Background: an optimization exercise with open tools, aiming at small area. Do not read the settings as production practice.
Where RTL was checked, it was by simulation tests only, not by an equivalence proof against the original.
Not every run is shown, and edits may drop behaviour that the tests do not exercise.
Function not checked in runs 6 and 7: the RTL went through the layout flow alone.

--- flow/config.mk ---
export PLATFORM = sky130hd
export DESIGN_NAME = w5300_ctrl
export DESIGN_NICKNAME = w5300_ctrl
export VERILOG_FILES = /design/flow/design.v
export SDC_FILE = /design/flow/constraint.sdc
export NUM_CORES = 4
export LEC_CHECK = 0
export CAP_MARGIN = 20
export CORE_MARGIN = 2
export CORE_UTILIZATION = 40
export SLEW_MARGIN = 20
--- flow/constraint.sdc ---
create_clock -name core_clock -period 10.0 [get_ports {clk}]
set_input_delay 2.0000 -clock core_clock [delete_from_list [all_inputs] [get_ports {clk}]]
set_output_delay 2.0000 -clock core_clock [all_outputs]
set_load 0.01 [all_outputs]
--- flow/design.v ---
module w5300_init
(
   clk,
   reset,
   w_init_done,
   w_rst,
   w_addr,
   w_wdata,
   w_wr,
   w_wr_en,
   w_rd,
   w_rdata,
   w_cs
);
   parameter P_REG_NUM = 56;
   parameter P_CHK_NUM = 4;
   parameter P_CLK_PD  = 10;
   parameter P_SIG_VD  = 7;
   input          clk;          
   input          reset;        
   output         w_init_done;  
   output         w_rst;        
   output [9:0]   w_addr;       
   output [7:0]   w_wdata;      
   output         w_wr;         
   output         w_wr_en;      
   output         w_rd;         
   input  [7:0]   w_rdata;      
   output         w_cs;         
   reg  [3:0]  clk_tick; 
   always@(posedge clk) begin
      if(reset) begin
         clk_tick <= 0;
      end
      else begin
         clk_tick <= clk_tick + 1'b1;
         if(clk_tick==P_CLK_PD-1)
            clk_tick <= 0;
      end
   end
   wire        fsm_en = (clk_tick==P_CLK_PD-1);
   reg  [1:0]  fsm_st;
   reg         fsm_start;
   reg  [9:0]  fsm_cnt;
   always@(posedge clk) begin
      if(reset) begin
         fsm_st <= 2'b11;
         fsm_start <= 1'b1;
         fsm_cnt <= 0;
      end
      else begin
         if(fsm_en) begin
            case(fsm_st)
               2'b11: begin
                  fsm_cnt <= 0;
                  if(fsm_start) begin
                     fsm_start <= 1'b0;
                     fsm_st <= 2'b00;
                  end
               end
               2'b00: begin
                  fsm_cnt <= fsm_cnt + 1'b1;
                  if(fsm_cnt==(55000/(P_CLK_PD*10))) begin  
                     fsm_cnt <= 0;
                     fsm_st <= 2'b01;
                  end
               end
               2'b01: begin
                  fsm_cnt <= fsm_cnt + 1'b1;
                  if(fsm_cnt==P_REG_NUM-1) begin
                     fsm_cnt <= 0;
                     fsm_st <= 2'b10;
                  end
               end
               2'b10: begin
                  fsm_cnt <= fsm_cnt + 1'b1;
                  if(fsm_cnt==P_CHK_NUM-1) begin
                     fsm_cnt <= 0;
                     fsm_st <= 2'b11;
                  end
               end
               default:
                  fsm_st <= 2'b11;
            endcase
         end
      end
   end
   reg         w_init_done;
   reg         w_rst;  
   reg  [9:0]  w_addr; 
   reg  [7:0]  w_wdata;
   reg         w_wr;  
   reg         w_wr_en; 
   reg         w_rd;   
   reg         w_cs;   
	wire [9:0]	regmem_addr = regmem[fsm_cnt][17:8];
	wire [7:0]	regmem_data = regmem[fsm_cnt][7:0];
	always@* begin
      case(fsm_st)
         2'b11: begin
            w_rst       <= 1'b0;  
            w_addr      <= 0; 
            w_wdata     <= 0;
            w_wr        <= 1'b0;   
            w_wr_en     <= 1'b0;
            w_rd        <= 1'b0;   
            w_cs        <= 1'b0;
            w_init_done <= 1'b0;
         end
         2'b00: begin
            w_rst       <= fsm_cnt<(5000/(P_CLK_PD*10));
            w_addr      <= 0; 
            w_wdata     <= 0;
            w_wr        <= 1'b0;   
            w_wr_en     <= 1'b0;
            w_rd        <= 1'b0;   
            w_cs        <= 1'b0;   
            w_init_done <= 1'b0;
         end
         2'b01: begin
            w_rst       <= 1'b0;  
            w_addr      <= regmem_addr; 
            w_wdata     <= regmem_data;
            w_wr        <= (clk_tick<P_SIG_VD); 
            w_wr_en     <= 1'b1;
            w_rd        <= 1'b0;   
            w_cs        <= (clk_tick<P_SIG_VD);
            w_init_done <= 1'b0;
         end
         2'b10: begin
            w_rst       <= 1'b0;  
            w_addr      <= chkmem[fsm_cnt][17:8]; 
            w_wdata     <= 0;
            w_wr        <= 1'b0;
            w_wr_en     <= 1'b0;
            w_rd        <= (clk_tick<P_SIG_VD);
            w_cs        <= (clk_tick<P_SIG_VD);
            w_init_done <= fsm_en&(fsm_cnt==P_CHK_NUM-1);
         end
         default: begin
            w_rst       <= 1'b0;
            w_addr      <= 0;
            w_wdata     <= 0;
            w_wr        <= 1'b0;
            w_wr_en     <= 1'b0;
            w_rd        <= 1'b0;
            w_cs        <= 1'b0;
            w_init_done <= 1'b0;
         end
      endcase 
   end
   reg  [17:0]    regmem[0:P_REG_NUM-1];
   reg  [17:0]    chkmem[0:P_CHK_NUM-1];
   initial begin
      regmem[0]  = {10'h000,       8'h38};           
      regmem[1]  = {10'h001,       8'h80};           
      regmem[2]  = {10'h004,      8'h00};           
      regmem[3]  = {10'h005,      8'hFF};          
      regmem[4]  = {10'h008,     8'h00};           
      regmem[5]  = {10'h009,     8'h01};          
      regmem[6]  = {10'h00A,     8'h02};          
      regmem[7]  = {10'h00B,     8'h03};          
      regmem[8]  = {10'h00C,     8'h04};          
      regmem[9]  = {10'h00D,     8'h05};          
      regmem[10] = {10'h010,      8'd192};          
      regmem[11] = {10'h011,      8'd168};         
      regmem[12] = {10'h012,      8'd199};         
      regmem[13] = {10'h013,      8'd1};           
      regmem[14] = {10'h014,     8'd255};          
      regmem[15] = {10'h015,     8'd255};         
      regmem[16] = {10'h016,     8'd255};         
      regmem[17] = {10'h017,     8'd0};           
      regmem[18] = {10'h018,     8'd192};          
      regmem[19] = {10'h019,     8'd168};         
      regmem[20] = {10'h01A,     8'd199};         
      regmem[21] = {10'h01B,     8'd110};         
      regmem[22] = {10'h020,     8'h08};           
      regmem[23] = {10'h028,     8'h08};           
      regmem[24] = {10'h021,     8'h08};           
      regmem[25] = {10'h029,     8'h08};           
      regmem[26] = {10'h030,   8'h00};           
      regmem[27] = {10'h031,   8'hFF};
      regmem[28] = {10'h200,    8'h01};  
      regmem[29] = {10'h201,    8'h01|8'h20};
      regmem[30] = {10'h20A, 8'h13};           
      regmem[31] = {10'h20B, 8'h14};      
      regmem[32] = {10'h212,8'h13};           
      regmem[33] = {10'h213,8'h14};           
      regmem[34] = {10'h214,  8'd192};          
      regmem[35] = {10'h215,  8'd168};          
      regmem[36] = {10'h216,  8'd199};      
      regmem[37] = {10'h217,  8'd196};      
      regmem[38] = {10'h204,   8'h00};           
      regmem[39] = {10'h205,   8'h1F};        
      regmem[40] = {10'h218,  8'h05};           
      regmem[41] = {10'h219,  8'hB4};       
      regmem[42] = {10'h240,    8'h00};           
      regmem[43] = {10'h241,    8'h02};  
      regmem[44] = {10'h244,   8'h00};           
      regmem[45] = {10'h245,   8'h1F};        
      regmem[46] = {10'h24A, 8'h13};           
      regmem[47] = {10'h24B, 8'h14};      
      regmem[48] = {10'h252,8'h13};           
      regmem[49] = {10'h253,8'h14};           
      regmem[50] = {10'h254,  8'd192};          
      regmem[51] = {10'h255,  8'd168};          
      regmem[52] = {10'h256,  8'd199};      
      regmem[53] = {10'h257,  8'd196};      
      regmem[54] = {10'h258,  8'h05};           
      regmem[55] = {10'h259,  8'hB4};
      chkmem[0]  = {10'h0FE,      8'h53};
      chkmem[1]  = {10'h0FF,      8'h00};
      chkmem[2]  = {10'h000,       8'h38};
      chkmem[3]  = {10'h001,       8'h00};
   end
endmodule
module w5300_datacomm
(
   clk,
   reset,
   start,
   s_rx_dv,
   s_rx_data,
   s_rx_addr,
   s_rx_done,
   c_tx_en,
   c_tx_addr,
   c_tx_rd,
   c_tx_data,
   c_tx_error,
   c_tx_done,
   w_addr,
   w_wdata,
   w_wr,
   w_wr_en,
   w_rd,
   w_rdata,
   w_cs
);
   parameter P_PROT       = 1'b1;
   parameter TX_ADDR_NBIT = 14;
   parameter RX_ADDR_NBIT = 14;
   parameter P_CLK_PD     = 10;
   parameter P_SIG_VD     = 7;
   parameter P_TIMEOUT    = 32'h0026_25A0;  
   parameter P_SENDOK_CHK = 1'b0;
   parameter P_PROTIME    = 32'h0026_25A0;  
   parameter P_MR_ALIGN   = 8'h01;
   input                      clk;        
   input                      reset;      
   input                      start;      
   output                     s_rx_dv;    
   output [7:0]               s_rx_data;  
   output [RX_ADDR_NBIT-1:0]  s_rx_addr;  
   output                     s_rx_done;  
   input                      c_tx_en;    
   output                     c_tx_rd;    
   output [TX_ADDR_NBIT-1:0]  c_tx_addr;  
   input  [7:0]               c_tx_data;  
   output                     c_tx_error; 
   output                     c_tx_done;  
   output [9:0]               w_addr;     
   output [7:0]               w_wdata;    
   output                     w_wr;       
   output                     w_wr_en;    
   output                     w_rd;       
   input  [7:0]               w_rdata;    
   output                     w_cs;       
   reg  [3:0]  clk_tick; 
   always@(posedge clk) begin
      if(reset) begin
         clk_tick <= 0;
      end
      else begin
         clk_tick <= clk_tick + 1'b1;
         if(clk_tick==P_CLK_PD-1)
            clk_tick <= 0;
      end
   end
   wire                    fsm_en = (clk_tick==P_CLK_PD-1);
   wire                    fsm_rd = (clk_tick==P_SIG_VD-1);
   reg  [2:0]              fsm_st;
   reg  [15:0]             fsm_cnt;
   reg  [15:0]             recv_size;
   reg  [15:0]             send_size;
   reg                     s_rx_dv;  
   reg  [7:0]              s_rx_data;
   reg  [RX_ADDR_NBIT-1:0] s_rx_addr;
   reg                     s_rx_done;
   reg                     c_tx_rd;
   reg  [TX_ADDR_NBIT-1:0] c_tx_addr;
   reg                     c_tx_error;
   reg                     c_tx_done;
   reg  [7:0]              send_data;
   reg                     isfirstsend;
   reg  [31:0]             watchdog;
   reg  [7:0]              fsm_rdata;
   always@(posedge clk) begin
      if(reset) begin
         fsm_st <= 3'b000;
         fsm_cnt <= 0;
         s_rx_dv <= 1'b0;  
         s_rx_data <= 0;
         s_rx_addr <= 0;
         s_rx_done <= 1'b0;
         c_tx_addr <= 0;
         c_tx_error<= 1'b0;
         c_tx_done <= 1'b0;
         recv_size <= 16'hFFFF;
         send_size <= 16'hFFFF;
         isfirstsend <= 1'b1;
         watchdog  <= 0;
         c_tx_rd   <= 1'b0;
         fsm_rdata <= 0;
      end
      else begin
         s_rx_dv    <= 1'b0;
         c_tx_done  <= 1'b0;
         c_tx_error <= 1'b0;
         s_rx_done  <= 1'b0;
         c_tx_rd    <= 1'b0;
         fsm_rdata  <= fsm_rd ? w_rdata : fsm_rdata;
         if(fsm_en) begin
            case(fsm_st)
               3'b000: begin  
                  fsm_cnt     <= 0;
                  s_rx_addr   <= {RX_ADDR_NBIT{1'b1}};
                  c_tx_addr   <= 0;
                  recv_size   <= 0;
                  send_size   <= 0;
                  isfirstsend <= 1'b1;
                  watchdog    <= 0;
                  if(start)  
                     fsm_st   <= 3'b001;
               end
               3'b001: begin  
                  fsm_cnt <= fsm_cnt + 1'b1;
                  s_rx_addr <= {RX_ADDR_NBIT{1'b1}};
                  c_tx_addr <= 0;
                  if(P_PROT==1'b0) begin
                     if(fsm_cnt==1) begin
                        fsm_cnt <= 0;
                        if(fsm_rdata==8'h13)
                           fsm_st <= 3'b010;
                     end
                  end
                  else if(P_PROT==1'b1) begin
                     watchdog <= watchdog + 1'b1;
                     if(watchdog==P_PROTIME) begin  
                        watchdog <= 0;
                        fsm_cnt  <= 0;
                        fsm_st   <= 3'b111;
                     end
                     else if(fsm_cnt==1) begin
                        if(fsm_rdata==8'h22)
                           fsm_cnt <= 2;
                        else
                           fsm_cnt <= 0;
                     end
                     else if(fsm_cnt==2) begin
                        fsm_cnt  <= 0;
                        if(c_tx_en)   
                           fsm_st <= 3'b101;
                        else if((fsm_rdata&8'h04)==8'h04)  
                           fsm_st <= 3'b100;
                        else
                           fsm_cnt <= fsm_cnt;
                     end
                  end
               end
               3'b010: begin  
                  fsm_cnt <= fsm_cnt + 1'b1;
                  if(fsm_cnt!=0) begin
                     fsm_cnt <= fsm_cnt - 1'b1;
                     if(fsm_rdata==8'h08) begin  
                        fsm_cnt <= 0;
                        fsm_st <= 3'b111;
                     end
                     else if((fsm_rdata&8'h01)==8'h01) begin  
                        fsm_cnt <= 0;
                        fsm_st <= 3'b011;
                     end
                  end
               end
               3'b011: begin  
                  fsm_cnt <= 0;
                  if((fsm_rdata&8'h02)==8'h02)  
                     fsm_st <= 3'b110;
                  else if((fsm_rdata&8'h08)==8'h08)  
                     fsm_st <= 3'b111;
                  else if((fsm_rdata&8'h04)==8'h04)  
                     fsm_st <= 3'b100;
                  else if(c_tx_en)   
                     fsm_st <= 3'b101;
               end
               3'b100: begin  
                  if(P_PROT==1'b0) begin
                     if(P_MR_ALIGN) begin  
                        fsm_cnt <= fsm_cnt + 1'b1;
                        if(fsm_cnt==0)
                           recv_size[15:8] <= fsm_rdata;
                        else if(fsm_cnt==1) begin
                           recv_size[7:0]  <= fsm_rdata;
                           if(recv_size[15:8]==0 && fsm_rdata==0)  
                              fsm_cnt <= 0;
                        end
                        else if(fsm_cnt==recv_size*2+1) begin
                           if((fsm_rdata&8'h04)==8'h04)
                              fsm_cnt <= fsm_cnt - 1'b1;  
                        end
                        else if(fsm_cnt==recv_size*2+2) begin
                           fsm_cnt <= 0;
                           fsm_st <= 3'b011;
                           s_rx_addr <= {RX_ADDR_NBIT{1'b1}};
                           s_rx_done <= 1'b1;
                        end
                        if(fsm_cnt==0||fsm_cnt==1||(fsm_cnt<recv_size*2&&fsm_cnt[1])) begin
                           s_rx_dv <= 1'b1;
                           if(fsm_cnt==0||fsm_cnt==1)
                              s_rx_addr <= fsm_cnt;
                           else
                              s_rx_addr <= s_rx_addr + 1'b1;
                        end
                     end
                     else begin
                        fsm_cnt <= fsm_cnt + 1'b1;
                        if(fsm_cnt==1)
                           recv_size[15:8] <= fsm_rdata;
                        else if(fsm_cnt==2) begin
                           recv_size[7:0]  <= fsm_rdata;
                        end
                        else if(fsm_cnt==recv_size+3) begin
                           fsm_cnt <= 0;
                           fsm_st <= 3'b011;
                           s_rx_addr <= {RX_ADDR_NBIT{1'b1}};
                           s_rx_done <= 1'b1;
                        end
                        if(fsm_cnt>=1 && fsm_cnt<=recv_size+2) begin
                           s_rx_dv <= 1'b1;
                           s_rx_addr <= s_rx_addr + 1'b1;
                        end
                     end
                  end
                  else if(P_PROT==1'b1) begin
                     fsm_cnt <= fsm_cnt + 1'b1;
                     if(fsm_cnt==7)
                        recv_size[15:8] <= fsm_rdata;
                     else if(fsm_cnt==8) begin
                        recv_size[7:0]  <= fsm_rdata;
                     end
                     else if(fsm_cnt==recv_size+9) begin
                        fsm_cnt   <= 16'd1;
                        fsm_st    <= 3'b001;
                        s_rx_addr <= {RX_ADDR_NBIT{1'b1}};
                        s_rx_done <= 1'b1;
                     end
                     if(fsm_cnt>=7 && fsm_cnt<=recv_size+8) begin
                        s_rx_dv <= 1'b1;
                        s_rx_addr <= s_rx_addr + 1'b1;
                     end
                  end
                  s_rx_data <= fsm_rdata;
               end
               3'b101: begin  
                  c_tx_addr <= c_tx_addr + 1'b1;
                  c_tx_rd   <= 1'b1;
                  if(fsm_cnt>3 && fsm_cnt>send_size+1) begin
                     c_tx_rd   <= 1'b0;
                     c_tx_addr <= 0;
                  end
                  fsm_cnt <= fsm_cnt + 1'b1;
                  send_data <= c_tx_data;
                  if(fsm_cnt==0+1)
                     send_size <= {send_data,8'h00};
                  else if(fsm_cnt==1+1)
                     send_size <= send_size+(send_data[0] ? send_data+1'b1 : send_data);
                  watchdog <= 0;
                  if(send_size!=0) begin
                     if(fsm_cnt==send_size+3) begin
                        fsm_cnt <= fsm_cnt;
                        watchdog <= watchdog + 1'b1;
                        if((fsm_rdata&8'h02)==8'h02 || watchdog==P_TIMEOUT) begin  
                           fsm_cnt <= 0;
                           fsm_st <= 3'b111;
                        end
                        else if(~P_SENDOK_CHK || isfirstsend || (fsm_rdata&8'h10)==8'h10)  
                           fsm_cnt <= fsm_cnt + 1'b1;
                     end
                     else if(fsm_cnt==send_size+8) begin
                        fsm_cnt <= P_PROT==1'b0 ? 16'd0 : 16'd1;
                        fsm_st  <= P_PROT==1'b0 ? 3'b011 : 3'b001;
                        c_tx_done <= 1'b1;
                        c_tx_addr <= 0;
                        isfirstsend <= 1'b0;
                     end
                  end
               end
               3'b110: begin  
                  fsm_cnt <= fsm_cnt + 1'b1;
                  if(fsm_cnt==1) begin
                     fsm_cnt <= fsm_cnt - 1'b1;
                     if((fsm_rdata&8'h02)==8'h02) begin  
                        fsm_cnt <= 0;
                        fsm_st <= 3'b111;
                     end
                  end
               end
               3'b111: begin  
                  fsm_cnt <= fsm_cnt + 1'b1;
                  if(fsm_cnt==1) begin
                     fsm_cnt <= 0;
                     fsm_st <= 3'b000;
                  end
               end
               default: begin
                  fsm_st <= 3'b000;
               end
            endcase
         end
      end
   end
   reg  [9:0]  w_addr; 
   reg  [7:0]  w_wdata;
   reg         w_wr;   
   reg         w_wr_en; 
   reg         w_rd;   
   reg         w_cs;   
   always@* begin
      case(fsm_st)
         3'b000: begin  
            w_addr      <= 10'h209;
            w_wdata     <= 0;
            w_wr        <= 1'b0;
            w_wr_en     <= 1'b0;
            w_rd        <= (clk_tick<P_SIG_VD);
            w_cs        <= (clk_tick<P_SIG_VD);
         end
         3'b001: begin  
            w_addr      <= P_PROT==1'b0 ? (fsm_cnt==0 ? 10'h203 : 10'h209) : (fsm_cnt==0 ? 10'h243 : (fsm_cnt==1 ? 10'h249 : 10'h247));
            w_wdata     <= 8'h01;
            w_wr        <= fsm_cnt==0 ? (clk_tick<P_SIG_VD) : 1'b0;
            w_wr_en     <= fsm_cnt==0 ? 1'b1 : 1'b0;
            w_rd        <= fsm_cnt==0 ? 1'b0 : (clk_tick<P_SIG_VD);
            w_cs        <= (clk_tick<P_SIG_VD);
         end
         3'b010: begin  
            w_addr      <= fsm_cnt==0 ? 10'h203 : 10'h207; 
            w_wdata     <= 8'h04;
            w_wr        <= fsm_cnt==0 ? (clk_tick<P_SIG_VD) : 1'b0;
            w_wr_en     <= fsm_cnt[0]==0 ? 1'b1 : 1'b0;
            w_rd        <= fsm_cnt==0 ? 1'b0 : (clk_tick<P_SIG_VD);
            w_cs        <= (clk_tick<P_SIG_VD);
         end
         3'b011: begin  
            w_addr      <= 10'h207; 
            w_wdata     <= 0;
            w_wr        <= 1'b0;
            w_wr_en     <= 1'b0;
            w_rd        <= (clk_tick<P_SIG_VD);
            w_cs        <= (clk_tick<P_SIG_VD);
         end
         3'b100: begin  
            if(P_PROT==1'b0) begin
               if(P_MR_ALIGN) begin  
                  w_addr      <=((fsm_cnt==recv_size*2||fsm_cnt==recv_size*2+1)&&recv_size!=0)   ? 10'h207 :
                                ((fsm_cnt==recv_size*2+2&&recv_size!=0) ? 10'h203   :
                                ((fsm_cnt[1:0]==2 ? 10'h230 : 
                                 (fsm_cnt[1:0]==3 ? 10'h231 :
                                 (fsm_cnt[1:0]==0 ? 10'h22A   : 10'h22B))))); 
                  w_wdata     <= (fsm_cnt==recv_size*2&&recv_size!=0) ? 8'h04 : 8'h40;
                  w_wr        <= ((fsm_cnt==recv_size*2||fsm_cnt==recv_size*2+2)&&recv_size!=0) ? (clk_tick<P_SIG_VD) : 1'b0;
                  w_wr_en     <= ((fsm_cnt==recv_size*2||fsm_cnt==recv_size*2+2)&&recv_size!=0) ? 1'b1 : 1'b0;
                  w_rd        <= ((fsm_cnt==recv_size*2||fsm_cnt==recv_size*2+2)&&recv_size!=0) ? 1'b0: (clk_tick<P_SIG_VD);
                  w_cs        <= (clk_tick<P_SIG_VD);
               end
               else begin
                  w_addr      <= (fsm_cnt==0) ? 10'h207 :
                                ((fsm_cnt==recv_size+3&&recv_size!=0) ? 10'h203   :
                                 (fsm_cnt[0]==1 ? 10'h230 : 10'h231)); 
                  w_wdata     <= (fsm_cnt==0) ? 8'h04 : 8'h40;
                  w_wr        <= ((fsm_cnt==0)||(fsm_cnt==recv_size+3&&recv_size!=0)) ? (clk_tick<P_SIG_VD) : 1'b0;
                  w_wr_en     <= ((fsm_cnt==0)||(fsm_cnt==recv_size+3&&recv_size!=0)) ? 1'b1 : 1'b0;
                  w_rd        <= ((fsm_cnt==0)||(fsm_cnt==recv_size+3&&recv_size!=0)) ? 1'b0 : (clk_tick<P_SIG_VD);
                  w_cs        <= (clk_tick<P_SIG_VD);
               end
            end
            else if(P_PROT==1'b1) begin
               w_addr      <= (fsm_cnt==0) ? 10'h247 :
                             ((fsm_cnt==recv_size+9&&recv_size!=0) ? 10'h243   :
                              (fsm_cnt[0]==1 ? 10'h270 : 10'h271)); 
               w_wdata     <= (fsm_cnt==0) ? 8'h04 : 8'h40;
               w_wr        <= ((fsm_cnt==0)||(fsm_cnt==recv_size+9&&recv_size!=0)) ? (clk_tick<P_SIG_VD) : 1'b0;
               w_wr_en     <= ((fsm_cnt==0)||(fsm_cnt==recv_size+9&&recv_size!=0)) ? 1'b1 : 1'b0;
               w_rd        <= ((fsm_cnt==0)||(fsm_cnt==recv_size+9&&recv_size!=0)) ? 1'b0 : (clk_tick<P_SIG_VD);
               w_cs        <= (clk_tick<P_SIG_VD);
            end
				else begin
					w_addr      <= 0; 
					w_wdata     <= 0;
					w_wr        <= 1'b0;
					w_wr_en     <= 1'b0;
					w_rd        <= 1'b0;
					w_cs        <= 1'b0;
				end
         end
         3'b101: begin  
            if(P_PROT==1'b0) begin
               w_addr   <= (fsm_cnt==0) ? 10'h225 : 
                          ((fsm_cnt==1) ? 10'h226 : 
                          ((fsm_cnt==2) ? 10'h227 : 
                          ((fsm_cnt==send_size+3&&send_size!=0) ? 10'h207 :  
                          ((fsm_cnt==send_size+4&&send_size!=0) ? 10'h207 :  
                          ((fsm_cnt==send_size+5&&send_size!=0) ? 10'h221 : 
                          ((fsm_cnt==send_size+6&&send_size!=0) ? 10'h222 : 
                          ((fsm_cnt==send_size+7&&send_size!=0) ? 10'h223 : 
                          ((fsm_cnt==send_size+8&&send_size!=0) ? 10'h203   :  
                           (fsm_cnt[0] ? 10'h22E :
                                         10'h22F))))))))); 
               w_wdata  <= (fsm_cnt==send_size+4&&send_size!=0) ? 8'h10 :
                          ((fsm_cnt==send_size+5&&send_size!=0) ? 8'h00 :
                          ((fsm_cnt==send_size+6&&send_size!=0) ? send_size[15:8] :
                          ((fsm_cnt==send_size+7&&send_size!=0) ? send_size[7:0]  :
                          ((fsm_cnt==send_size+8&&send_size!=0) ? 8'h20 : send_data))));
            end
            else if(P_PROT==1'b1) begin
               w_addr   <= (fsm_cnt==0) ? 10'h265 : 
                          ((fsm_cnt==1) ? 10'h266 : 
                          ((fsm_cnt==2) ? 10'h267 : 
                          ((fsm_cnt==send_size+3&&send_size!=0) ? 10'h247 :  
                          ((fsm_cnt==send_size+4&&send_size!=0) ? 10'h247 :  
                          ((fsm_cnt==send_size+5&&send_size!=0) ? 10'h261 : 
                          ((fsm_cnt==send_size+6&&send_size!=0) ? 10'h262 : 
                          ((fsm_cnt==send_size+7&&send_size!=0) ? 10'h263 : 
                          ((fsm_cnt==send_size+8&&send_size!=0) ? 10'h243   :  
                           (fsm_cnt[0] ? 10'h26E :
                                         10'h26F))))))))); 
               w_wdata  <= (fsm_cnt==send_size+4&&send_size!=0) ? 8'h10 :
                          ((fsm_cnt==send_size+5&&send_size!=0) ? 8'h00 :
                          ((fsm_cnt==send_size+6&&send_size!=0) ? send_size[15:8] :
                          ((fsm_cnt==send_size+7&&send_size!=0) ? send_size[7:0]  :
                          ((fsm_cnt==send_size+8&&send_size!=0) ? 8'h21 : send_data))));
            end
				else begin
					w_addr   <= 0; 
               w_wdata  <= 0;
            end
            w_wr        <= (fsm_cnt==0 || fsm_cnt==1 || fsm_cnt==2 || 
                           (fsm_cnt==send_size+3&&send_size!=0)) ? 1'b0 : (clk_tick<P_SIG_VD);
            w_wr_en     <= (fsm_cnt==0 || fsm_cnt==1 || fsm_cnt==2 || 
                           (fsm_cnt==send_size+3&&send_size!=0)) ? 1'b0 : 1'b1;
            w_rd        <= (fsm_cnt==0 || fsm_cnt==1 || fsm_cnt==2 || 
                           (fsm_cnt==send_size+3&&send_size!=0)) ? (clk_tick<P_SIG_VD) : 1'b0;
            w_cs        <= (clk_tick<P_SIG_VD);
         end
         3'b110: begin  
            if(P_PROT==1'b0)
               w_addr   <= fsm_cnt==0 ? 10'h203 : 10'h207;
            else if(P_PROT==1'b1)
               w_addr   <= fsm_cnt==0 ? 10'h243 : 10'h247;
				else
					w_addr   <= 0; 
            w_wdata     <= 8'h08;
            w_wr        <= fsm_cnt==0 ? (clk_tick<P_SIG_VD) : 1'b0;
            w_wr_en     <= fsm_cnt==0 ? 1'b1 : 1'b0;
            w_rd        <= fsm_cnt==0 ? 1'b0 : (clk_tick<P_SIG_VD);
            w_cs        <= (clk_tick<P_SIG_VD);
         end
         3'b111: begin  
            if(P_PROT==1'b0)
               w_addr   <= fsm_cnt==0 ? 10'h207 : 10'h203;
            else if(P_PROT==1'b1)
               w_addr   <= fsm_cnt==0 ? 10'h247 : 10'h243;
				else
					w_addr   <= 0; 
            w_wdata     <= fsm_cnt==0 ? (8'h10|8'h08|8'h04|8'h02|8'h01) : 
                                        8'h10;
            w_wr        <= (clk_tick<P_SIG_VD);
            w_wr_en     <= 1'b1;
            w_rd        <= 1'b0;
            w_cs        <= (clk_tick<P_SIG_VD);
         end
         default: begin
            w_addr      <= 0; 
            w_wdata     <= 0;
            w_wr        <= 1'b0;
            w_wr_en     <= 1'b0;
            w_rd        <= 1'b0;
            w_cs        <= 1'b0;
         end
      endcase
   end
endmodule
module w5300_ctrl
(
   clk,
   reset,
   start,
   init_done,
   s_rx_dv,
   s_rx_data,
   s_rx_addr,
   s_rx_done,
   c_tx_en,
   c_tx_addr,
   c_tx_rd,
   c_tx_data,
   c_tx_error,
   c_tx_done,
   w_rst,
   w_addr,
   w_wdata,
   w_wr,
   w_wr_en,
   w_rd,
   w_rdata,
   w_cs
);
   input          clk;         
   input          reset;       
   input          start;       
   output         init_done;   
   output         s_rx_dv;     
   output [7:0]   s_rx_data;   
   output [13:0]  s_rx_addr;   
   output         s_rx_done;   
   input          c_tx_en;     
   output [13:0]  c_tx_addr;   
   output         c_tx_rd;     
   input  [7:0]   c_tx_data;   
   output         c_tx_error;  
   output         c_tx_done;   
   output         w_rst;       
   output [9:0]   w_addr;      
   output [7:0]   w_wdata;     
   output         w_wr;        
   output         w_wr_en;     
   output         w_rd;        
   input  [7:0]   w_rdata;     
   output         w_cs;        
   wire        i_done;
   wire        i_rst;
   wire [9:0]  i_addr;
   wire [7:0]  i_wdata;
   wire        i_wr;
   wire        i_wr_en;
   wire        i_rd;
   wire        i_cs;
   wire [9:0]  d_addr;
   wire [7:0]  d_wdata;
   wire        d_wr;
   wire        d_wr_en;
   wire        d_rd;
   wire        d_cs;
   reg         init_done;
   always@(posedge clk) begin
      if(reset)
         init_done <= 1'b0;
      else if(i_done)
         init_done <= 1'b1;
   end
   w5300_init u_init
   (
      .clk        (clk     ),
      .reset      (reset   ),
      .w_init_done(i_done  ),
      .w_rst      (i_rst   ),
      .w_addr     (i_addr  ),
      .w_wdata    (i_wdata ),
      .w_wr       (i_wr    ),
      .w_wr_en    (i_wr_en ),
      .w_rd       (i_rd    ),
      .w_rdata    (w_rdata ),
      .w_cs       (i_cs    )
   );
   w5300_datacomm
   #(
      .P_PROT     (1'b1       ),  
      .P_PROTIME  (32'd1000   )
   )
   u_datacomm
   (
      .clk        (clk          ),
      .reset      (reset | ~init_done),
      .start      (start        ),
      .s_rx_dv    (s_rx_dv      ),
      .s_rx_data  (s_rx_data    ),
      .s_rx_addr  (s_rx_addr    ),
      .s_rx_done  (s_rx_done    ),
      .c_tx_en    (c_tx_en      ),
      .c_tx_addr  (c_tx_addr    ),
      .c_tx_rd    (c_tx_rd      ),
      .c_tx_data  (c_tx_data    ),
      .c_tx_error (c_tx_error   ),
      .c_tx_done  (c_tx_done    ),
      .w_addr     (d_addr       ),
      .w_wdata    (d_wdata      ),
      .w_wr       (d_wr         ),
      .w_wr_en    (d_wr_en      ),
      .w_rd       (d_rd         ),
      .w_rdata    (w_rdata      ),
      .w_cs       (d_cs         )
   );
   assign w_rst   = init_done ? 1'b0    : i_rst;
   assign w_addr  = init_done ? d_addr  : i_addr;
   assign w_wdata = init_done ? d_wdata : i_wdata;
   assign w_wr    = init_done ? d_wr    : i_wr;
   assign w_wr_en = init_done ? d_wr_en : i_wr_en;
   assign w_rd    = init_done ? d_rd    : i_rd;
   assign w_cs    = init_done ? d_cs    : i_cs;
endmodule
--- flow/run.sh ---
#!/bin/bash
# synth_recipe.tcl (not shown) runs the flow's synth.tcl, then flattens the netlist and writes it again
# the make line also repeats each setting of config.mk as NAME=value (left out here)
make -C /OpenROAD-flow-scripts/flow DESIGN_CONFIG=/design/flow/config.mk WORK_HOME=/design/flow/orfs CLKGATE_MAP_FILE= SYNTH_SCRIPT=/design/flow/synth_recipe.tcl finish
==> results.toml, run 1 <==
[run_status]
status = "timing/DRC/antenna clean"

[sta]
setup_violations = 0
maxSlewViolCount = 0
fmax_mhz = 132

[setup_path]
crit_path_top_delay_cell = "dfxtp_1"
worstRegToRegCells = 16
crit_end = "w_addr[3]"
crit_fanout = 20
worstPathCellList = "ha_1 > nand3_1 > or3_1 > xnor2_1 > nor3b_1 > nand4_1 > nand2_1 > or3_1 > or4_1 > o21ai_1 > clkdlybuf4s50_1"
crit_buf_inv = 1
crit_type = "flip-flop to primary output"
cp-startpoint = "u_datacomm.send_size[4]"

[place]
portBuffers = 82
place_hpwl_mm = 39.8

[hold_path]
worstHoldEndpoint = "u_datacomm.s_rx_data[4]"

[synth]
yosys_warnings = 3
synthMuxAreaShare_pct = 1.34
synth_top_area_cell = "dfxtp_1"
syn_area_sq_um = 15100
synth_xor_area_share_pct = 8.63
synthArstFlopShare_pct = 0
ys_top_cells_by_area = "dfxtp_1 (23%), ha_1 (7.6%), nand2_1 (5.4%), xnor2_1 (4.8%), nor2_1 (4.4%)"
syn_area_per_cell_sq_um = 7.62

[clock_tree]
htreeDepth = 4
cts_setup_buffers = 0
cts_tree = "yes"
cts_buffers = 17

[floorplan]
rows = 71
die_w_um = 198

[routing]
drt_iter0_drc = 1813
viasPerCell = 6.18

[finish]
antenna_cells = 0

[global_routing]
grt_usage_pct = 27.1
grt_start_max_net_pins = 61
==> run 1: registers in the layout, summed over array words and instances (netlist names), named ones only <==
| register | flops |
|---|---|
| u_datacomm.watchdog | 32 |
| u_datacomm.fsm_cnt | 16 |
| u_datacomm.recv_size | 16 |
| u_datacomm.send_size | 16 |
| u_datacomm.c_tx_addr | 14 |
| u_datacomm.s_rx_addr | 14 |
| u_init.fsm_cnt | 10 |
| u_datacomm.fsm_rdata | 8 |
| u_datacomm.s_rx_data | 8 |
| u_datacomm.send_data | 8 |
| u_init.regmem_addr | 8 |
| u_init.regmem_data | 8 |
| u_datacomm.clk_tick | 4 |
| u_init.clk_tick | 4 |
| u_datacomm.fsm_st | 3 |
| u_init.fsm_st | 2 |
| init_done | 1 |
| u_datacomm.c_tx_done | 1 |
| u_datacomm.c_tx_rd | 1 |
| u_datacomm.s_rx_done | 1 |
| u_datacomm.s_rx_dv | 1 |
| u_init.fsm_start | 1 |
==> run 1: Yosys cell counts, drive strengths merged, types with 21 or more instances <==
cell / number
nand2: 221
nor2: 179
dfxtp: 171
o21ai: 122
a21oi: 115
ha: 92
nand3: 83
nor3: 83
xnor2: 83
clkbuf: 62
buf: 59
inv: 53
nand4: 52
xor2: 52
and3: 47
o211ai: 35
a31oi: 28
nor4: 28
or3: 28
o21a: 24
a211oi: 21
==> run 1: stage by stage <==
step / cell area [sq um] / hold WS [ns] / instances / utilization [%]
4_1_cts: 16700 / 0.457 / 2511 / 44.8
5_1_grt: 16700 / 0.477 / 2511 / 44.8
3_3_place_gp: 16200 / 0.446 / 2480 / 43.3
6_report: 16700 / 0.456 / 2511 / 44.8
3_5_place_dp: 16200 / 0.447 / 2480 / 43.3
2_1_floorplan: 15100 / 0.440 / 1983 / -
==> run 1: layout make-up <==
class | instances | area [sq um]
well taps | 511 | 639
multi-input cells | 1626 | 10700
clock inverters | 12 | 120
repair buffers | 107 | 1010
clock buffers | 19 | 443
inverters | 57 | 214
fillers | 3743 | 20700
flip-flops and latches | 179 | 3660
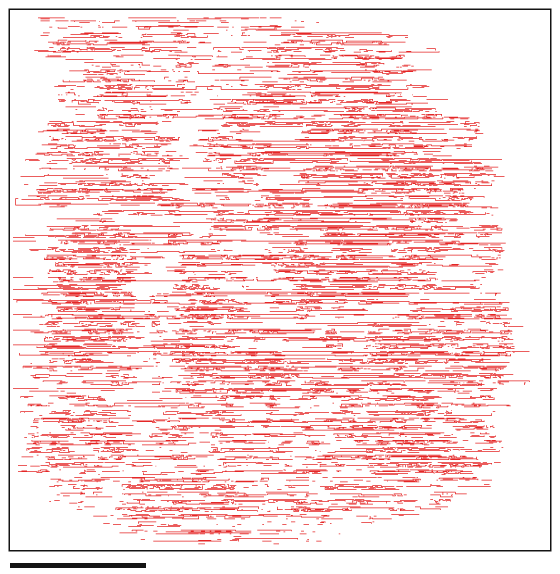
Run 1: M1 wires
The bar under the picture is 50 um long.
- wire length on this layer: 24.2 mm
- main direction: horizontal
- longest straight run: 55.7 um
- share of all routed wire: 45%
Routed WL: 53.4 mm
via count: 15500

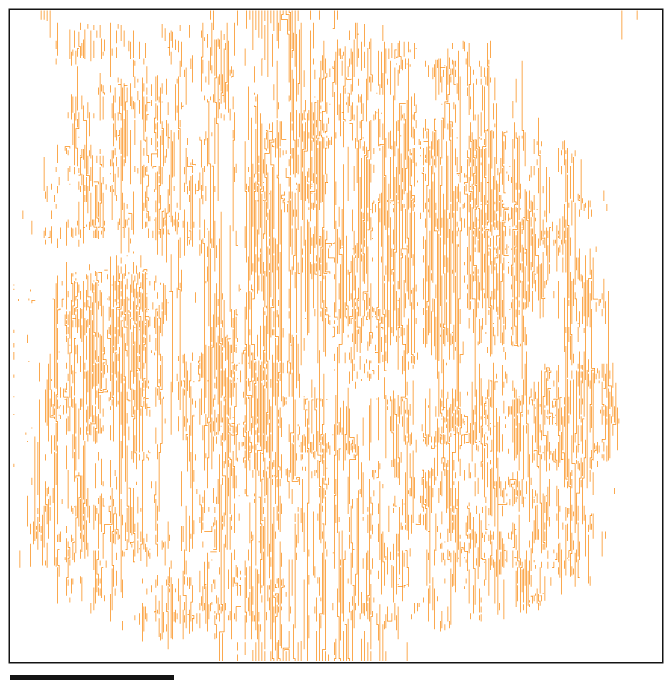
Run 1: signal wires on met2
The bar under the picture is 50 um long.
- wire length on this layer: 24.0 mm
- longest straight run: 65.3 um
- share of all routed wire: 45%
- nets with wire on the layer: 1679
- main direction: vertical
GR Util met2: 42.5%

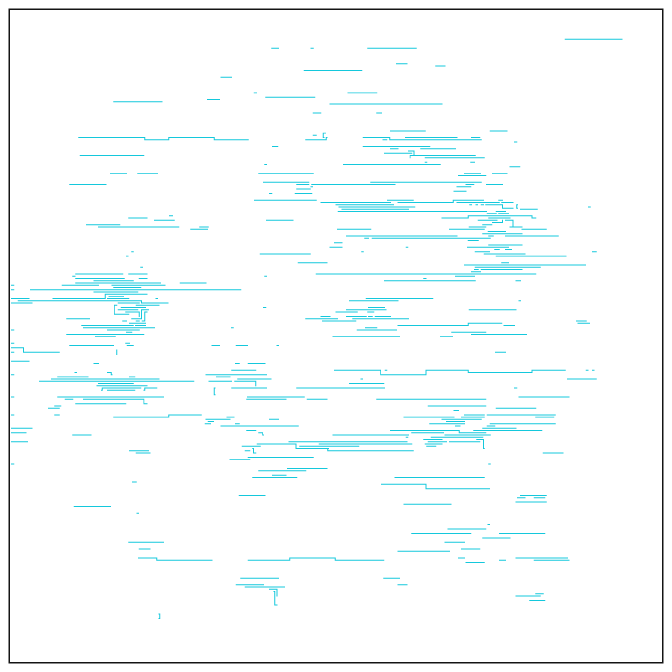
Run 1: metal 3
- nets with wire on the layer: 237
- main direction: horizontal

Run 1, signal wires on met4:
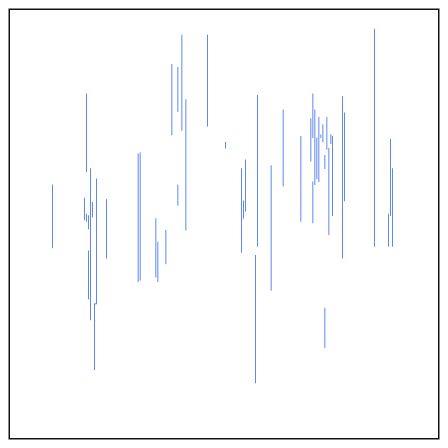

--- run 2 (changed files replaced; the others as in run 1) ---
==> flow/design.v <==
module w5300_ctrl
(
   clk,
   reset,
   start,
   init_done,
   s_rx_dv,
   s_rx_data,
   s_rx_addr,
   s_rx_done,
   c_tx_en,
   c_tx_addr,
   c_tx_rd,
   c_tx_data,
   c_tx_error,
   c_tx_done,
   w_rst,
   w_addr,
   w_wdata,
   w_wr,
   w_wr_en,
   w_rd,
   w_rdata,
   w_cs
);
   input          clk;         
   input          reset;       
   input          start;       
   output         init_done;   
   output         s_rx_dv;     
   output [7:0]   s_rx_data;   
   output [13:0]  s_rx_addr;   
   output         s_rx_done;   
   input          c_tx_en;     
   output [13:0]  c_tx_addr;   
   output         c_tx_rd;     
   input  [7:0]   c_tx_data;   
   output         c_tx_error;  
   output         c_tx_done;   
   output         w_rst;       
   output [9:0]   w_addr;      
   output [7:0]   w_wdata;     
   output         w_wr;        
   output         w_wr_en;     
   output         w_rd;        
   input  [7:0]   w_rdata;     
   output         w_cs;        
   localparam [2:0] ST_IIDLE = 3'b000;   
   localparam [2:0] ST_IRST  = 3'b001;   
   localparam [2:0] ST_ISEQ  = 3'b010;   
   localparam [2:0] ST_CLOSE = 3'b100;   
   localparam [2:0] ST_OPEN  = 3'b101;
   localparam [2:0] ST_RECV  = 3'b110;
   localparam [2:0] ST_SEND  = 3'b111;
   reg  [3:0]  tick;
   wire        t_end = tick[3] & tick[0];                  
   wire        t_smp = tick[2] & tick[1] & ~tick[0];       
   wire        t_stb = ~tick[3] & ~(tick[2] & tick[1] & tick[0]);  
   always @(posedge clk) begin
      if (reset | t_end)
         tick <= 4'd0;
      else
         tick <= tick + 4'd1;
   end
   reg  [2:0]  st;
   reg  [15:0] cnt;        
   reg  [15:0] sz;         
   reg  [9:0]  wd;         
   reg  [13:0] rxa;        
   reg  [7:0]  rdat;       
   reg         rx_dv;
   reg         rx_done;
   reg         tx_done;
   reg         tx_rd;
   wire is_iidle = (st == ST_IIDLE);
   wire is_irst  = (st == ST_IRST);
   wire is_iseq  = (st == ST_ISEQ);
   wire is_close = (st == ST_CLOSE);
   wire is_open  = (st == ST_OPEN);
   wire is_recv  = (st == ST_RECV);
   wire is_send  = (st == ST_SEND);
   wire [15:0] cnt_inc = cnt + 16'd1;
   wire        c_hi0   = (cnt[15:4] == 12'd0);
   wire        c_hi2   = c_hi0 & ~cnt[3] & ~cnt[2];        
   wire        c_eq0   = c_hi2 & ~cnt[1] & ~cnt[0];
   wire        c_eq1   = c_hi2 & ~cnt[1] &  cnt[0];
   wire        c_eq2   = c_hi2 &  cnt[1] & ~cnt[0];
   wire        c_lt3   = c_hi2 & ~(cnt[1] & cnt[0]);
   wire        c_eq7   = c_hi0 & ~cnt[3] & cnt[2] & cnt[1] & cnt[0];
   wire        c_eq8   = c_hi0 &  cnt[3] & ~cnt[2] & ~cnt[1] & ~cnt[0];
   wire        c_gt3   = ~c_hi2;
   wire        c_ge5   = ~c_hi0 | cnt[3] | (cnt[2] & (cnt[1] | cnt[0]));
   wire        c_ge7   = ~c_hi0 | cnt[3] | (cnt[2] & cnt[1] & cnt[0]);
   wire        c_ge9   = ~c_hi0 | (cnt[3] & (cnt[2] | cnt[1] | cnt[0]));
   wire [16:0] u      = {1'b0, cnt} - {1'b0, sz};
   wire        u_hi0  = (u[16:4] == 13'd0);
   wire        u_eq3  = u_hi0 & (u[3:0] == 4'd3);
   wire        u_eq4  = u_hi0 & (u[3:0] == 4'd4);
   wire        u_eq5  = u_hi0 & (u[3:0] == 4'd5);
   wire        u_eq6  = u_hi0 & (u[3:0] == 4'd6);
   wire        u_eq7  = u_hi0 & (u[3:0] == 4'd7);
   wire        u_eq8  = u_hi0 & (u[3:0] == 4'd8);
   wire        u_eq9  = u_hi0 & (u[3:0] == 4'd9);
   wire        u_le8  = u[16] | ((u[15:4] == 12'd0) & (~u[3] | (u[2:0] == 3'd0)));
   wire        u_ge2  = ~u[16] & (u[15:1] != 15'd0);
   wire        sz_nz  = (sz != 16'd0);
   wire        r_dv   = c_ge7 & (~c_ge9 | u_le8);
   wire        r_end  = c_ge9 & u_eq9;
   wire        s_stop = c_gt3 & u_ge2;
   wire        s_chk  = ~c_lt3 & sz_nz & u_eq3;
   wire        s_end  = ~c_lt3 & sz_nz & u_eq8;
   wire        wd_hit = wd[9] & wd[8] & wd[7] & wd[6] & wd[5] & wd[3];  
   always @(posedge clk) begin
      if (reset)
         st <= ST_IIDLE;
      else if (t_end) begin
         case (st)
            ST_IIDLE: st <= ST_IRST;
            ST_IRST:  if (cnt[9] & cnt[5] & cnt[2] & cnt[1]) st <= ST_ISEQ;           
            ST_ISEQ:  if (cnt[5] & cnt[4] & cnt[3] & cnt[1] & cnt[0]) st <= ST_CLOSE;  
            ST_CLOSE: if (cnt[1] & start) st <= ST_OPEN;
            ST_OPEN: begin
               if (wd_hit)
                  st <= ST_CLOSE;
               else if (cnt[1]) begin
                  if (c_tx_en)
                     st <= ST_SEND;
                  else if (rdat[2])
                     st <= ST_RECV;
               end
            end
            ST_RECV:  if (r_end) st <= ST_OPEN;
            ST_SEND: begin
               if (s_chk & rdat[1])
                  st <= ST_CLOSE;
               else if (s_end)
                  st <= ST_OPEN;
            end
            default:  st <= ST_IIDLE;
         endcase
      end
   end
   assign init_done = st[2];
   always @(posedge clk) begin
      if (t_end) begin
         case (st)
            ST_IIDLE: cnt <= 16'd0;
            ST_IRST:  cnt <= (cnt[9] & cnt[5] & cnt[2] & cnt[1]) ? 16'd0 : cnt_inc;
            ST_ISEQ:  cnt <= (cnt[5] & cnt[4] & cnt[3] & cnt[1] & cnt[0]) ? 16'd2 : cnt_inc;
            ST_CLOSE: cnt <= cnt[1] ? (start ? 16'd0 : cnt) : cnt_inc;
            ST_OPEN: begin
               if (wd_hit)
                  cnt <= 16'd0;
               else if (cnt[0])
                  cnt <= (rdat == 8'h22) ? 16'd2 : 16'd0;
               else if (cnt[1])
                  cnt <= (c_tx_en | rdat[2]) ? 16'd0 : cnt;
               else
                  cnt <= 16'd1;
            end
            ST_RECV:  cnt <= r_end ? 16'd1 : cnt_inc;
            ST_SEND:  cnt <= (s_chk & rdat[1]) ? 16'd0 : (s_end ? 16'd1 : cnt_inc);
            default:  cnt <= cnt_inc;
         endcase
      end
   end
   always @(posedge clk) begin
      if (t_end) begin
         if (is_recv) begin
            if (c_eq7) sz[15:8] <= rdat;
            if (c_eq8) sz[7:0]  <= rdat;
         end
         else if (is_send) begin
            if (c_eq1) sz[15:8] <= rdat;
            if (c_eq2) begin
               sz[15:8] <= sz[15:8] + {7'd0, &rdat};
               sz[7:0]  <= {rdat[7:1] + {6'd0, rdat[0]}, 1'b0};
            end
         end
      end
   end
   always @(posedge clk) begin
      if (t_end & (is_open | is_send | is_close))
         wd <= (is_open & ~wd_hit) ? wd + 10'd1 : 10'd0;
   end
   always @(posedge clk) begin
      if (t_end) begin
         if (is_open)
            rxa <= 14'h3FFF;
         else if (is_recv & r_dv)
            rxa <= rxa + 14'd1;
      end
   end
   always @(posedge clk) begin
      if (t_end & is_send)
         rdat <= c_tx_data;
      else if (t_smp & (~is_send | s_chk))
         rdat <= w_rdata;
   end
   always @(posedge clk) begin
      rx_dv   <= ~reset & t_end & is_recv & r_dv;
      rx_done <= ~reset & t_end & is_recv & r_end;
      tx_done <= ~reset & t_end & is_send & s_end;
      tx_rd   <= ~reset & t_end & is_send & ~s_stop;
   end
   assign s_rx_dv    = rx_dv;
   assign s_rx_data  = rdat;
   assign s_rx_addr  = rxa;
   assign s_rx_done  = rx_done;
   assign c_tx_rd    = tx_rd;
   assign c_tx_addr  = cnt[13:0] & {14{~(~sz_nz & c_ge5)}};
   assign c_tx_error = 1'b0;
   assign c_tx_done  = tx_done;
   reg  [17:0] rom;
   always @* begin
      case (cnt[5:0])
         6'd0 : rom = {10'h000,       8'h38};
         6'd1 : rom = {10'h001,       8'h80};
         6'd2 : rom = {10'h004,      8'h00};
         6'd3 : rom = {10'h005,      8'hFF};
         6'd4 : rom = {10'h008,     8'h00};
         6'd5 : rom = {10'h009,     8'h01};
         6'd6 : rom = {10'h00A,     8'h02};
         6'd7 : rom = {10'h00B,     8'h03};
         6'd8 : rom = {10'h00C,     8'h04};
         6'd9 : rom = {10'h00D,     8'h05};
         6'd10: rom = {10'h010,      8'd192};
         6'd11: rom = {10'h011,      8'd168};
         6'd12: rom = {10'h012,      8'd199};
         6'd13: rom = {10'h013,      8'd1};
         6'd14: rom = {10'h014,     8'd255};
         6'd15: rom = {10'h015,     8'd255};
         6'd16: rom = {10'h016,     8'd255};
         6'd17: rom = {10'h017,     8'd0};
         6'd18: rom = {10'h018,     8'd192};
         6'd19: rom = {10'h019,     8'd168};
         6'd20: rom = {10'h01A,     8'd199};
         6'd21: rom = {10'h01B,     8'd110};
         6'd22: rom = {10'h020,     8'h08};
         6'd23: rom = {10'h028,     8'h08};
         6'd24: rom = {10'h021,     8'h08};
         6'd25: rom = {10'h029,     8'h08};
         6'd26: rom = {10'h030,   8'h00};
         6'd27: rom = {10'h031,   8'hFF};
         6'd28: rom = {10'h200,    8'h01};
         6'd29: rom = {10'h201,    8'h01|8'h20};
         6'd30: rom = {10'h20A, 8'h13};
         6'd31: rom = {10'h20B, 8'h14};
         6'd32: rom = {10'h212,8'h13};
         6'd33: rom = {10'h213,8'h14};
         6'd34: rom = {10'h214,  8'd192};
         6'd35: rom = {10'h215,  8'd168};
         6'd36: rom = {10'h216,  8'd199};
         6'd37: rom = {10'h217,  8'd196};
         6'd38: rom = {10'h204,   8'h00};
         6'd39: rom = {10'h205,   8'h1F};
         6'd40: rom = {10'h218,  8'h05};
         6'd41: rom = {10'h219,  8'hB4};
         6'd42: rom = {10'h240,    8'h00};
         6'd43: rom = {10'h241,    8'h02};
         6'd44: rom = {10'h244,   8'h00};
         6'd45: rom = {10'h245,   8'h1F};
         6'd46: rom = {10'h24A, 8'h13};
         6'd47: rom = {10'h24B, 8'h14};
         6'd48: rom = {10'h252,8'h13};
         6'd49: rom = {10'h253,8'h14};
         6'd50: rom = {10'h254,  8'd192};
         6'd51: rom = {10'h255,  8'd168};
         6'd52: rom = {10'h256,  8'd199};
         6'd53: rom = {10'h257,  8'd196};
         6'd54: rom = {10'h258,  8'h05};
         6'd55: rom = {10'h259,  8'hB4};
         6'd56: rom = {10'h0FE,      8'h00};
         6'd57: rom = {10'h0FF,      8'h00};
         6'd58: rom = {10'h000,       8'h00};
         6'd59: rom = {10'h001,       8'h00};
         6'd60: rom = {10'h0FE,      8'h00};
         6'd61: rom = {10'h0FF,      8'h00};
         6'd62: rom = {10'h000,       8'h00};
         default: rom = {10'h001,     8'h00};
      endcase
   end
   wire        seq_chk = cnt[5] & cnt[4] & cnt[3];    
   reg         w_rst;
   reg  [9:0]  w_addr;
   reg  [7:0]  w_wdata;
   reg         w_wr;
   reg         w_wr_en;
   reg         w_rd;
   reg         w_cs;
   always @* begin
      w_rst   = 1'b0;
      w_addr  = rom[17:8];
      w_wdata = rdat;
      w_wr    = 1'b0;
      w_wr_en = 1'b0;
      w_rd    = 1'b0;
      w_cs    = 1'b0;
      case (st)
         ST_IRST: begin
            w_rst = (cnt[9:0] < 10'd50);
         end
         ST_ISEQ: begin
            w_addr  = rom[17:8];
            w_wdata = rom[7:0];
            w_wr    = ~seq_chk & t_stb;
            w_wr_en = ~seq_chk;
            w_rd    = seq_chk & t_stb;
            w_cs    = t_stb;
         end
         ST_CLOSE: begin
            w_addr  = cnt[1] ? 10'h209 : (cnt[0] ? 10'h243 : 10'h247);
            w_wdata = cnt[0] ? 8'h10 : 8'h1F;
            w_wr    = ~cnt[1] & t_stb;
            w_wr_en = ~cnt[1];
            w_rd    = cnt[1] & t_stb;
            w_cs    = t_stb;
         end
         ST_OPEN: begin
            w_addr  = cnt[0] ? 10'h249 : (cnt[1] ? 10'h247 : 10'h243);
            w_wdata = 8'h01;
            w_wr    = ~cnt[0] & ~cnt[1] & t_stb;
            w_wr_en = ~cnt[0] & ~cnt[1];
            w_rd    = (cnt[0] | cnt[1]) & t_stb;
            w_cs    = t_stb;
         end
         ST_RECV: begin
            w_addr  = c_eq0 ? 10'h247 :
                      ((r_end & sz_nz) ? 10'h243 :
                      (cnt[0] ? 10'h270 : 10'h271));
            w_wdata = c_eq0 ? 8'h04 : 8'h40;
            w_wr    = (c_eq0 | (r_end & sz_nz)) & t_stb;
            w_wr_en = (c_eq0 | (r_end & sz_nz));
            w_rd    = ~(c_eq0 | (r_end & sz_nz)) & t_stb;
            w_cs    = t_stb;
         end
         ST_SEND: begin
            w_addr  = c_eq0 ? 10'h265 :
                      (c_eq1 ? 10'h266 :
                      (c_eq2 ? 10'h267 :
                      ((sz_nz & (u_eq3 | u_eq4)) ? 10'h247 :
                      ((sz_nz & u_eq5) ? 10'h261 :
                      ((sz_nz & u_eq6) ? 10'h262 :
                      ((sz_nz & u_eq7) ? 10'h263 :
                      ((sz_nz & u_eq8) ? 10'h243 :
                      (cnt[0] ? 10'h26E : 10'h26F))))))));
            w_wdata = (sz_nz & u_eq4) ? 8'h10 :
                      ((sz_nz & u_eq5) ? 8'h00 :
                      ((sz_nz & u_eq6) ? sz[15:8] :
                      ((sz_nz & u_eq7) ? sz[7:0] :
                      ((sz_nz & u_eq8) ? 8'h21 : rdat))));
            w_wr    = ~(c_lt3 | s_chk) & t_stb;
            w_wr_en = ~(c_lt3 | s_chk);
            w_rd    = (c_lt3 | s_chk) & t_stb;
            w_cs    = t_stb;
         end
         default: ;
      endcase
   end
endmodule
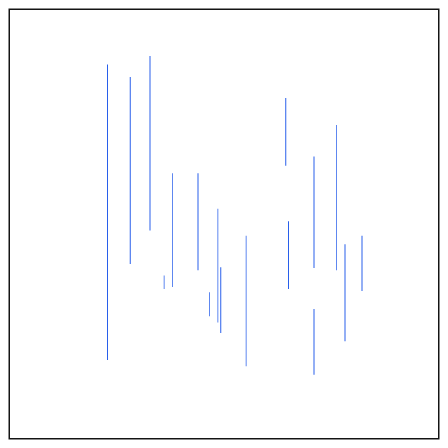
Run 2: signal wires on met4
- longest straight run: 95.9 um
- share of all routed wire: 2.4%

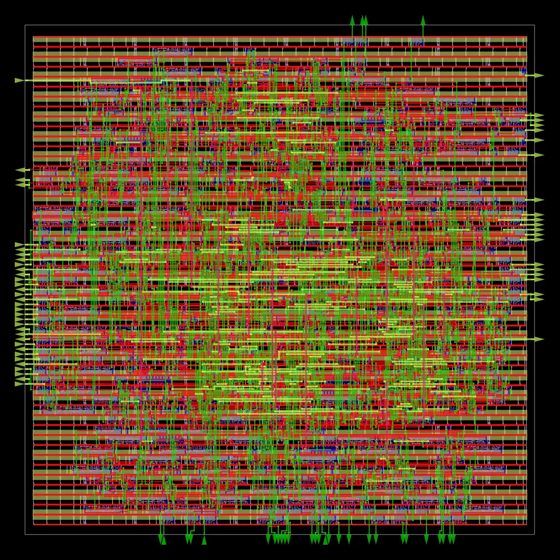
Run 2: routing view
met3 WL: 2.06 mm
Total GRT Usage: 24.9%
Routed WL: 24.7 mm
max layer used: met4

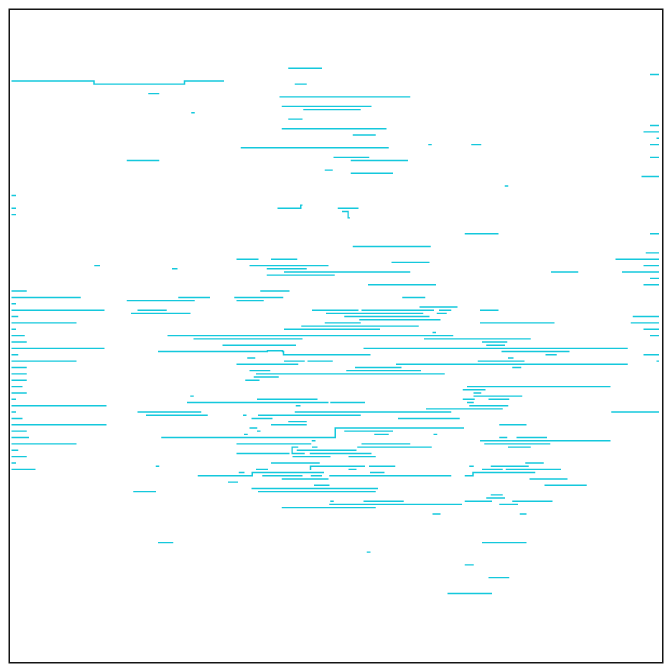
Run 2: metal 3
- longest straight run: 60.7 um
- share of all routed wire: 8.3%

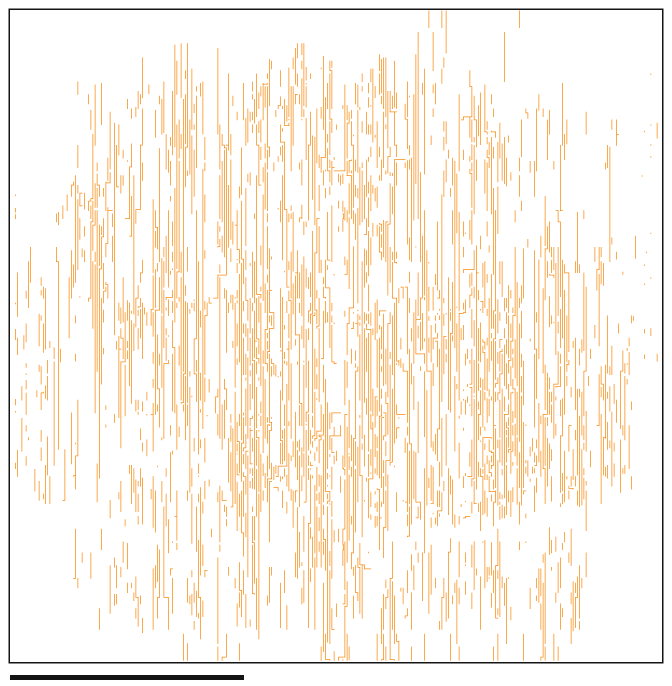
Run 2: signal wires on met2
The bar under the picture is 50 um long.
- main direction: vertical
- nets with wire on the layer: 841
- wire length on this layer: 10800 um
- share of all routed wire: 44%
GR Util met2: 37.1%
via count: 7515

==> results.toml, run 2 <==
[place]
place_hpwl_mm = 18.3
portBuffers = 82
dp.cells = 1205

[sta]
setup_violations = 0
fmax_mhz = 120
final.min_clock_period_ns = 8.35
worst_pin_slew_ns = 0.879
maxSlewViolCount = 0
relSlewSlack_pct = 41.1

[finish]
regArea_sq_um = 2140
finalNonFillerCells = 1221
layout_common_cells = "nor2_1 (123), nand2_1 (96), clkdlybuf4s50_1 (82)"
final_common_cell = "nor2_1"
multi_input_area_sq_um = 4810
nFillCells = 1824

[floorplan]
die_w_um = 139
rows = 49

[setup_path]
start_kind = "flip-flop"
crit_top_cell = "or4_4"
crit_type = "flip-flop to primary output"
crit_fanout = 21
worstPathCellList = "inv_1 > ha_1 > fa_1 > or4b_1 > nor4_1 > a21oi_1 > o221a_1 > or4_4 > or3_1 > or4_4 > and3_1 > a211oi_2 > clkdlybuf4s50_1"
crit_path_top_delay_cell = "edfxtp_1"
cpPeakStageDelay_ns = 0.87

[clock_tree]
cts_buffers = 9
cts_tree = "yes"
cts_setup_buffers = 0
htreeDepth = 3
clk_latency_ns = 0.36

[routing]
drt_iter0_drc = 793
viasPerCell = 6.15

[global_routing]
grt_overflow_total = 0
grt_start_max_net_pins = 49
grt_pass1_wl_mm = 38.3

[synth]
syn_area_sq_um = 7320
synth_top_area_cell = "edfxtp_1"
synth.most_common_cell = "nor2_1"
synthArstFlopShare_pct = 0
yosys_warnings = 1
ys_top_cells_by_area = "edfxtp_1 (26%), ha_1 (6.8%), nor2_1 (6.3%), a21oi_1 (5.0%), nand2_1 (4.9%)"

[run_status]
status = "timing/DRC/antenna clean"
-- run 2: changes by cell type after synthesis, sizes merged, moves of 34 or more --
cell,delta
a21oi,-42
buf,-42
dfxtp,-160
edfxtp,+56
ha,-52
nand2,-125
nand3,-49
nand4,-34
nor2,-56
nor3,-48
o21ai,-67
xnor2,-54
-- run 2: worst paths after layout --
path / startpoint / end / slack (ns) / cells after the start
worst max-delay path: cnt[0] / w_wdata[3] / 1.65 / 13
worst max register to register: cnt[0] / cnt[13] / 4.12 / 12
worst min-delay path: tick[0] / tick[0] / 0.49 / 1
worst min register to register: tick[0] / tick[0] / 0.49 / 1
-- run 2: logic make-up after synthesis --
logic type,Yosys count,synth area share [%]
AND/OR/NAND/NOR,416,27.8
AO/OA/AOI/OAI,250,22.1
buffers and inverters,94,5.16
flip-flops,75,29.3
XOR/XNOR,48,5.75
adder cells (fa/ha/maj),41,7.11
multiplexers,16,2.68
other,1,0.0513
-- run 2: cell type report --
cell class	count	area share, %
multi-input combinational	773	56.2
timing repair buffer	93	10.5
inverter	35	1.53
tap	229	3.35
clock inverter	7	0.745
clock buffer	9	2.63
sequential	75	25.0
-- run 2: per-stage QoR --
stage / hold WS, ns / cell area [sq um]
floorplan: 0.441 / 7320
global placement: 0.464 / 8270
detailed placement: 0.460 / 8270
CTS: 0.488 / 8560
global route: 0.530 / 8560
finish: 0.489 / 8560
-- run 2: routing by layer --
layer  track usage [%]  vias to the layer above
met5                 0                        -
met4              8.24                        0
met3              4.51                       40
met2              37.1                      377
met1              36.4                     3531
li1                  -                     3567
Run 2, M1 wires:
The bar under the picture is 50 um long.
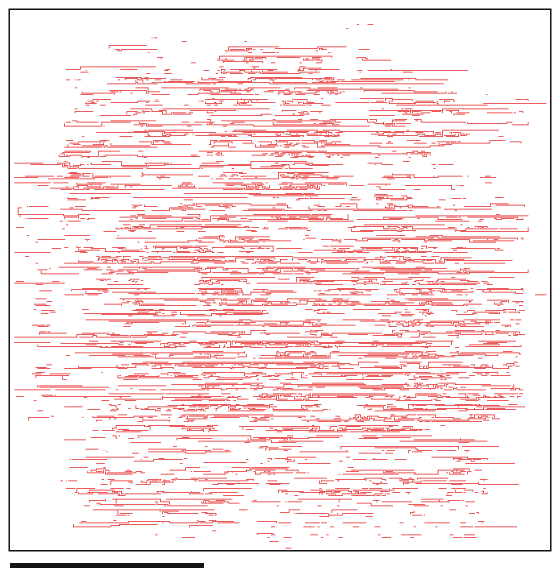

--- run 3 (diff from run 2) ---
--- a/flow/design.v
+++ b/flow/design.v
@@ -86,13 +86,24 @@
    wire        c_eq1   = c_hi2 & ~cnt[1] &  cnt[0];
    wire        c_eq2   = c_hi2 &  cnt[1] & ~cnt[0];
    wire        c_lt3   = c_hi2 & ~(cnt[1] & cnt[0]);
+   wire        c_lt2   = c_hi2 & ~cnt[1];
    wire        c_eq7   = c_hi0 & ~cnt[3] & cnt[2] & cnt[1] & cnt[0];
    wire        c_eq8   = c_hi0 &  cnt[3] & ~cnt[2] & ~cnt[1] & ~cnt[0];
    wire        c_gt3   = ~c_hi2;
    wire        c_ge5   = ~c_hi0 | cnt[3] | (cnt[2] & (cnt[1] | cnt[0]));
    wire        c_ge7   = ~c_hi0 | cnt[3] | (cnt[2] & cnt[1] & cnt[0]);
    wire        c_ge9   = ~c_hi0 | (cnt[3] & (cnt[2] | cnt[1] | cnt[0]));
-   wire [16:0] u      = {1'b0, cnt} - {1'b0, sz};
+   wire [16:0] u;
+   wire [16:0] ub;
+   assign ub[0] = 1'b0;
+   genvar gi;
+   generate
+      for (gi = 0; gi < 16; gi = gi + 1) begin : g_sub
+         assign u[gi]    = cnt[gi] ^ sz[gi] ^ ub[gi];
+         assign ub[gi+1] = (~cnt[gi] & sz[gi]) | (~(cnt[gi] ^ sz[gi]) & ub[gi]);
+      end
+   endgenerate
+   assign u[16] = ub[16];
    wire        u_hi0  = (u[16:4] == 13'd0);
    wire        u_eq3  = u_hi0 & (u[3:0] == 4'd3);
    wire        u_eq4  = u_hi0 & (u[3:0] == 4'd4);
@@ -118,7 +129,7 @@
             ST_IIDLE: st <= ST_IRST;
             ST_IRST:  if (cnt[9] & cnt[5] & cnt[2] & cnt[1]) st <= ST_ISEQ;           
             ST_ISEQ:  if (cnt[5] & cnt[4] & cnt[3] & cnt[1] & cnt[0]) st <= ST_CLOSE;  
-            ST_CLOSE: if (cnt[1] & start) st <= ST_OPEN;
+            ST_CLOSE: if (~c_lt2 & start) st <= ST_OPEN;
             ST_OPEN: begin
                if (wd_hit)
                   st <= ST_CLOSE;
@@ -146,8 +157,8 @@
          case (st)
             ST_IIDLE: cnt <= 16'd0;
             ST_IRST:  cnt <= (cnt[9] & cnt[5] & cnt[2] & cnt[1]) ? 16'd0 : cnt_inc;
-            ST_ISEQ:  cnt <= (cnt[5] & cnt[4] & cnt[3] & cnt[1] & cnt[0]) ? 16'd2 : cnt_inc;
-            ST_CLOSE: cnt <= cnt[1] ? (start ? 16'd0 : cnt) : cnt_inc;
+            ST_ISEQ:  cnt <= cnt_inc;
+            ST_CLOSE: cnt <= c_lt2 ? cnt_inc : (start ? 16'd0 : cnt);
             ST_OPEN: begin
                if (wd_hit)
                   cnt <= 16'd0;
@@ -281,80 +292,62 @@
       endcase
    end
    wire        seq_chk = cnt[5] & cnt[4] & cnt[3];    
-   reg         w_rst;
-   reg  [9:0]  w_addr;
-   reg  [7:0]  w_wdata;
-   reg         w_wr;
-   reg         w_wr_en;
-   reg         w_rd;
-   reg         w_cs;
+   reg         wen;        
+   reg  [9:0]  addr;
+   reg  [7:0]  wdat;
    always @* begin
-      w_rst   = 1'b0;
-      w_addr  = rom[17:8];
-      w_wdata = rdat;
-      w_wr    = 1'b0;
-      w_wr_en = 1'b0;
-      w_rd    = 1'b0;
-      w_cs    = 1'b0;
+      wen  = 1'b0;
+      addr = rom[17:8];
+      wdat = rdat;
       case (st)
-         ST_IRST: begin
-            w_rst = (cnt[9:0] < 10'd50);
-         end
          ST_ISEQ: begin
-            w_addr  = rom[17:8];
-            w_wdata = rom[7:0];
-            w_wr    = ~seq_chk & t_stb;
-            w_wr_en = ~seq_chk;
-            w_rd    = seq_chk & t_stb;
-            w_cs    = t_stb;
+            wen  = ~seq_chk;
+            addr = rom[17:8];
+            wdat = rom[7:0];
          end
          ST_CLOSE: begin
-            w_addr  = cnt[1] ? 10'h209 : (cnt[0] ? 10'h243 : 10'h247);
-            w_wdata = cnt[0] ? 8'h10 : 8'h1F;
-            w_wr    = ~cnt[1] & t_stb;
-            w_wr_en = ~cnt[1];
-            w_rd    = cnt[1] & t_stb;
-            w_cs    = t_stb;
+            wen  = c_lt2;
+            addr = ~c_lt2 ? 10'h209 : (cnt[0] ? 10'h243 : 10'h247);
+            wdat = cnt[0] ? 8'h10 : 8'h1F;
          end
          ST_OPEN: begin
-            w_addr  = cnt[0] ? 10'h249 : (cnt[1] ? 10'h247 : 10'h243);
-            w_wdata = 8'h01;
-            w_wr    = ~cnt[0] & ~cnt[1] & t_stb;
-            w_wr_en = ~cnt[0] & ~cnt[1];
-            w_rd    = (cnt[0] | cnt[1]) & t_stb;
-            w_cs    = t_stb;
+            wen  = ~cnt[0] & ~cnt[1];
+            addr = cnt[0] ? 10'h249 : (cnt[1] ? 10'h247 : 10'h243);
+            wdat = 8'h01;
          end
          ST_RECV: begin
-            w_addr  = c_eq0 ? 10'h247 :
-                      ((r_end & sz_nz) ? 10'h243 :
-                      (cnt[0] ? 10'h270 : 10'h271));
-            w_wdata = c_eq0 ? 8'h04 : 8'h40;
-            w_wr    = (c_eq0 | (r_end & sz_nz)) & t_stb;
-            w_wr_en = (c_eq0 | (r_end & sz_nz));
-            w_rd    = ~(c_eq0 | (r_end & sz_nz)) & t_stb;
-            w_cs    = t_stb;
+            wen  = c_eq0 | (r_end & sz_nz);
+            addr = c_eq0 ? 10'h247 :
+                   ((r_end & sz_nz) ? 10'h243 :
+                   (cnt[0] ? 10'h270 : 10'h271));
+            wdat = c_eq0 ? 8'h04 : 8'h40;
          end
          ST_SEND: begin
-            w_addr  = c_eq0 ? 10'h265 :
-                      (c_eq1 ? 10'h266 :
-                      (c_eq2 ? 10'h267 :
-                      ((sz_nz & (u_eq3 | u_eq4)) ? 10'h247 :
-                      ((sz_nz & u_eq5) ? 10'h261 :
-                      ((sz_nz & u_eq6) ? 10'h262 :
-                      ((sz_nz & u_eq7) ? 10'h263 :
-                      ((sz_nz & u_eq8) ? 10'h243 :
-                      (cnt[0] ? 10'h26E : 10'h26F))))))));
-            w_wdata = (sz_nz & u_eq4) ? 8'h10 :
-                      ((sz_nz & u_eq5) ? 8'h00 :
-                      ((sz_nz & u_eq6) ? sz[15:8] :
-                      ((sz_nz & u_eq7) ? sz[7:0] :
-                      ((sz_nz & u_eq8) ? 8'h21 : rdat))));
-            w_wr    = ~(c_lt3 | s_chk) & t_stb;
-            w_wr_en = ~(c_lt3 | s_chk);
-            w_rd    = (c_lt3 | s_chk) & t_stb;
-            w_cs    = t_stb;
+            wen  = ~(c_lt3 | s_chk);
+            addr = c_eq0 ? 10'h265 :
+                   (c_eq1 ? 10'h266 :
+                   (c_eq2 ? 10'h267 :
+                   ((sz_nz & (u_eq3 | u_eq4)) ? 10'h247 :
+                   ((sz_nz & u_eq5) ? 10'h261 :
+                   ((sz_nz & u_eq6) ? 10'h262 :
+                   ((sz_nz & u_eq7) ? 10'h263 :
+                   ((sz_nz & u_eq8) ? 10'h243 :
+                   (cnt[0] ? 10'h26E : 10'h26F))))))));
+            wdat = (sz_nz & u_eq4) ? 8'h10 :
+                   ((sz_nz & u_eq5) ? 8'h00 :
+                   ((sz_nz & u_eq6) ? sz[15:8] :
+                   ((sz_nz & u_eq7) ? sz[7:0] :
+                   ((sz_nz & u_eq8) ? 8'h21 : rdat))));
          end
          default: ;
       endcase
    end
+   wire        bus_on = st[2] | st[1];    
+   assign w_rst   = is_irst & (cnt[9:0] < 10'd50);
+   assign w_addr  = addr;
+   assign w_wdata = wdat;
+   assign w_wr_en = wen;
+   assign w_cs    = bus_on & t_stb;
+   assign w_wr    = w_cs & wen;
+   assign w_rd    = w_cs & ~wen;
 endmodule
==> flow/flow/run.sh (new file) <==
#!/bin/bash
# Standard ORFS layout, with the smallest buffer (buf_1) on every input and output port.
set -euo pipefail
export BUFFER_PORTS_ARGS="-buffer_cell sky130_fd_sc_hd__buf_1"
bash standard.sh synth > synth.log 2>&1
bash standard.sh finish > finish.log 2>&1
==> flow/standard.sh (new file) <==
#!/bin/bash
# synth_recipe.tcl (not shown) runs the flow's synth.tcl, then flattens the netlist and writes it again
# the make line also repeats each setting of config.mk as NAME=value (left out here)
make -C /OpenROAD-flow-scripts/flow DESIGN_CONFIG=/design/flow/config.mk WORK_HOME=/design/flow/orfs CLKGATE_MAP_FILE= SYNTH_SCRIPT=/design/flow/synth_recipe.tcl "${@:-finish}"
removed: flow/run.sh
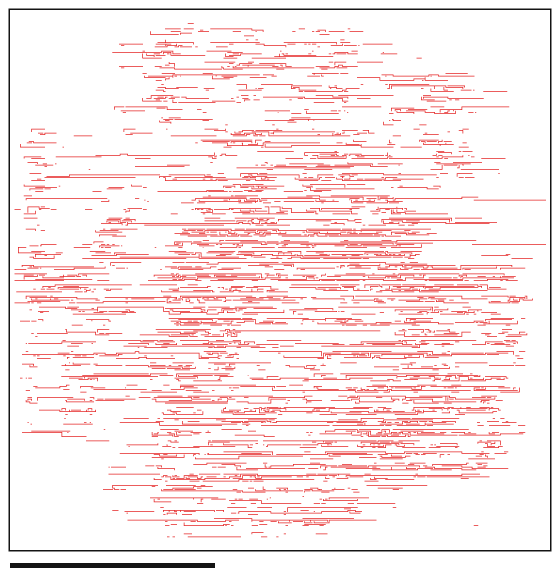
Run 3: M1 wires
The bar under the picture is 50 um long.
- main direction: horizontal
- wire length on this layer: 9110 um
- longest straight run: 36.8 um

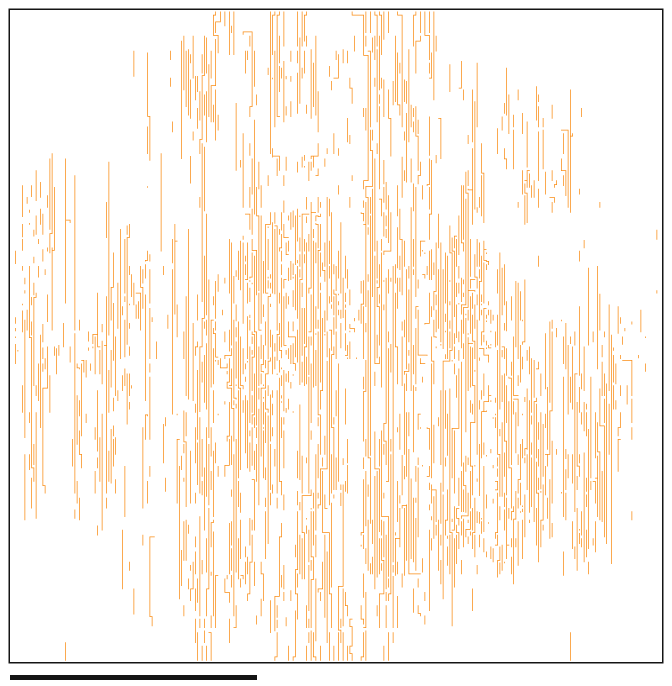
Run 3: signal wires on met2
The bar under the picture is 50 um long.
- main direction: vertical
- longest straight run: 59.8 um
- share of all routed wire: 45%

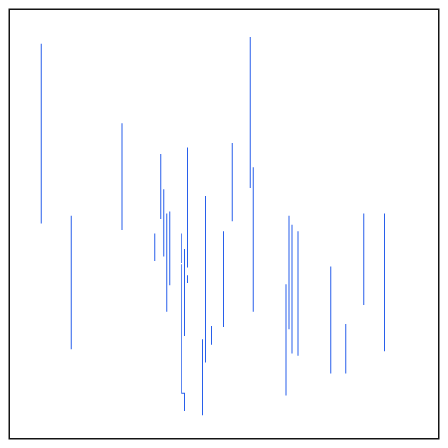
Run 3: signal wires on met4
- wire length on this layer: 836 um
- share of all routed wire: 4.0%
- nets with wire on the layer: 25
- main direction: vertical
- longest straight run: 55.1 um

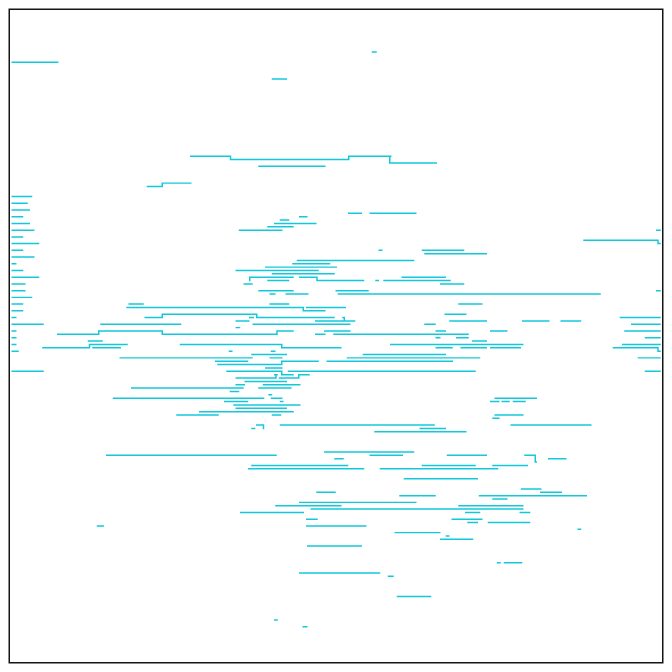
Run 3: metal 3
- wire length on this layer: 1700 um
- nets with wire on the layer: 136
- main direction: horizontal
Routed WL: 21.0 mm
via count: 6286

==> results.toml, run 3 <==
[finish]
fin_util_pct = 46.8
final_common_cell = "nor2_1"
fin_area_sq_um = 7470
layout_common_cells = "nor2_1 (104), buf_1 (80), nand2_1 (67)"
reg_top3 = "cnt x16, sz x16, rxa x14"

[global_routing]
grt_overflow_total = 0
grt_usage_pct = 24.3
grt_start_max_net_pins = 47
grt_pass1_wl_mm = 33.4

[sta]
final.min_clock_period_ns = 9.72
fmax_mhz = 103
worst_pin_slew_ns = 0.983

[setup_path]
cpPeakStageDelay_ns = 0.43
r2r-start = "sz[0]"
crit_type = "flip-flop to primary output"
start_kind = "flip-flop"
crit_path_top_delay_cell = "a2111o_1"
crit_top_cell = "fa_2"
crit_fanout = 5

[place]
portBuffers = 82
postPlaceCellArea_sq_um = 7080

[synth]
synth.most_common_cell = "nor2_1"
syn_area_sq_um = 6550
yosys_warnings = 1
synthArstFlopShare_pct = 0
syn_area_per_cell_sq_um = 8.50

[routing]
drt_iter0_drc = 1025

[hold_path]
hp-start = "tick[0]"

[floorplan]
die_w_um = 132
rows = 46

[clock_tree]
htreeDepth = 3
cts_tree = "yes"

[run_status]
status = "timing/DRC/antenna clean"
-- run 3: changes by cell type after synthesis, sizes merged, moves of 6 or more --
cell | previous run | this run
ha | 40 | 23
nor3 | 35 | 26
nor2 | 123 | 104
xor2 | 19 | 12
a21oi | 73 | 46
o21ai | 55 | 43
or4 | 8 | 1
and3 | 24 | 18
nor2b | 18 | 6
nand2 | 96 | 68
fa | 1 | 15
buf | 17 | 11
and2 | 9 | 3
-- run 3: repair_timing --
action                     4_1_cts  5_1_grt
pin swaps                        1        3
gates resized for setup          5       17
buffers inserted                 2        2
setup endpoints to repair       12       16
-- run 3: cell families (layout without fill, tap and decap cells) --
group                    Yosys count  after routing  synth area share, %
XOR/XNOR                          40             40                 5.35
multiplexers                      18             18                 3.31
AO/OA/AOI/OAI                    188            188                 18.8
flip-flops                        75             75                 32.7
other                              1              2               0.0573
AND/OR/NAND/NOR                  322            322                 25.5
adder cells (fa/ha/maj)           38             38                 8.98
buffers and inverters             88            161                 5.33
-- run 3: critical path, delay by kind of cell (launching register included) --
family | cells | cell delay (ns)
adders and majority gates | 16 | 5.03
DFF | 1 | 0.42
buffers and inverters | 6 | 0.65
and+or+nand+nor | 4 | 0.78
AOI/OAI and AO/OA | 2 | 0.50
-- run 3: routing by layer --
metal	up-vias	wire length, um	global-route usage [%]	part of all wire [%]
met2	308	9390	36.1	45
met1	2970	9110	34.0	43
met3	61	1690	5.00	8.1
met4	0	835	11.6	4.0
li1	2947	-	-	-
met5	-	0	0	0
-- run 3: cell type report --
class | count | area [sq um]
Clock inverter | 5 | 58.8
Multi-Input combinational cell | 608 | 4110
Clock buffer | 11 | 253
Fill cell | 1606 | 8480
Tap cell | 216 | 270
Inverter | 39 | 146
Timing Repair Buffer | 106 | 490
Sequential cell | 75 | 2140
-- run 3: path summary, 6_finish.rpt --
| path | to | slack (ns) | cells past startpoint |
|---|---|---|---|
| hold / removal | tick[0] | 0.50 | 1 |
| setup / recovery | w_wr | 0.28 | 28 |
| hold reg to reg | tick[0] | 0.50 | 1 |
| setup reg to reg | cnt[1] | 2.09 | 26 |
-- run 3: metrics by stage --
stage                     hold slack, ns  worst slack [ns]  instances
after global routing               0.524            0.0327       1060
after CTS                          0.494            0.0299       1058
after floorplan                    0.448             0.106        771
final                              0.503             0.282       1060
after global placement             0.476             0.306       1040
after detailed placement           0.481             0.145       1040
Run 3, routing view:
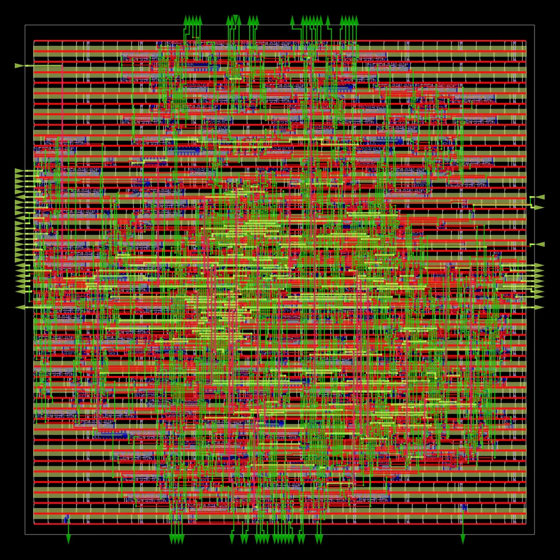

--- run 4 (diff from run 3) ---
==> flow/run.sh (new file) <==
#!/bin/bash
# synth_recipe.tcl (not shown) runs the flow's synth.tcl, then flattens the netlist and writes it again
# the make line also repeats each setting of config.mk as NAME=value (left out here)
make -C /OpenROAD-flow-scripts/flow DESIGN_CONFIG=/design/flow/config.mk WORK_HOME=/design/flow/orfs CLKGATE_MAP_FILE= SYNTH_SCRIPT=/design/flow/synth_recipe.tcl finish
removed: flow/flow/run.sh
removed: flow/standard.sh
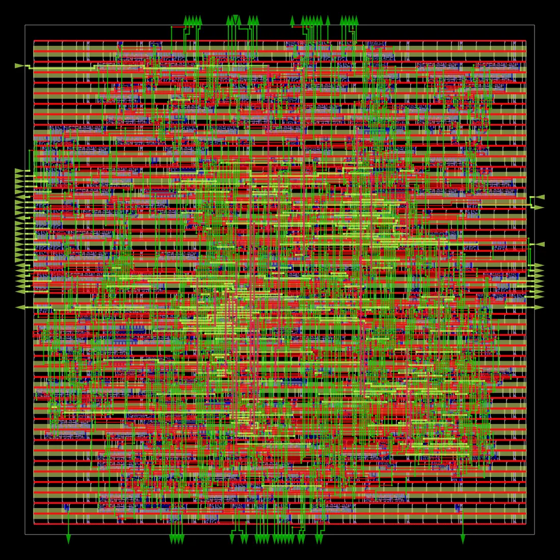
Run 4: routing view
Routed WL: 22.5 mm
met3 WL: 1.82 mm

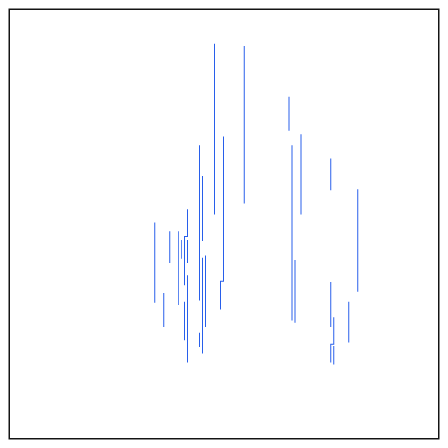
Run 4: signal wires on met4
- wire length on this layer: 612 um
- nets with wire on the layer: 23
- longest straight run: 53.7 um

==> results.toml, run 4 <==
[place]
portBuffers = 82
postPlaceCellArea_sq_um = 7660
dp_slack_ns = -0.159
place_hpwl_mm = 16.5

[finish]
final_common_cell = "nor2_1"
layout_common_cells = "nor2_1 (104), nand2_1 (68), clkdlybuf4s50_1 (65)"
regArea_sq_um = 2140
nFillCells = 1528

[synth]
synth_xor_area_share_pct = 5.35
synth_top_area_cell = "edfxtp_1"
yosys.area_share.simple_pct = 25.5
synth_common_cells = "nor2_1 (104), nand2_1 (68), edfxtp_1 (64), a21oi_1 (46), o21ai_0 (43)"
synthArstFlopShare_pct = 0
synth_top_family_by_area = "simple AND/OR/NAND/NOR gates"
syn_area_sq_um = 6550
synthMuxAreaShare_pct = 3.31

[setup_path]
r2r-start = "cnt[0]"
crit_top_cell = "fa_2"
cp_top_family = "adder cells"
rr_endpoint = "cnt[1]"
crit_type = "flip-flop to primary output"

[global_routing]
grt_usage_pct = 25.5
grt_overflow_total = 0

[sta]
fmax_mhz = 102

[routing]
viasPerCell = 6.05

[floorplan]
die_w_um = 132

[run_status]
status = "timing/DRC/antenna clean"

[clock_tree]
cts_tree = "yes"
cts_buffers = 9
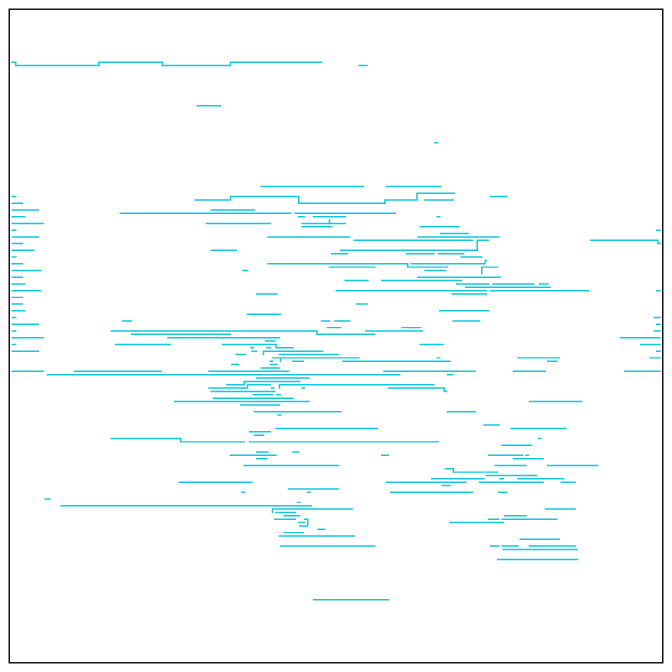
Run 4: metal 3
- share of all routed wire: 8.1%
- nets with wire on the layer: 144
- longest straight run: 71.3 um

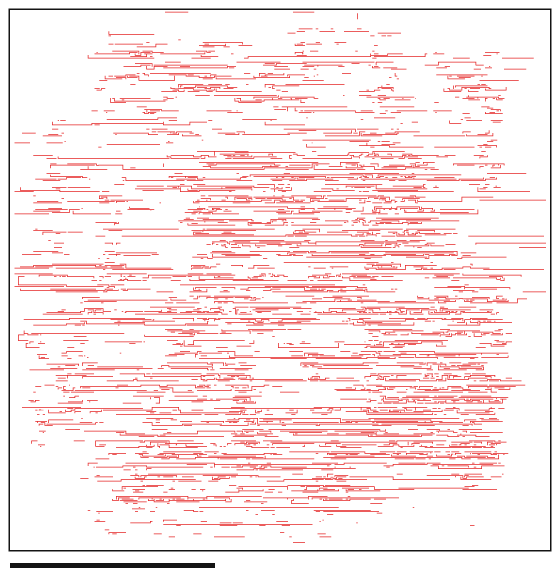
Run 4: M1 wires
The bar under the picture is 50 um long.
- main direction: horizontal
- longest straight run: 40.0 um
M1 GR Usage: 34.6%
via count: 6493

run 4: cell counts after synthesis:
Identical to the previous run, type by type.
run 4: layout make-up:
| class | count | share of cell area (%) |
|---|---|---|
| clock buffer | 10 | 2.95 |
| timing repair buffer | 119 | 13.3 |
| tap | 216 | 3.33 |
| multi-input combinational | 608 | 51.0 |
| inverter | 39 | 1.80 |
| sequential | 75 | 26.4 |
| clock inverter | 6 | 1.19 |
run 4: kinds of logic (layout without fill, tap and decap cells):
kind of cell,Yosys count,in the layout
multiplexers,18,18
AND/OR/NAND/NOR,322,322
AO/OA/AOI/OAI,188,188
XOR/XNOR,40,40
flip-flops,75,75
other,1,2
buffers and inverters,88,174
adder cells (fa/ha/maj),38,38
run 4: worst max path at each step:
| stage | startpoint | endpoint | slack (ns) | cells after the start |
|---|---|---|---|---|
| 2_1_floorplan | cnt[0] | w_wdata[0] | 0.11 | 28 |
| 3_3_place_gp | cnt[0] | w_wdata[5] | 0.06 | 28 |
| 3_5_place_dp | cnt[0] | w_wdata[5] | -0.16 | 28 |
| 4_1_cts | cnt[0] | w_wdata[0] | 0.04 | 27 |
| 5_1_grt | cnt[0] | w_wdata[0] | -0.005 | 30 |
| 6_report | cnt[0] | w_wdata[3] | 0.24 | 28 |
run 4: what timing repair did:
action | in CTS | in global routing
setup endpoints to repair | 17 | 17
hold buffers | 0 | 0
gates resized for setup | 34 | 9
buffers inserted | 7 | 1
pin swaps | 6 | 6
run 4: layer usage:
layer	vias up	track usage, %	share of wire [%]	routed length [um]
met3	60	5.34	8.1	1820
li1	2981	-	-	-
met5	-	0	0	0
met1	3117	34.6	43	9670
met2	335	40.5	46	10400
met4	0	9.00	2.7	612
run 4: stage by stage:
step,utilization (%),hold WS [ns],cells
2_1_floorplan,-,0.448,771
3_3_place_gp,48.0,0.479,1049
3_5_place_dp,48.0,0.494,1049
4_1_cts,50.6,0.511,1072
5_1_grt,50.9,0.555,1073
6_report,50.9,0.508,1073
Run 4, signal wires on met2:
The bar under the picture is 50 um long.
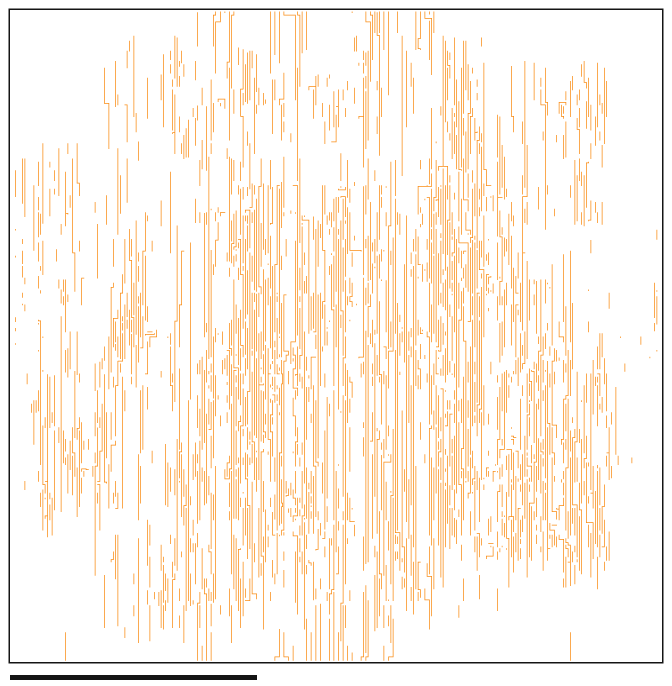

--- run 5 (diff from run 4) ---
==> flow/flow/run.sh (new file) <==
#!/bin/bash
# Layout flow: the standard synthesis, then the combinational logic between the
# registers re-mapped for area by ABC (registers, their names and cell types untouched),
# then the standard ORFS layout with the smallest buffer (buf_1) on every port.
set -euo pipefail
here=$(pwd)
R=$here/orfs/results/sky130hd/w5300_ctrl/base
LIB=$FLOW_HOME/platforms/sky130hd/lib/sky130_fd_sc_hd__tt_025C_1v80.lib
export BUFFER_PORTS_ARGS="-buffer_cell sky130_fd_sc_hd__buf_1"

bash standard.sh synth > synth.log 2>&1

cp $R/1_2_yosys.v $here/std_synth.v
cat > $here/resyn.ys <<EOT
read_liberty -ignore_miss_func -ignore_miss_dir -ignore_miss_data_latch $LIB
blackbox sky130_fd_sc_hd__*df* sky130_fd_sc_hd__*dl* sky130_fd_sc_hd__sdf* sky130_fd_sc_hd__conb_1
read_verilog $here/std_synth.v
hierarchy -top $FLOW_TOP
flatten
read_liberty -lib -overwrite -ignore_miss_dir $LIB
opt -purge
abc -liberty $LIB -dont_use sky130_fd_sc_hd__lpflow_bleeder_1 -dont_use sky130_fd_sc_hd__lpflow_clkbufkapwr_1 -dont_use sky130_fd_sc_hd__lpflow_clkbufkapwr_16 -dont_use sky130_fd_sc_hd__lpflow_clkbufkapwr_2 -dont_use sky130_fd_sc_hd__lpflow_clkbufkapwr_4 -dont_use sky130_fd_sc_hd__lpflow_clkbufkapwr_8 -dont_use sky130_fd_sc_hd__lpflow_clkinvkapwr_1 -dont_use sky130_fd_sc_hd__lpflow_clkinvkapwr_16 -dont_use sky130_fd_sc_hd__lpflow_clkinvkapwr_2 -dont_use sky130_fd_sc_hd__lpflow_clkinvkapwr_4 -dont_use sky130_fd_sc_hd__lpflow_clkinvkapwr_8 -dont_use sky130_fd_sc_hd__lpflow_decapkapwr_12 -dont_use sky130_fd_sc_hd__lpflow_decapkapwr_3 -dont_use sky130_fd_sc_hd__lpflow_decapkapwr_4 -dont_use sky130_fd_sc_hd__lpflow_decapkapwr_6 -dont_use sky130_fd_sc_hd__lpflow_decapkapwr_8 -dont_use sky130_fd_sc_hd__lpflow_inputiso0n_1 -dont_use sky130_fd_sc_hd__lpflow_inputiso0p_1 -dont_use sky130_fd_sc_hd__lpflow_inputiso1n_1 -dont_use sky130_fd_sc_hd__lpflow_inputiso1p_1 -dont_use sky130_fd_sc_hd__lpflow_inputisolatch_1 -dont_use sky130_fd_sc_hd__lpflow_isobufsrc_1 -dont_use sky130_fd_sc_hd__lpflow_isobufsrc_16 -dont_use sky130_fd_sc_hd__lpflow_isobufsrc_2 -dont_use sky130_fd_sc_hd__lpflow_isobufsrc_4 -dont_use sky130_fd_sc_hd__lpflow_isobufsrc_8 -dont_use sky130_fd_sc_hd__lpflow_isobufsrckapwr_16 -dont_use sky130_fd_sc_hd__lpflow_lsbuf_lh_hl_isowell_tap_1 -dont_use sky130_fd_sc_hd__lpflow_lsbuf_lh_hl_isowell_tap_2 -dont_use sky130_fd_sc_hd__lpflow_lsbuf_lh_hl_isowell_tap_4 -dont_use sky130_fd_sc_hd__lpflow_lsbuf_lh_isowell_4 -dont_use sky130_fd_sc_hd__lpflow_lsbuf_lh_isowell_tap_1 -dont_use sky130_fd_sc_hd__lpflow_lsbuf_lh_isowell_tap_2 -dont_use sky130_fd_sc_hd__lpflow_lsbuf_lh_isowell_tap_4 -dont_use sky130_fd_sc_hd__probe_p_8 -dont_use sky130_fd_sc_hd__probec_p_8  -script $here/flow/area.abc
opt_clean -purge
hilomap -singleton -hicell sky130_fd_sc_hd__conb_1 HI -locell sky130_fd_sc_hd__conb_1 LO
splitnets
opt_clean -purge
select -set ports i:* o:*
rename -hide w:* @ports %d
stat -liberty $LIB
check -assert -mapped
write_verilog -noattr -nohex -nodec $R/1_2_yosys.v
EOT
yosys -s $here/resyn.ys > resyn.log 2>&1

bash standard.sh finish > finish.log 2>&1
==> flow/flow/area.abc (new file) <==
strash
&get -n
&deepsyn -T 40
&put
dch -f
amap
topo
==> flow/standard.sh (new file) <==
#!/bin/bash
# synth_recipe.tcl (not shown) runs the flow's synth.tcl, then flattens the netlist and writes it again
# the make line also repeats each setting of config.mk as NAME=value (left out here)
make -C /OpenROAD-flow-scripts/flow DESIGN_CONFIG=/design/flow/config.mk WORK_HOME=/design/flow/orfs CLKGATE_MAP_FILE= SYNTH_SCRIPT=/design/flow/synth_recipe.tcl "${@:-finish}"
removed: flow/run.sh
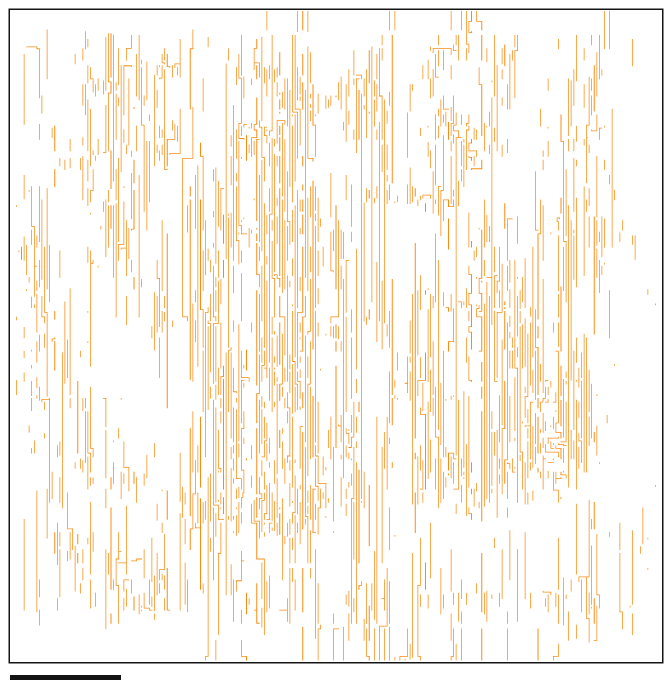
Run 5: signal wires on met2
The bar under the picture is 20 um long.
- main direction: vertical
- share of all routed wire: 43%
via count: 5712
Routed WL: 19.1 mm

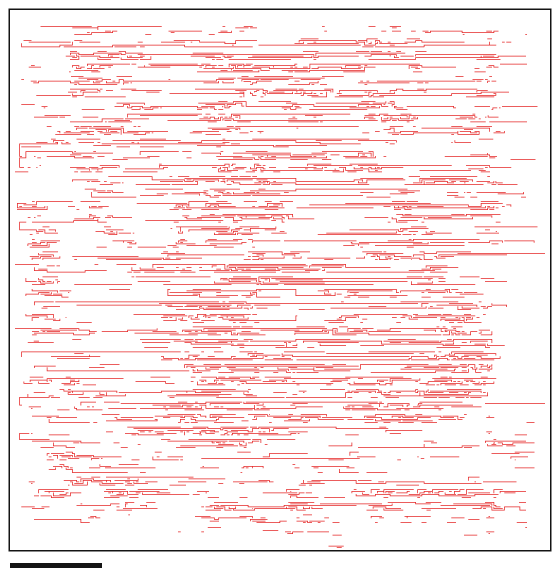
Run 5: M1 wires
The bar under the picture is 20 um long.
- nets with wire on the layer: 756
- longest straight run: 38.2 um
- main direction: horizontal
M1 GR Usage: 40.1%

==> results.toml, run 5 <==
[run_status]
status = "timing/DRC/antenna clean"

[setup_path]
crit_fanout = 17
crit_type = "flip-flop to primary output"
start_kind = "flip-flop"

[routing]
viasPerCell = 5.91
drt_iter0_drc = 755

[floorplan]
die_w_um = 117
rows = 41

[global_routing]
grt_pass1_wl_mm = 30.0
grt_usage_pct = 27.9
grt_start_max_net_pins = 19
grt_overflow_total = 0

[clock_tree]
cts_setup_buffers = 0
cts_resized = 0
cts_buffers = 9
cts_tree = "yes"

[sta]
final.min_clock_period_ns = 8.44
setup_violations = 0
worst_pin_slew_ns = 1.06
maxSlewViolCount = 0
fmax_mhz = 119

[place]
portBuffers = 82
place_hpwl_mm = 14.9

[synth]
yosys_warnings = 1
syn_area_per_cell_sq_um = 7.45

[finish]
fin_area_sq_um = 5990
layout_common_cells = "nor2_1 (195), clkinv_1 (98), buf_1 (82)"
final_common_cell = "nor2_1"
reg_top3 = "cnt x16, sz x16, rxa x14"
finalNonFillerCells = 966
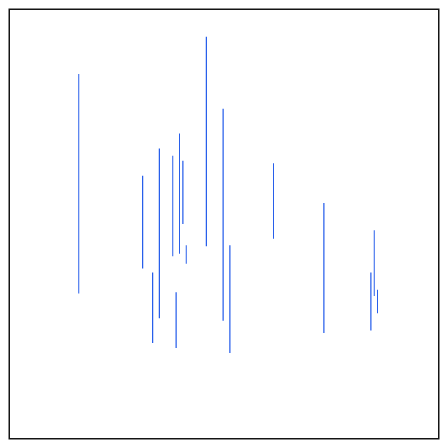
Run 5: signal wires on met4
- share of all routed wire: 2.6%
- longest straight run: 59.8 um

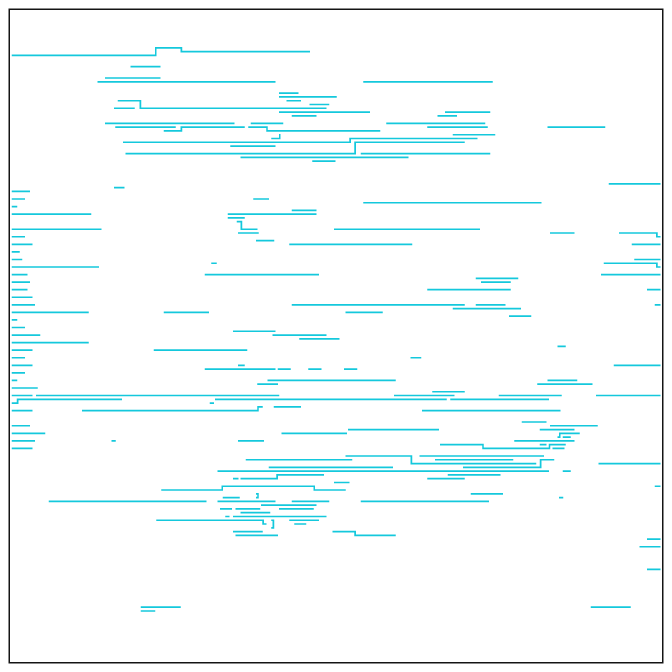
Run 5: metal 3
- wire length on this layer: 1860 um
- nets with wire on the layer: 143
- longest straight run: 59.3 um

==> run 5: per-layer routing <==
| layer | up-vias | global-route usage, % | wire (um) |
|---|---|---|---|
| met5 | - | 0 | 0 |
| met4 | 0 | 9.41 | 486 |
| li1 | 2707 | - | - |
| met2 | 300 | 41.1 | 8150 |
| met3 | 37 | 6.66 | 1860 |
| met1 | 2668 | 40.1 | 8560 |
==> run 5: final timing paths <==
check / cells after the start / slack (ns) / endpoint / startpoint
worst max-delay path: 21 / 1.56 / w_wdata[0] / cnt[1]
worst min-delay path: 1 / 0.51 / tick[0] / tick[0]
worst max register to register: 23 / 3.78 / st[0] / cnt[1]
worst min register to register: 1 / 0.51 / tick[0] / tick[0]
==> run 5: final cells by class <==
class / instances / area (sq um)
sequential: 75 / 2140
timing repair buffer: 88 / 353
clock inverter: 5 / 53.8
tap: 172 / 215
fill: 1305 / 6580
multi-input combinational: 519 / 2640
inverter: 96 / 360
clock buffer: 11 / 233
==> run 5: stage by stage <==
step / hold WS (ns) / util, % / setup slack, ns
floorplan: 0.452 / - / 3.32
global placement: 0.475 / 45.4 / 2.31
detailed placement: 0.493 / 45.4 / 2.10
CTS: 0.508 / 47.7 / 1.72
global route: 0.544 / 47.7 / 1.05
finish: 0.507 / 47.7 / 1.56
==> run 5: critical path: stages, from the launching register on <==
cell	delay, ns
edfxtp_1	0.76
clkinv_1	0.58
o22ai_1	0.50
o22ai_1	0.17
nand2_1	0.11
o21ai_0	0.12
nand2_1	0.11
o21ai_0	0.13
nand2_1	0.10
a311oi_1	0.08
nor3_1	0.15
nor3_1	0.07
o31ai_1	0.30
nor3_1	0.07
or4_1	0.57
or3_1	0.43
nor3_1	0.52
clkinv_1	0.23
nor2_1	0.34
nand2_1	0.25
o211ai_1	0.30
buf_1	0.20
Run 5, routing view:
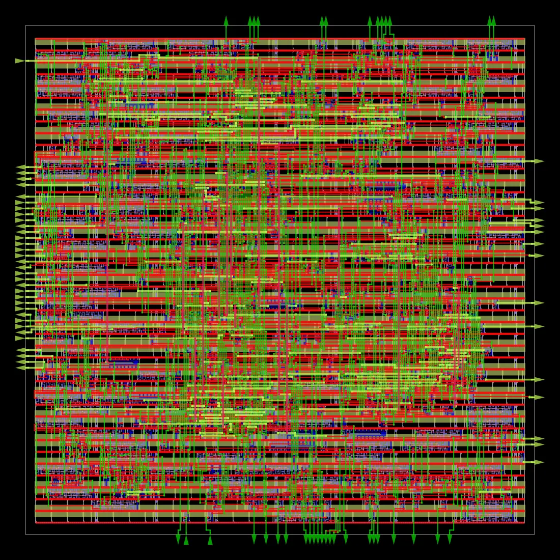

--- run 6: outline of the changes from run 5 ---
flow/design.v: 353 -> 348 lines; modules unchanged: 0
  w5300_ctrl: edited, 353 -> 348 lines
==> flow/flow/run.sh (replaced) <==
#!/bin/bash
# Layout flow: the standard synthesis, then the combinational logic between the
# registers re-mapped for area by ABC (registers, their names and cell types untouched;
# four ABC runs with different seeds, the smallest kept), then the standard ORFS layout
# with the smallest buffer (buf_1) on every port.
set -euo pipefail
here=$(pwd)
R=$here/orfs/results/sky130hd/w5300_ctrl/base
LIB=$FLOW_HOME/platforms/sky130hd/lib/sky130_fd_sc_hd__tt_025C_1v80.lib
export BUFFER_PORTS_ARGS="-buffer_cell sky130_fd_sc_hd__buf_1"

bash standard.sh synth > synth.log 2>&1

cp $R/1_2_yosys.v $here/std_synth.v
for n in 1 2 3 4; do
  sed "s/@SEED@/$n/" $here/flow/area.abc > $here/area_$n.abc
  cat > $here/resyn_$n.ys <<EOT
read_liberty -ignore_miss_func -ignore_miss_dir -ignore_miss_data_latch $LIB
blackbox sky130_fd_sc_hd__*df* sky130_fd_sc_hd__*dl* sky130_fd_sc_hd__sdf* sky130_fd_sc_hd__conb_1
read_verilog $here/std_synth.v
hierarchy -top $FLOW_TOP
flatten
read_liberty -lib -overwrite -ignore_miss_dir $LIB
opt -purge
abc -liberty $LIB -dont_use sky130_fd_sc_hd__lpflow_bleeder_1 -dont_use sky130_fd_sc_hd__lpflow_clkbufkapwr_1 -dont_use sky130_fd_sc_hd__lpflow_clkbufkapwr_16 -dont_use sky130_fd_sc_hd__lpflow_clkbufkapwr_2 -dont_use sky130_fd_sc_hd__lpflow_clkbufkapwr_4 -dont_use sky130_fd_sc_hd__lpflow_clkbufkapwr_8 -dont_use sky130_fd_sc_hd__lpflow_clkinvkapwr_1 -dont_use sky130_fd_sc_hd__lpflow_clkinvkapwr_16 -dont_use sky130_fd_sc_hd__lpflow_clkinvkapwr_2 -dont_use sky130_fd_sc_hd__lpflow_clkinvkapwr_4 -dont_use sky130_fd_sc_hd__lpflow_clkinvkapwr_8 -dont_use sky130_fd_sc_hd__lpflow_decapkapwr_12 -dont_use sky130_fd_sc_hd__lpflow_decapkapwr_3 -dont_use sky130_fd_sc_hd__lpflow_decapkapwr_4 -dont_use sky130_fd_sc_hd__lpflow_decapkapwr_6 -dont_use sky130_fd_sc_hd__lpflow_decapkapwr_8 -dont_use sky130_fd_sc_hd__lpflow_inputiso0n_1 -dont_use sky130_fd_sc_hd__lpflow_inputiso0p_1 -dont_use sky130_fd_sc_hd__lpflow_inputiso1n_1 -dont_use sky130_fd_sc_hd__lpflow_inputiso1p_1 -dont_use sky130_fd_sc_hd__lpflow_inputisolatch_1 -dont_use sky130_fd_sc_hd__lpflow_isobufsrc_1 -dont_use sky130_fd_sc_hd__lpflow_isobufsrc_16 -dont_use sky130_fd_sc_hd__lpflow_isobufsrc_2 -dont_use sky130_fd_sc_hd__lpflow_isobufsrc_4 -dont_use sky130_fd_sc_hd__lpflow_isobufsrc_8 -dont_use sky130_fd_sc_hd__lpflow_isobufsrckapwr_16 -dont_use sky130_fd_sc_hd__lpflow_lsbuf_lh_hl_isowell_tap_1 -dont_use sky130_fd_sc_hd__lpflow_lsbuf_lh_hl_isowell_tap_2 -dont_use sky130_fd_sc_hd__lpflow_lsbuf_lh_hl_isowell_tap_4 -dont_use sky130_fd_sc_hd__lpflow_lsbuf_lh_isowell_4 -dont_use sky130_fd_sc_hd__lpflow_lsbuf_lh_isowell_tap_1 -dont_use sky130_fd_sc_hd__lpflow_lsbuf_lh_isowell_tap_2 -dont_use sky130_fd_sc_hd__lpflow_lsbuf_lh_isowell_tap_4 -dont_use sky130_fd_sc_hd__probe_p_8 -dont_use sky130_fd_sc_hd__probec_p_8  -script $here/area_$n.abc
opt_clean -purge
hilomap -singleton -hicell sky130_fd_sc_hd__conb_1 HI -locell sky130_fd_sc_hd__conb_1 LO
splitnets
opt_clean -purge
select -set ports i:* o:*
rename -hide w:* @ports %d
tee -o $here/area_$n.txt stat -liberty $LIB
check -assert -mapped
write_verilog -noattr -nohex -nodec $here/cand_$n.v
EOT
  yosys -s $here/resyn_$n.ys > resyn_$n.log 2>&1 &
done
wait
best=""; bestarea=""
for n in 1 2 3 4; do
  if [[ -f $here/cand_$n.v ]]; then
    a=$(awk '/Chip area/ {print $NF}' $here/area_$n.txt)
    echo "seed $n: $a" >> resyn_pick.log
    if [[ -z "$best" ]] || awk -v a="$a" -v b="$bestarea" 'BEGIN{exit !(a<b)}'; then best=$n; bestarea=$a; fi
  fi
done
echo "kept seed $best ($bestarea)" >> resyn_pick.log
cp $here/cand_$best.v $R/1_2_yosys.v

bash standard.sh finish > finish.log 2>&1
==> flow/flow/area.abc (replaced) <==
strash
&get -n
&deepsyn -T 60 -S @SEED@
&put
dch -f
amap
topo
--- a/flow/config.mk
+++ b/flow/config.mk
@@ -9,3 +9,6 @@
 export CORE_MARGIN = 2
 export CORE_UTILIZATION = 40
+export CTS_BUF_LIST = sky130_fd_sc_hd__clkbuf_8
+export CTS_CLUSTER_DIAMETER = 200
+export CTS_CLUSTER_SIZE = 40
 export SLEW_MARGIN = 20
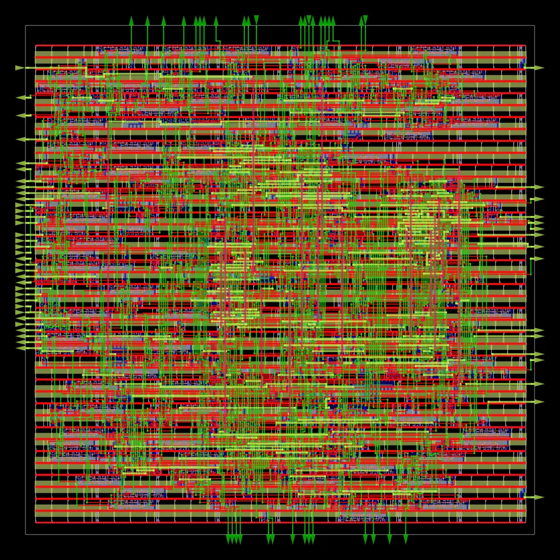
Run 6: routing view
via count: 5685
met1 WL: 8.08 mm
WL per Instance: 19.6 um

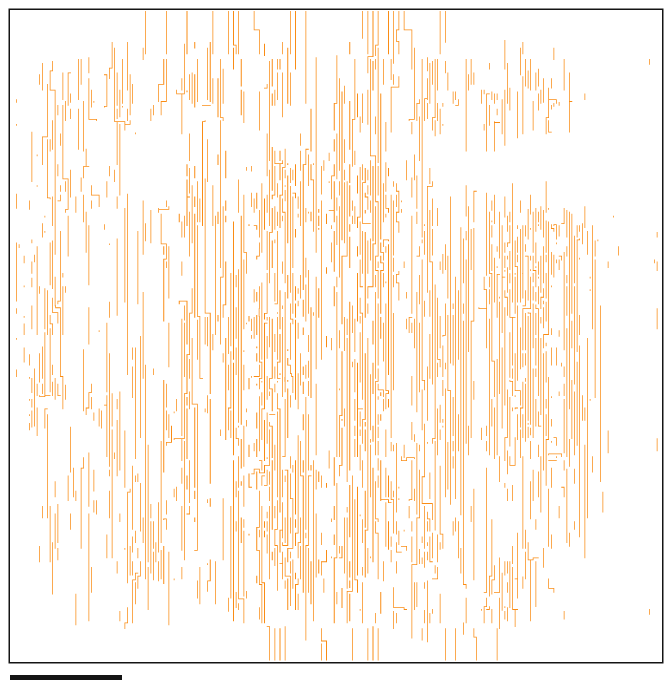
Run 6: signal wires on met2
The bar under the picture is 20 um long.
- main direction: vertical
- nets with wire on the layer: 691
- share of all routed wire: 43%
- wire length on this layer: 8080 um
- longest straight run: 51.2 um
GR Util met2: 41.5%
Routed WL: 18.6 mm

==> results.toml, run 6 <==
[finish]
regArea_sq_um = 2080
nFillCells = 1238
final_common_cell = "nor2_1"
reg_top3 = "cnt x16, sz x16, rxa x14"
layout_common_cells = "nor2_1 (194), clkinv_1 (92), buf_1 (82)"
antenna_cells = 0

[global_routing]
grt_start_max_net_pins = 18

[sta]
final.min_clock_period_ns = 8.20
worst_pin_slew_ns = 1.05
relSlewSlack_pct = 29.7

[run_status]
status = "timing/DRC/antenna clean"

[setup_path]
crit_type = "flip-flop to primary output"
crit_fanout = 15
r2r_slack_ns = 3.71
cp_top_family = "simple AND/OR/NAND/NOR gates"

[clock_tree]
cts-hold-fix-buffers = 0
clk_latency_ns = 0.37
htreeDepth = 3
cts_tree = "yes"
cts_resized = 0
cts_buffers = 9

[routing]
viasPerCell = 5.98

[floorplan]
die_w_um = 116

[synth]
syn_area_per_cell_sq_um = 7.42
syn_area_sq_um = 5020
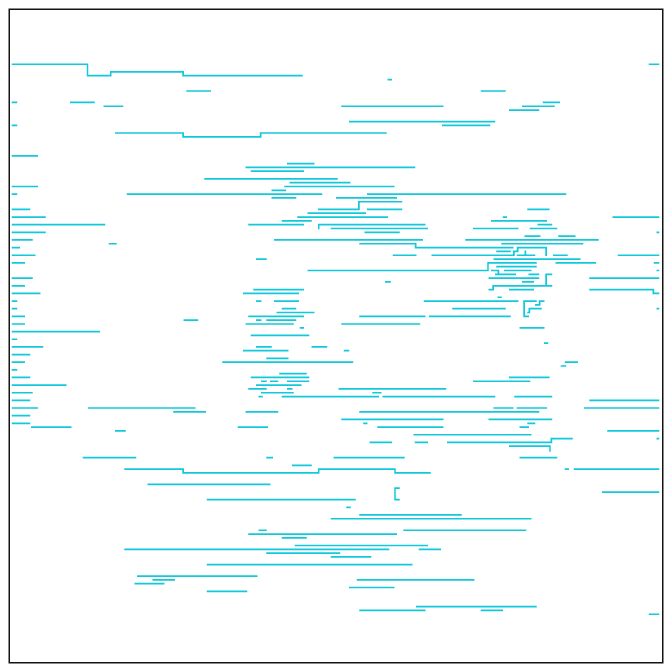
Run 6: metal 3
- main direction: horizontal
- share of all routed wire: 10%

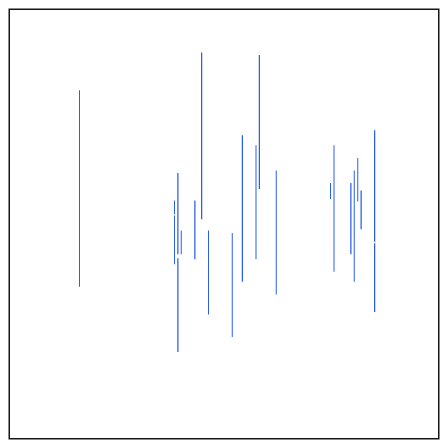
Run 6: signal wires on met4
- longest straight run: 53.0 um
- wire length on this layer: 530 um

run 6: metrics by stage:
| step | hold WS [ns] | util (%) | cells | instance area (sq um) | setup slack [ns] |
|---|---|---|---|---|---|
| floorplan | 0.440 | - | 678 | 5030 | 3.62 |
| global placement | 0.447 | 45.9 | 933 | 5590 | 2.64 |
| detailed placement | 0.478 | 46.0 | 933 | 5590 | 2.41 |
| CTS | 0.501 | 47.6 | 949 | 5790 | 1.96 |
| global route | 0.539 | 47.7 | 950 | 5800 | 1.28 |
| finish | 0.496 | 47.7 | 950 | 5800 | 1.80 |
run 6: per-layer routing:
layer / wire length, um / up-vias / track usage [%]
met5: 0 / - / 0
met4: 529 / 0 / 9.84
met3: 1950 / 45 / 6.33
met2: 8080 / 365 / 41.5
met1: 8080 / 2617 / 41.4
li1: - / 2658 / -
run 6: tightest hold or removal path: cells and delay by family, from the launching register on:
kind | cells | cell delay, ns
DFF | 1 | 0.33
AOI/OAI and AO/OA | 1 | 0.07
buffers and inverters | 1 | 0.05
run 6: worst paths after layout:
check,from,endpoint,cells after the start
max,cnt[1],w_rd,25
min,tick[2],tick[2],2
min reg2reg,tick[2],tick[2],2
max reg2reg,cnt[1],cnt[0],23
run 6: area by class of cell:
cell class | count | area share, %
Clock inverter | 6 | 1.04
Clock buffer | 10 | 2.37
Sequential cell | 72 | 35.9
Inverter | 92 | 5.96
Multi-Input combinational cell | 514 | 45.0
Timing Repair Buffer | 88 | 6.09
Tap cell | 168 | 3.63
Run 6, M1 wires:
The bar under the picture is 20 um long.
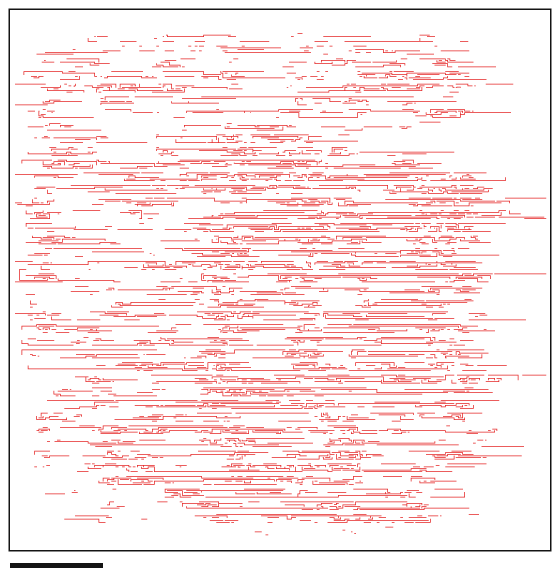

--- run 7 (diff from run 6) ---
==> flow/config.mk (replaced) <==
export PLATFORM = sky130hd
export DESIGN_NAME = w5300_ctrl
export DESIGN_NICKNAME = w5300_ctrl
export VERILOG_FILES = /design/flow/design.v
export SDC_FILE = /design/flow/constraint.sdc
export NUM_CORES = 4
export LEC_CHECK = 0
export CAP_MARGIN = 20
export CORE_MARGIN = 2
export CORE_UTILIZATION = 60
export CTS_BUF_LIST = sky130_fd_sc_hd__clkbuf_16
export CTS_CLUSTER_DIAMETER = 300
export CTS_CLUSTER_SIZE = 80
export SLEW_MARGIN = 20
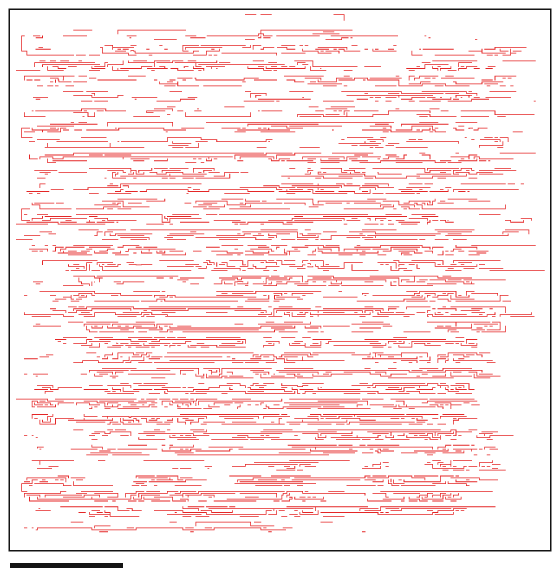
Run 7: M1 wires
The bar under the picture is 20 um long.
- longest straight run: 33.6 um
- nets with wire on the layer: 741

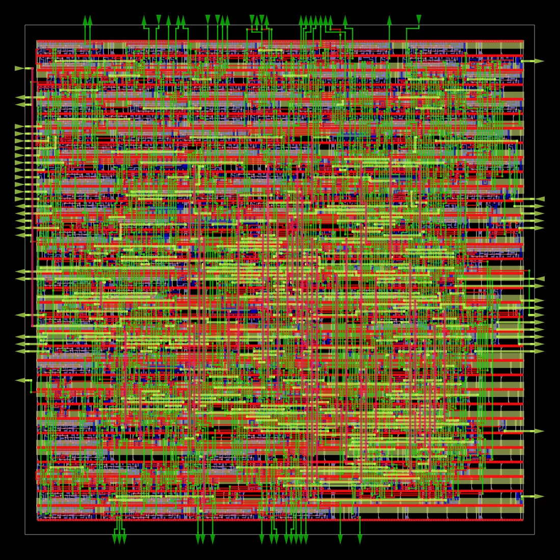
Run 7: routing view
Routed WL: 17.6 mm
WL per Instance: 19.9 um
met3 WL: 2.06 mm

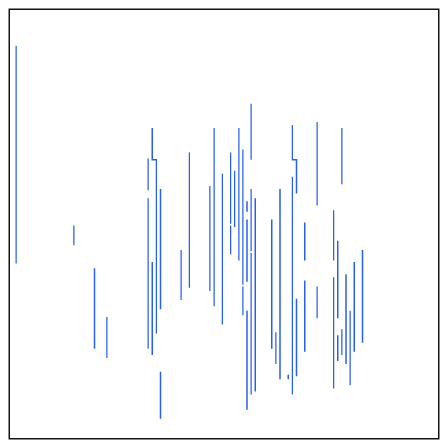
Run 7: signal wires on met4
- share of all routed wire: 5.4%
- wire length on this layer: 956 um
- nets with wire on the layer: 44
via count: 5899

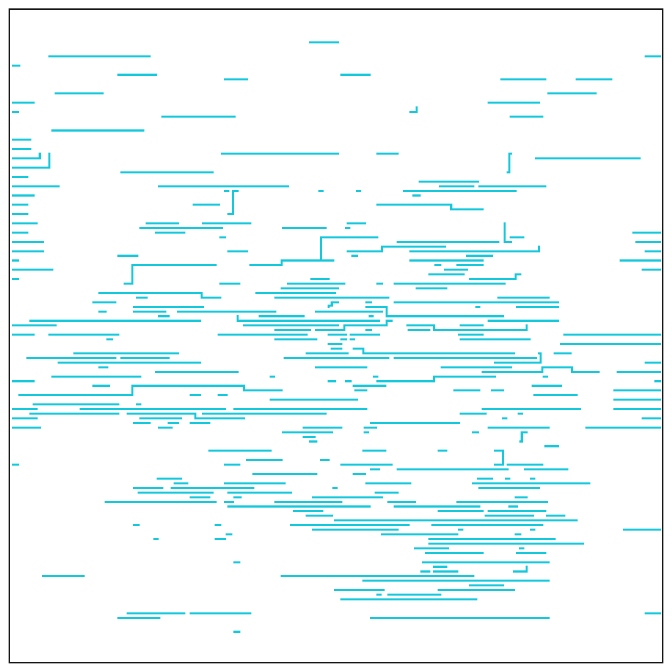
Run 7: metal 3
- wire length on this layer: 2060 um
- longest straight run: 35.4 um
- share of all routed wire: 12%
met3 usage: 8.30%

==> results.toml, run 7 <==
[run_status]
status = "timing/DRC/antenna clean"

[sta]
setup_violations = 0
fmax_mhz = 121
whs_ns = 0.476
final_hold_viol_count = 0
layout_setup_ws_ns = 1.75
worst_pin_slew_ns = 1.13
maxSlewViolCount = 0
final.min_clock_period_ns = 8.25
fin_skew_ns = 0.00608
rsz0062_at_grt = "no"
relSlewSlack_pct = 23.9

[finish]
reg_top3 = "cnt x16, sz x16, rxa x14"
fin_area_sq_um = 5820
antenna_cells = 0
layout_common_cells = "nor2_1 (194), clkinv_1 (92), buf_1 (82)"
final_common_cell = "nor2_1"
finalNonFillerCells = 886

[setup_path]
r2r-start = "cnt[1]"
rr_endpoint = "cnt[0]"
crit_type = "flip-flop to primary output"
crit_fanout = 15
cp-startpoint = "cnt[1]"
worstRegToRegCells = 23
crit_end = "w_wdata[5]"
r2r_slack_ns = 3.76
start_kind = "flip-flop"

[floorplan]
start_util_pct = 61.5
die_w_um = 95.5
rows = 33
fp.dieH_um = 95.5

[clock_tree]
cts_resized = 0
cts_buffers = 9
cts_setup_buffers = 0
clk_latency_ns = 0.34
cts-hold-fix-buffers = 0

[synth]
yosys_warnings = 1
syn_area_sq_um = 5020
syn_area_per_cell_sq_um = 7.42

[global_routing]
grt_overflow_total = 0
grt_pass1_wl_mm = 27.0
antenna_found_initial = 0
grt_start_max_net_pins = 18

[routing]
drt_iter0_drc = 855
viasPerCell = 6.66

[place]
dp_slack_ns = 2.42
portBuffers = 82
dp.cells = 870
postPlaceCellArea_sq_um = 5510
run 7: cell type report:
type                       instances  area [sq um]
multi-input combinational        514          2600
fill                             667          2350
sequential                        72          2080
timing repair buffer              87           345
inverter                          92           345
clock buffer                      10           250
tap                              105           131
clock inverter                     6          63.8
run 7: worst max-delay path, cell delays in order (launching register included):
cell,delay (ns)
edfxtp_1,0.59
clkinv_1,0.48
o22ai_1,0.46
o22ai_1,0.17
nand2_1,0.10
o21ai_0,0.12
nand2_1,0.13
o21a_1,0.15
a211oi_1,0.08
nor3_1,0.16
nor3_1,0.07
nor3_1,0.16
nor3_1,0.06
or3_1,0.31
a21oi_1,0.19
a21oi_1,0.06
nor4b_1,0.58
nand4_1,0.22
nor2_1,0.28
clkinv_1,0.20
nor3_1,0.47
clkinv_1,0.26
o22ai_1,0.24
o32a_1,0.20
buf_1,0.16
run 7: how the worst min path moves through the flow:
stage              end  startpoint  slack (ns)  cells past startpoint
3_5_place_dp   tick[2]     tick[2]        0.47                      2
5_1_grt        tick[2]     tick[2]        0.50                      2
3_3_place_gp   tick[2]     tick[2]        0.45                      2
4_1_cts        tick[2]     tick[2]        0.48                      2
2_1_floorplan  tick[2]     tick[2]        0.44                      2
6_report       tick[2]     tick[2]        0.48                      2
run 7: per-stage QoR:
stage,utilization [%]
finish,71.2
global route,71.2
CTS,71.2
detailed placement,67.3
global placement,67.3
floorplan,-
run 7: layer usage:
| metal | up-vias | track usage (%) | wire, um | share of wire, % |
|---|---|---|---|---|
| met4 | 0 | 20.1 | 955 | 5.4 |
| met5 | - | 0 | 0 | 0 |
| met1 | 2660 | 51.4 | 6860 | 39 |
| li1 | 2658 | - | - | - |
| met2 | 477 | 60.1 | 7760 | 44 |
| met3 | 104 | 8.30 | 2060 | 12 |

[afterwards: timing with drivers on the ports]
Ports are ideal in the flow. The routed layouts listed here were re-timed in OpenROAD.
Step 1 assumes that a clkbuf_16 drives the clock port and a buf_2 every other input.
Step 2 times the ports against the registers' clock, not the clock port: input delays grow and output delays shrink by t, the midpoint of the rising clock arrivals with the driver on.
a / b / c = ideal ports / drivers / drivers and shift; a / b = the first two.
run | shift t [ns] | setup slack, ns | slew at the worst register clock pin (ns) | pins driven straight from the clock port
run 1 | 0.510 | 2.423 / 2.366 / 2.876 | 0.08 / 0.08 | 1
run 2 | 0.398 | 1.654 / 1.609 / 2.007 | 0.07 / 0.07 | 1
run 3 | 0.389 | 0.282 / 0.240 / 0.629 | 0.06 / 0.06 | 1
run 4 | 0.386 | 0.243 / 0.201 / 0.587 | 0.07 / 0.07 | 1
run 5 | 0.381 | 1.562 / 1.517 / 1.898 | 0.06 / 0.06 | 1
run 6 | 0.398 | 1.803 / 1.768 / 2.166 | 0.09 / 0.09 | 1
run 7 | 0.375 | 1.748 / 1.711 / 2.086 | 0.06 / 0.06 | 1
After both steps every run listed still meets setup and hold.
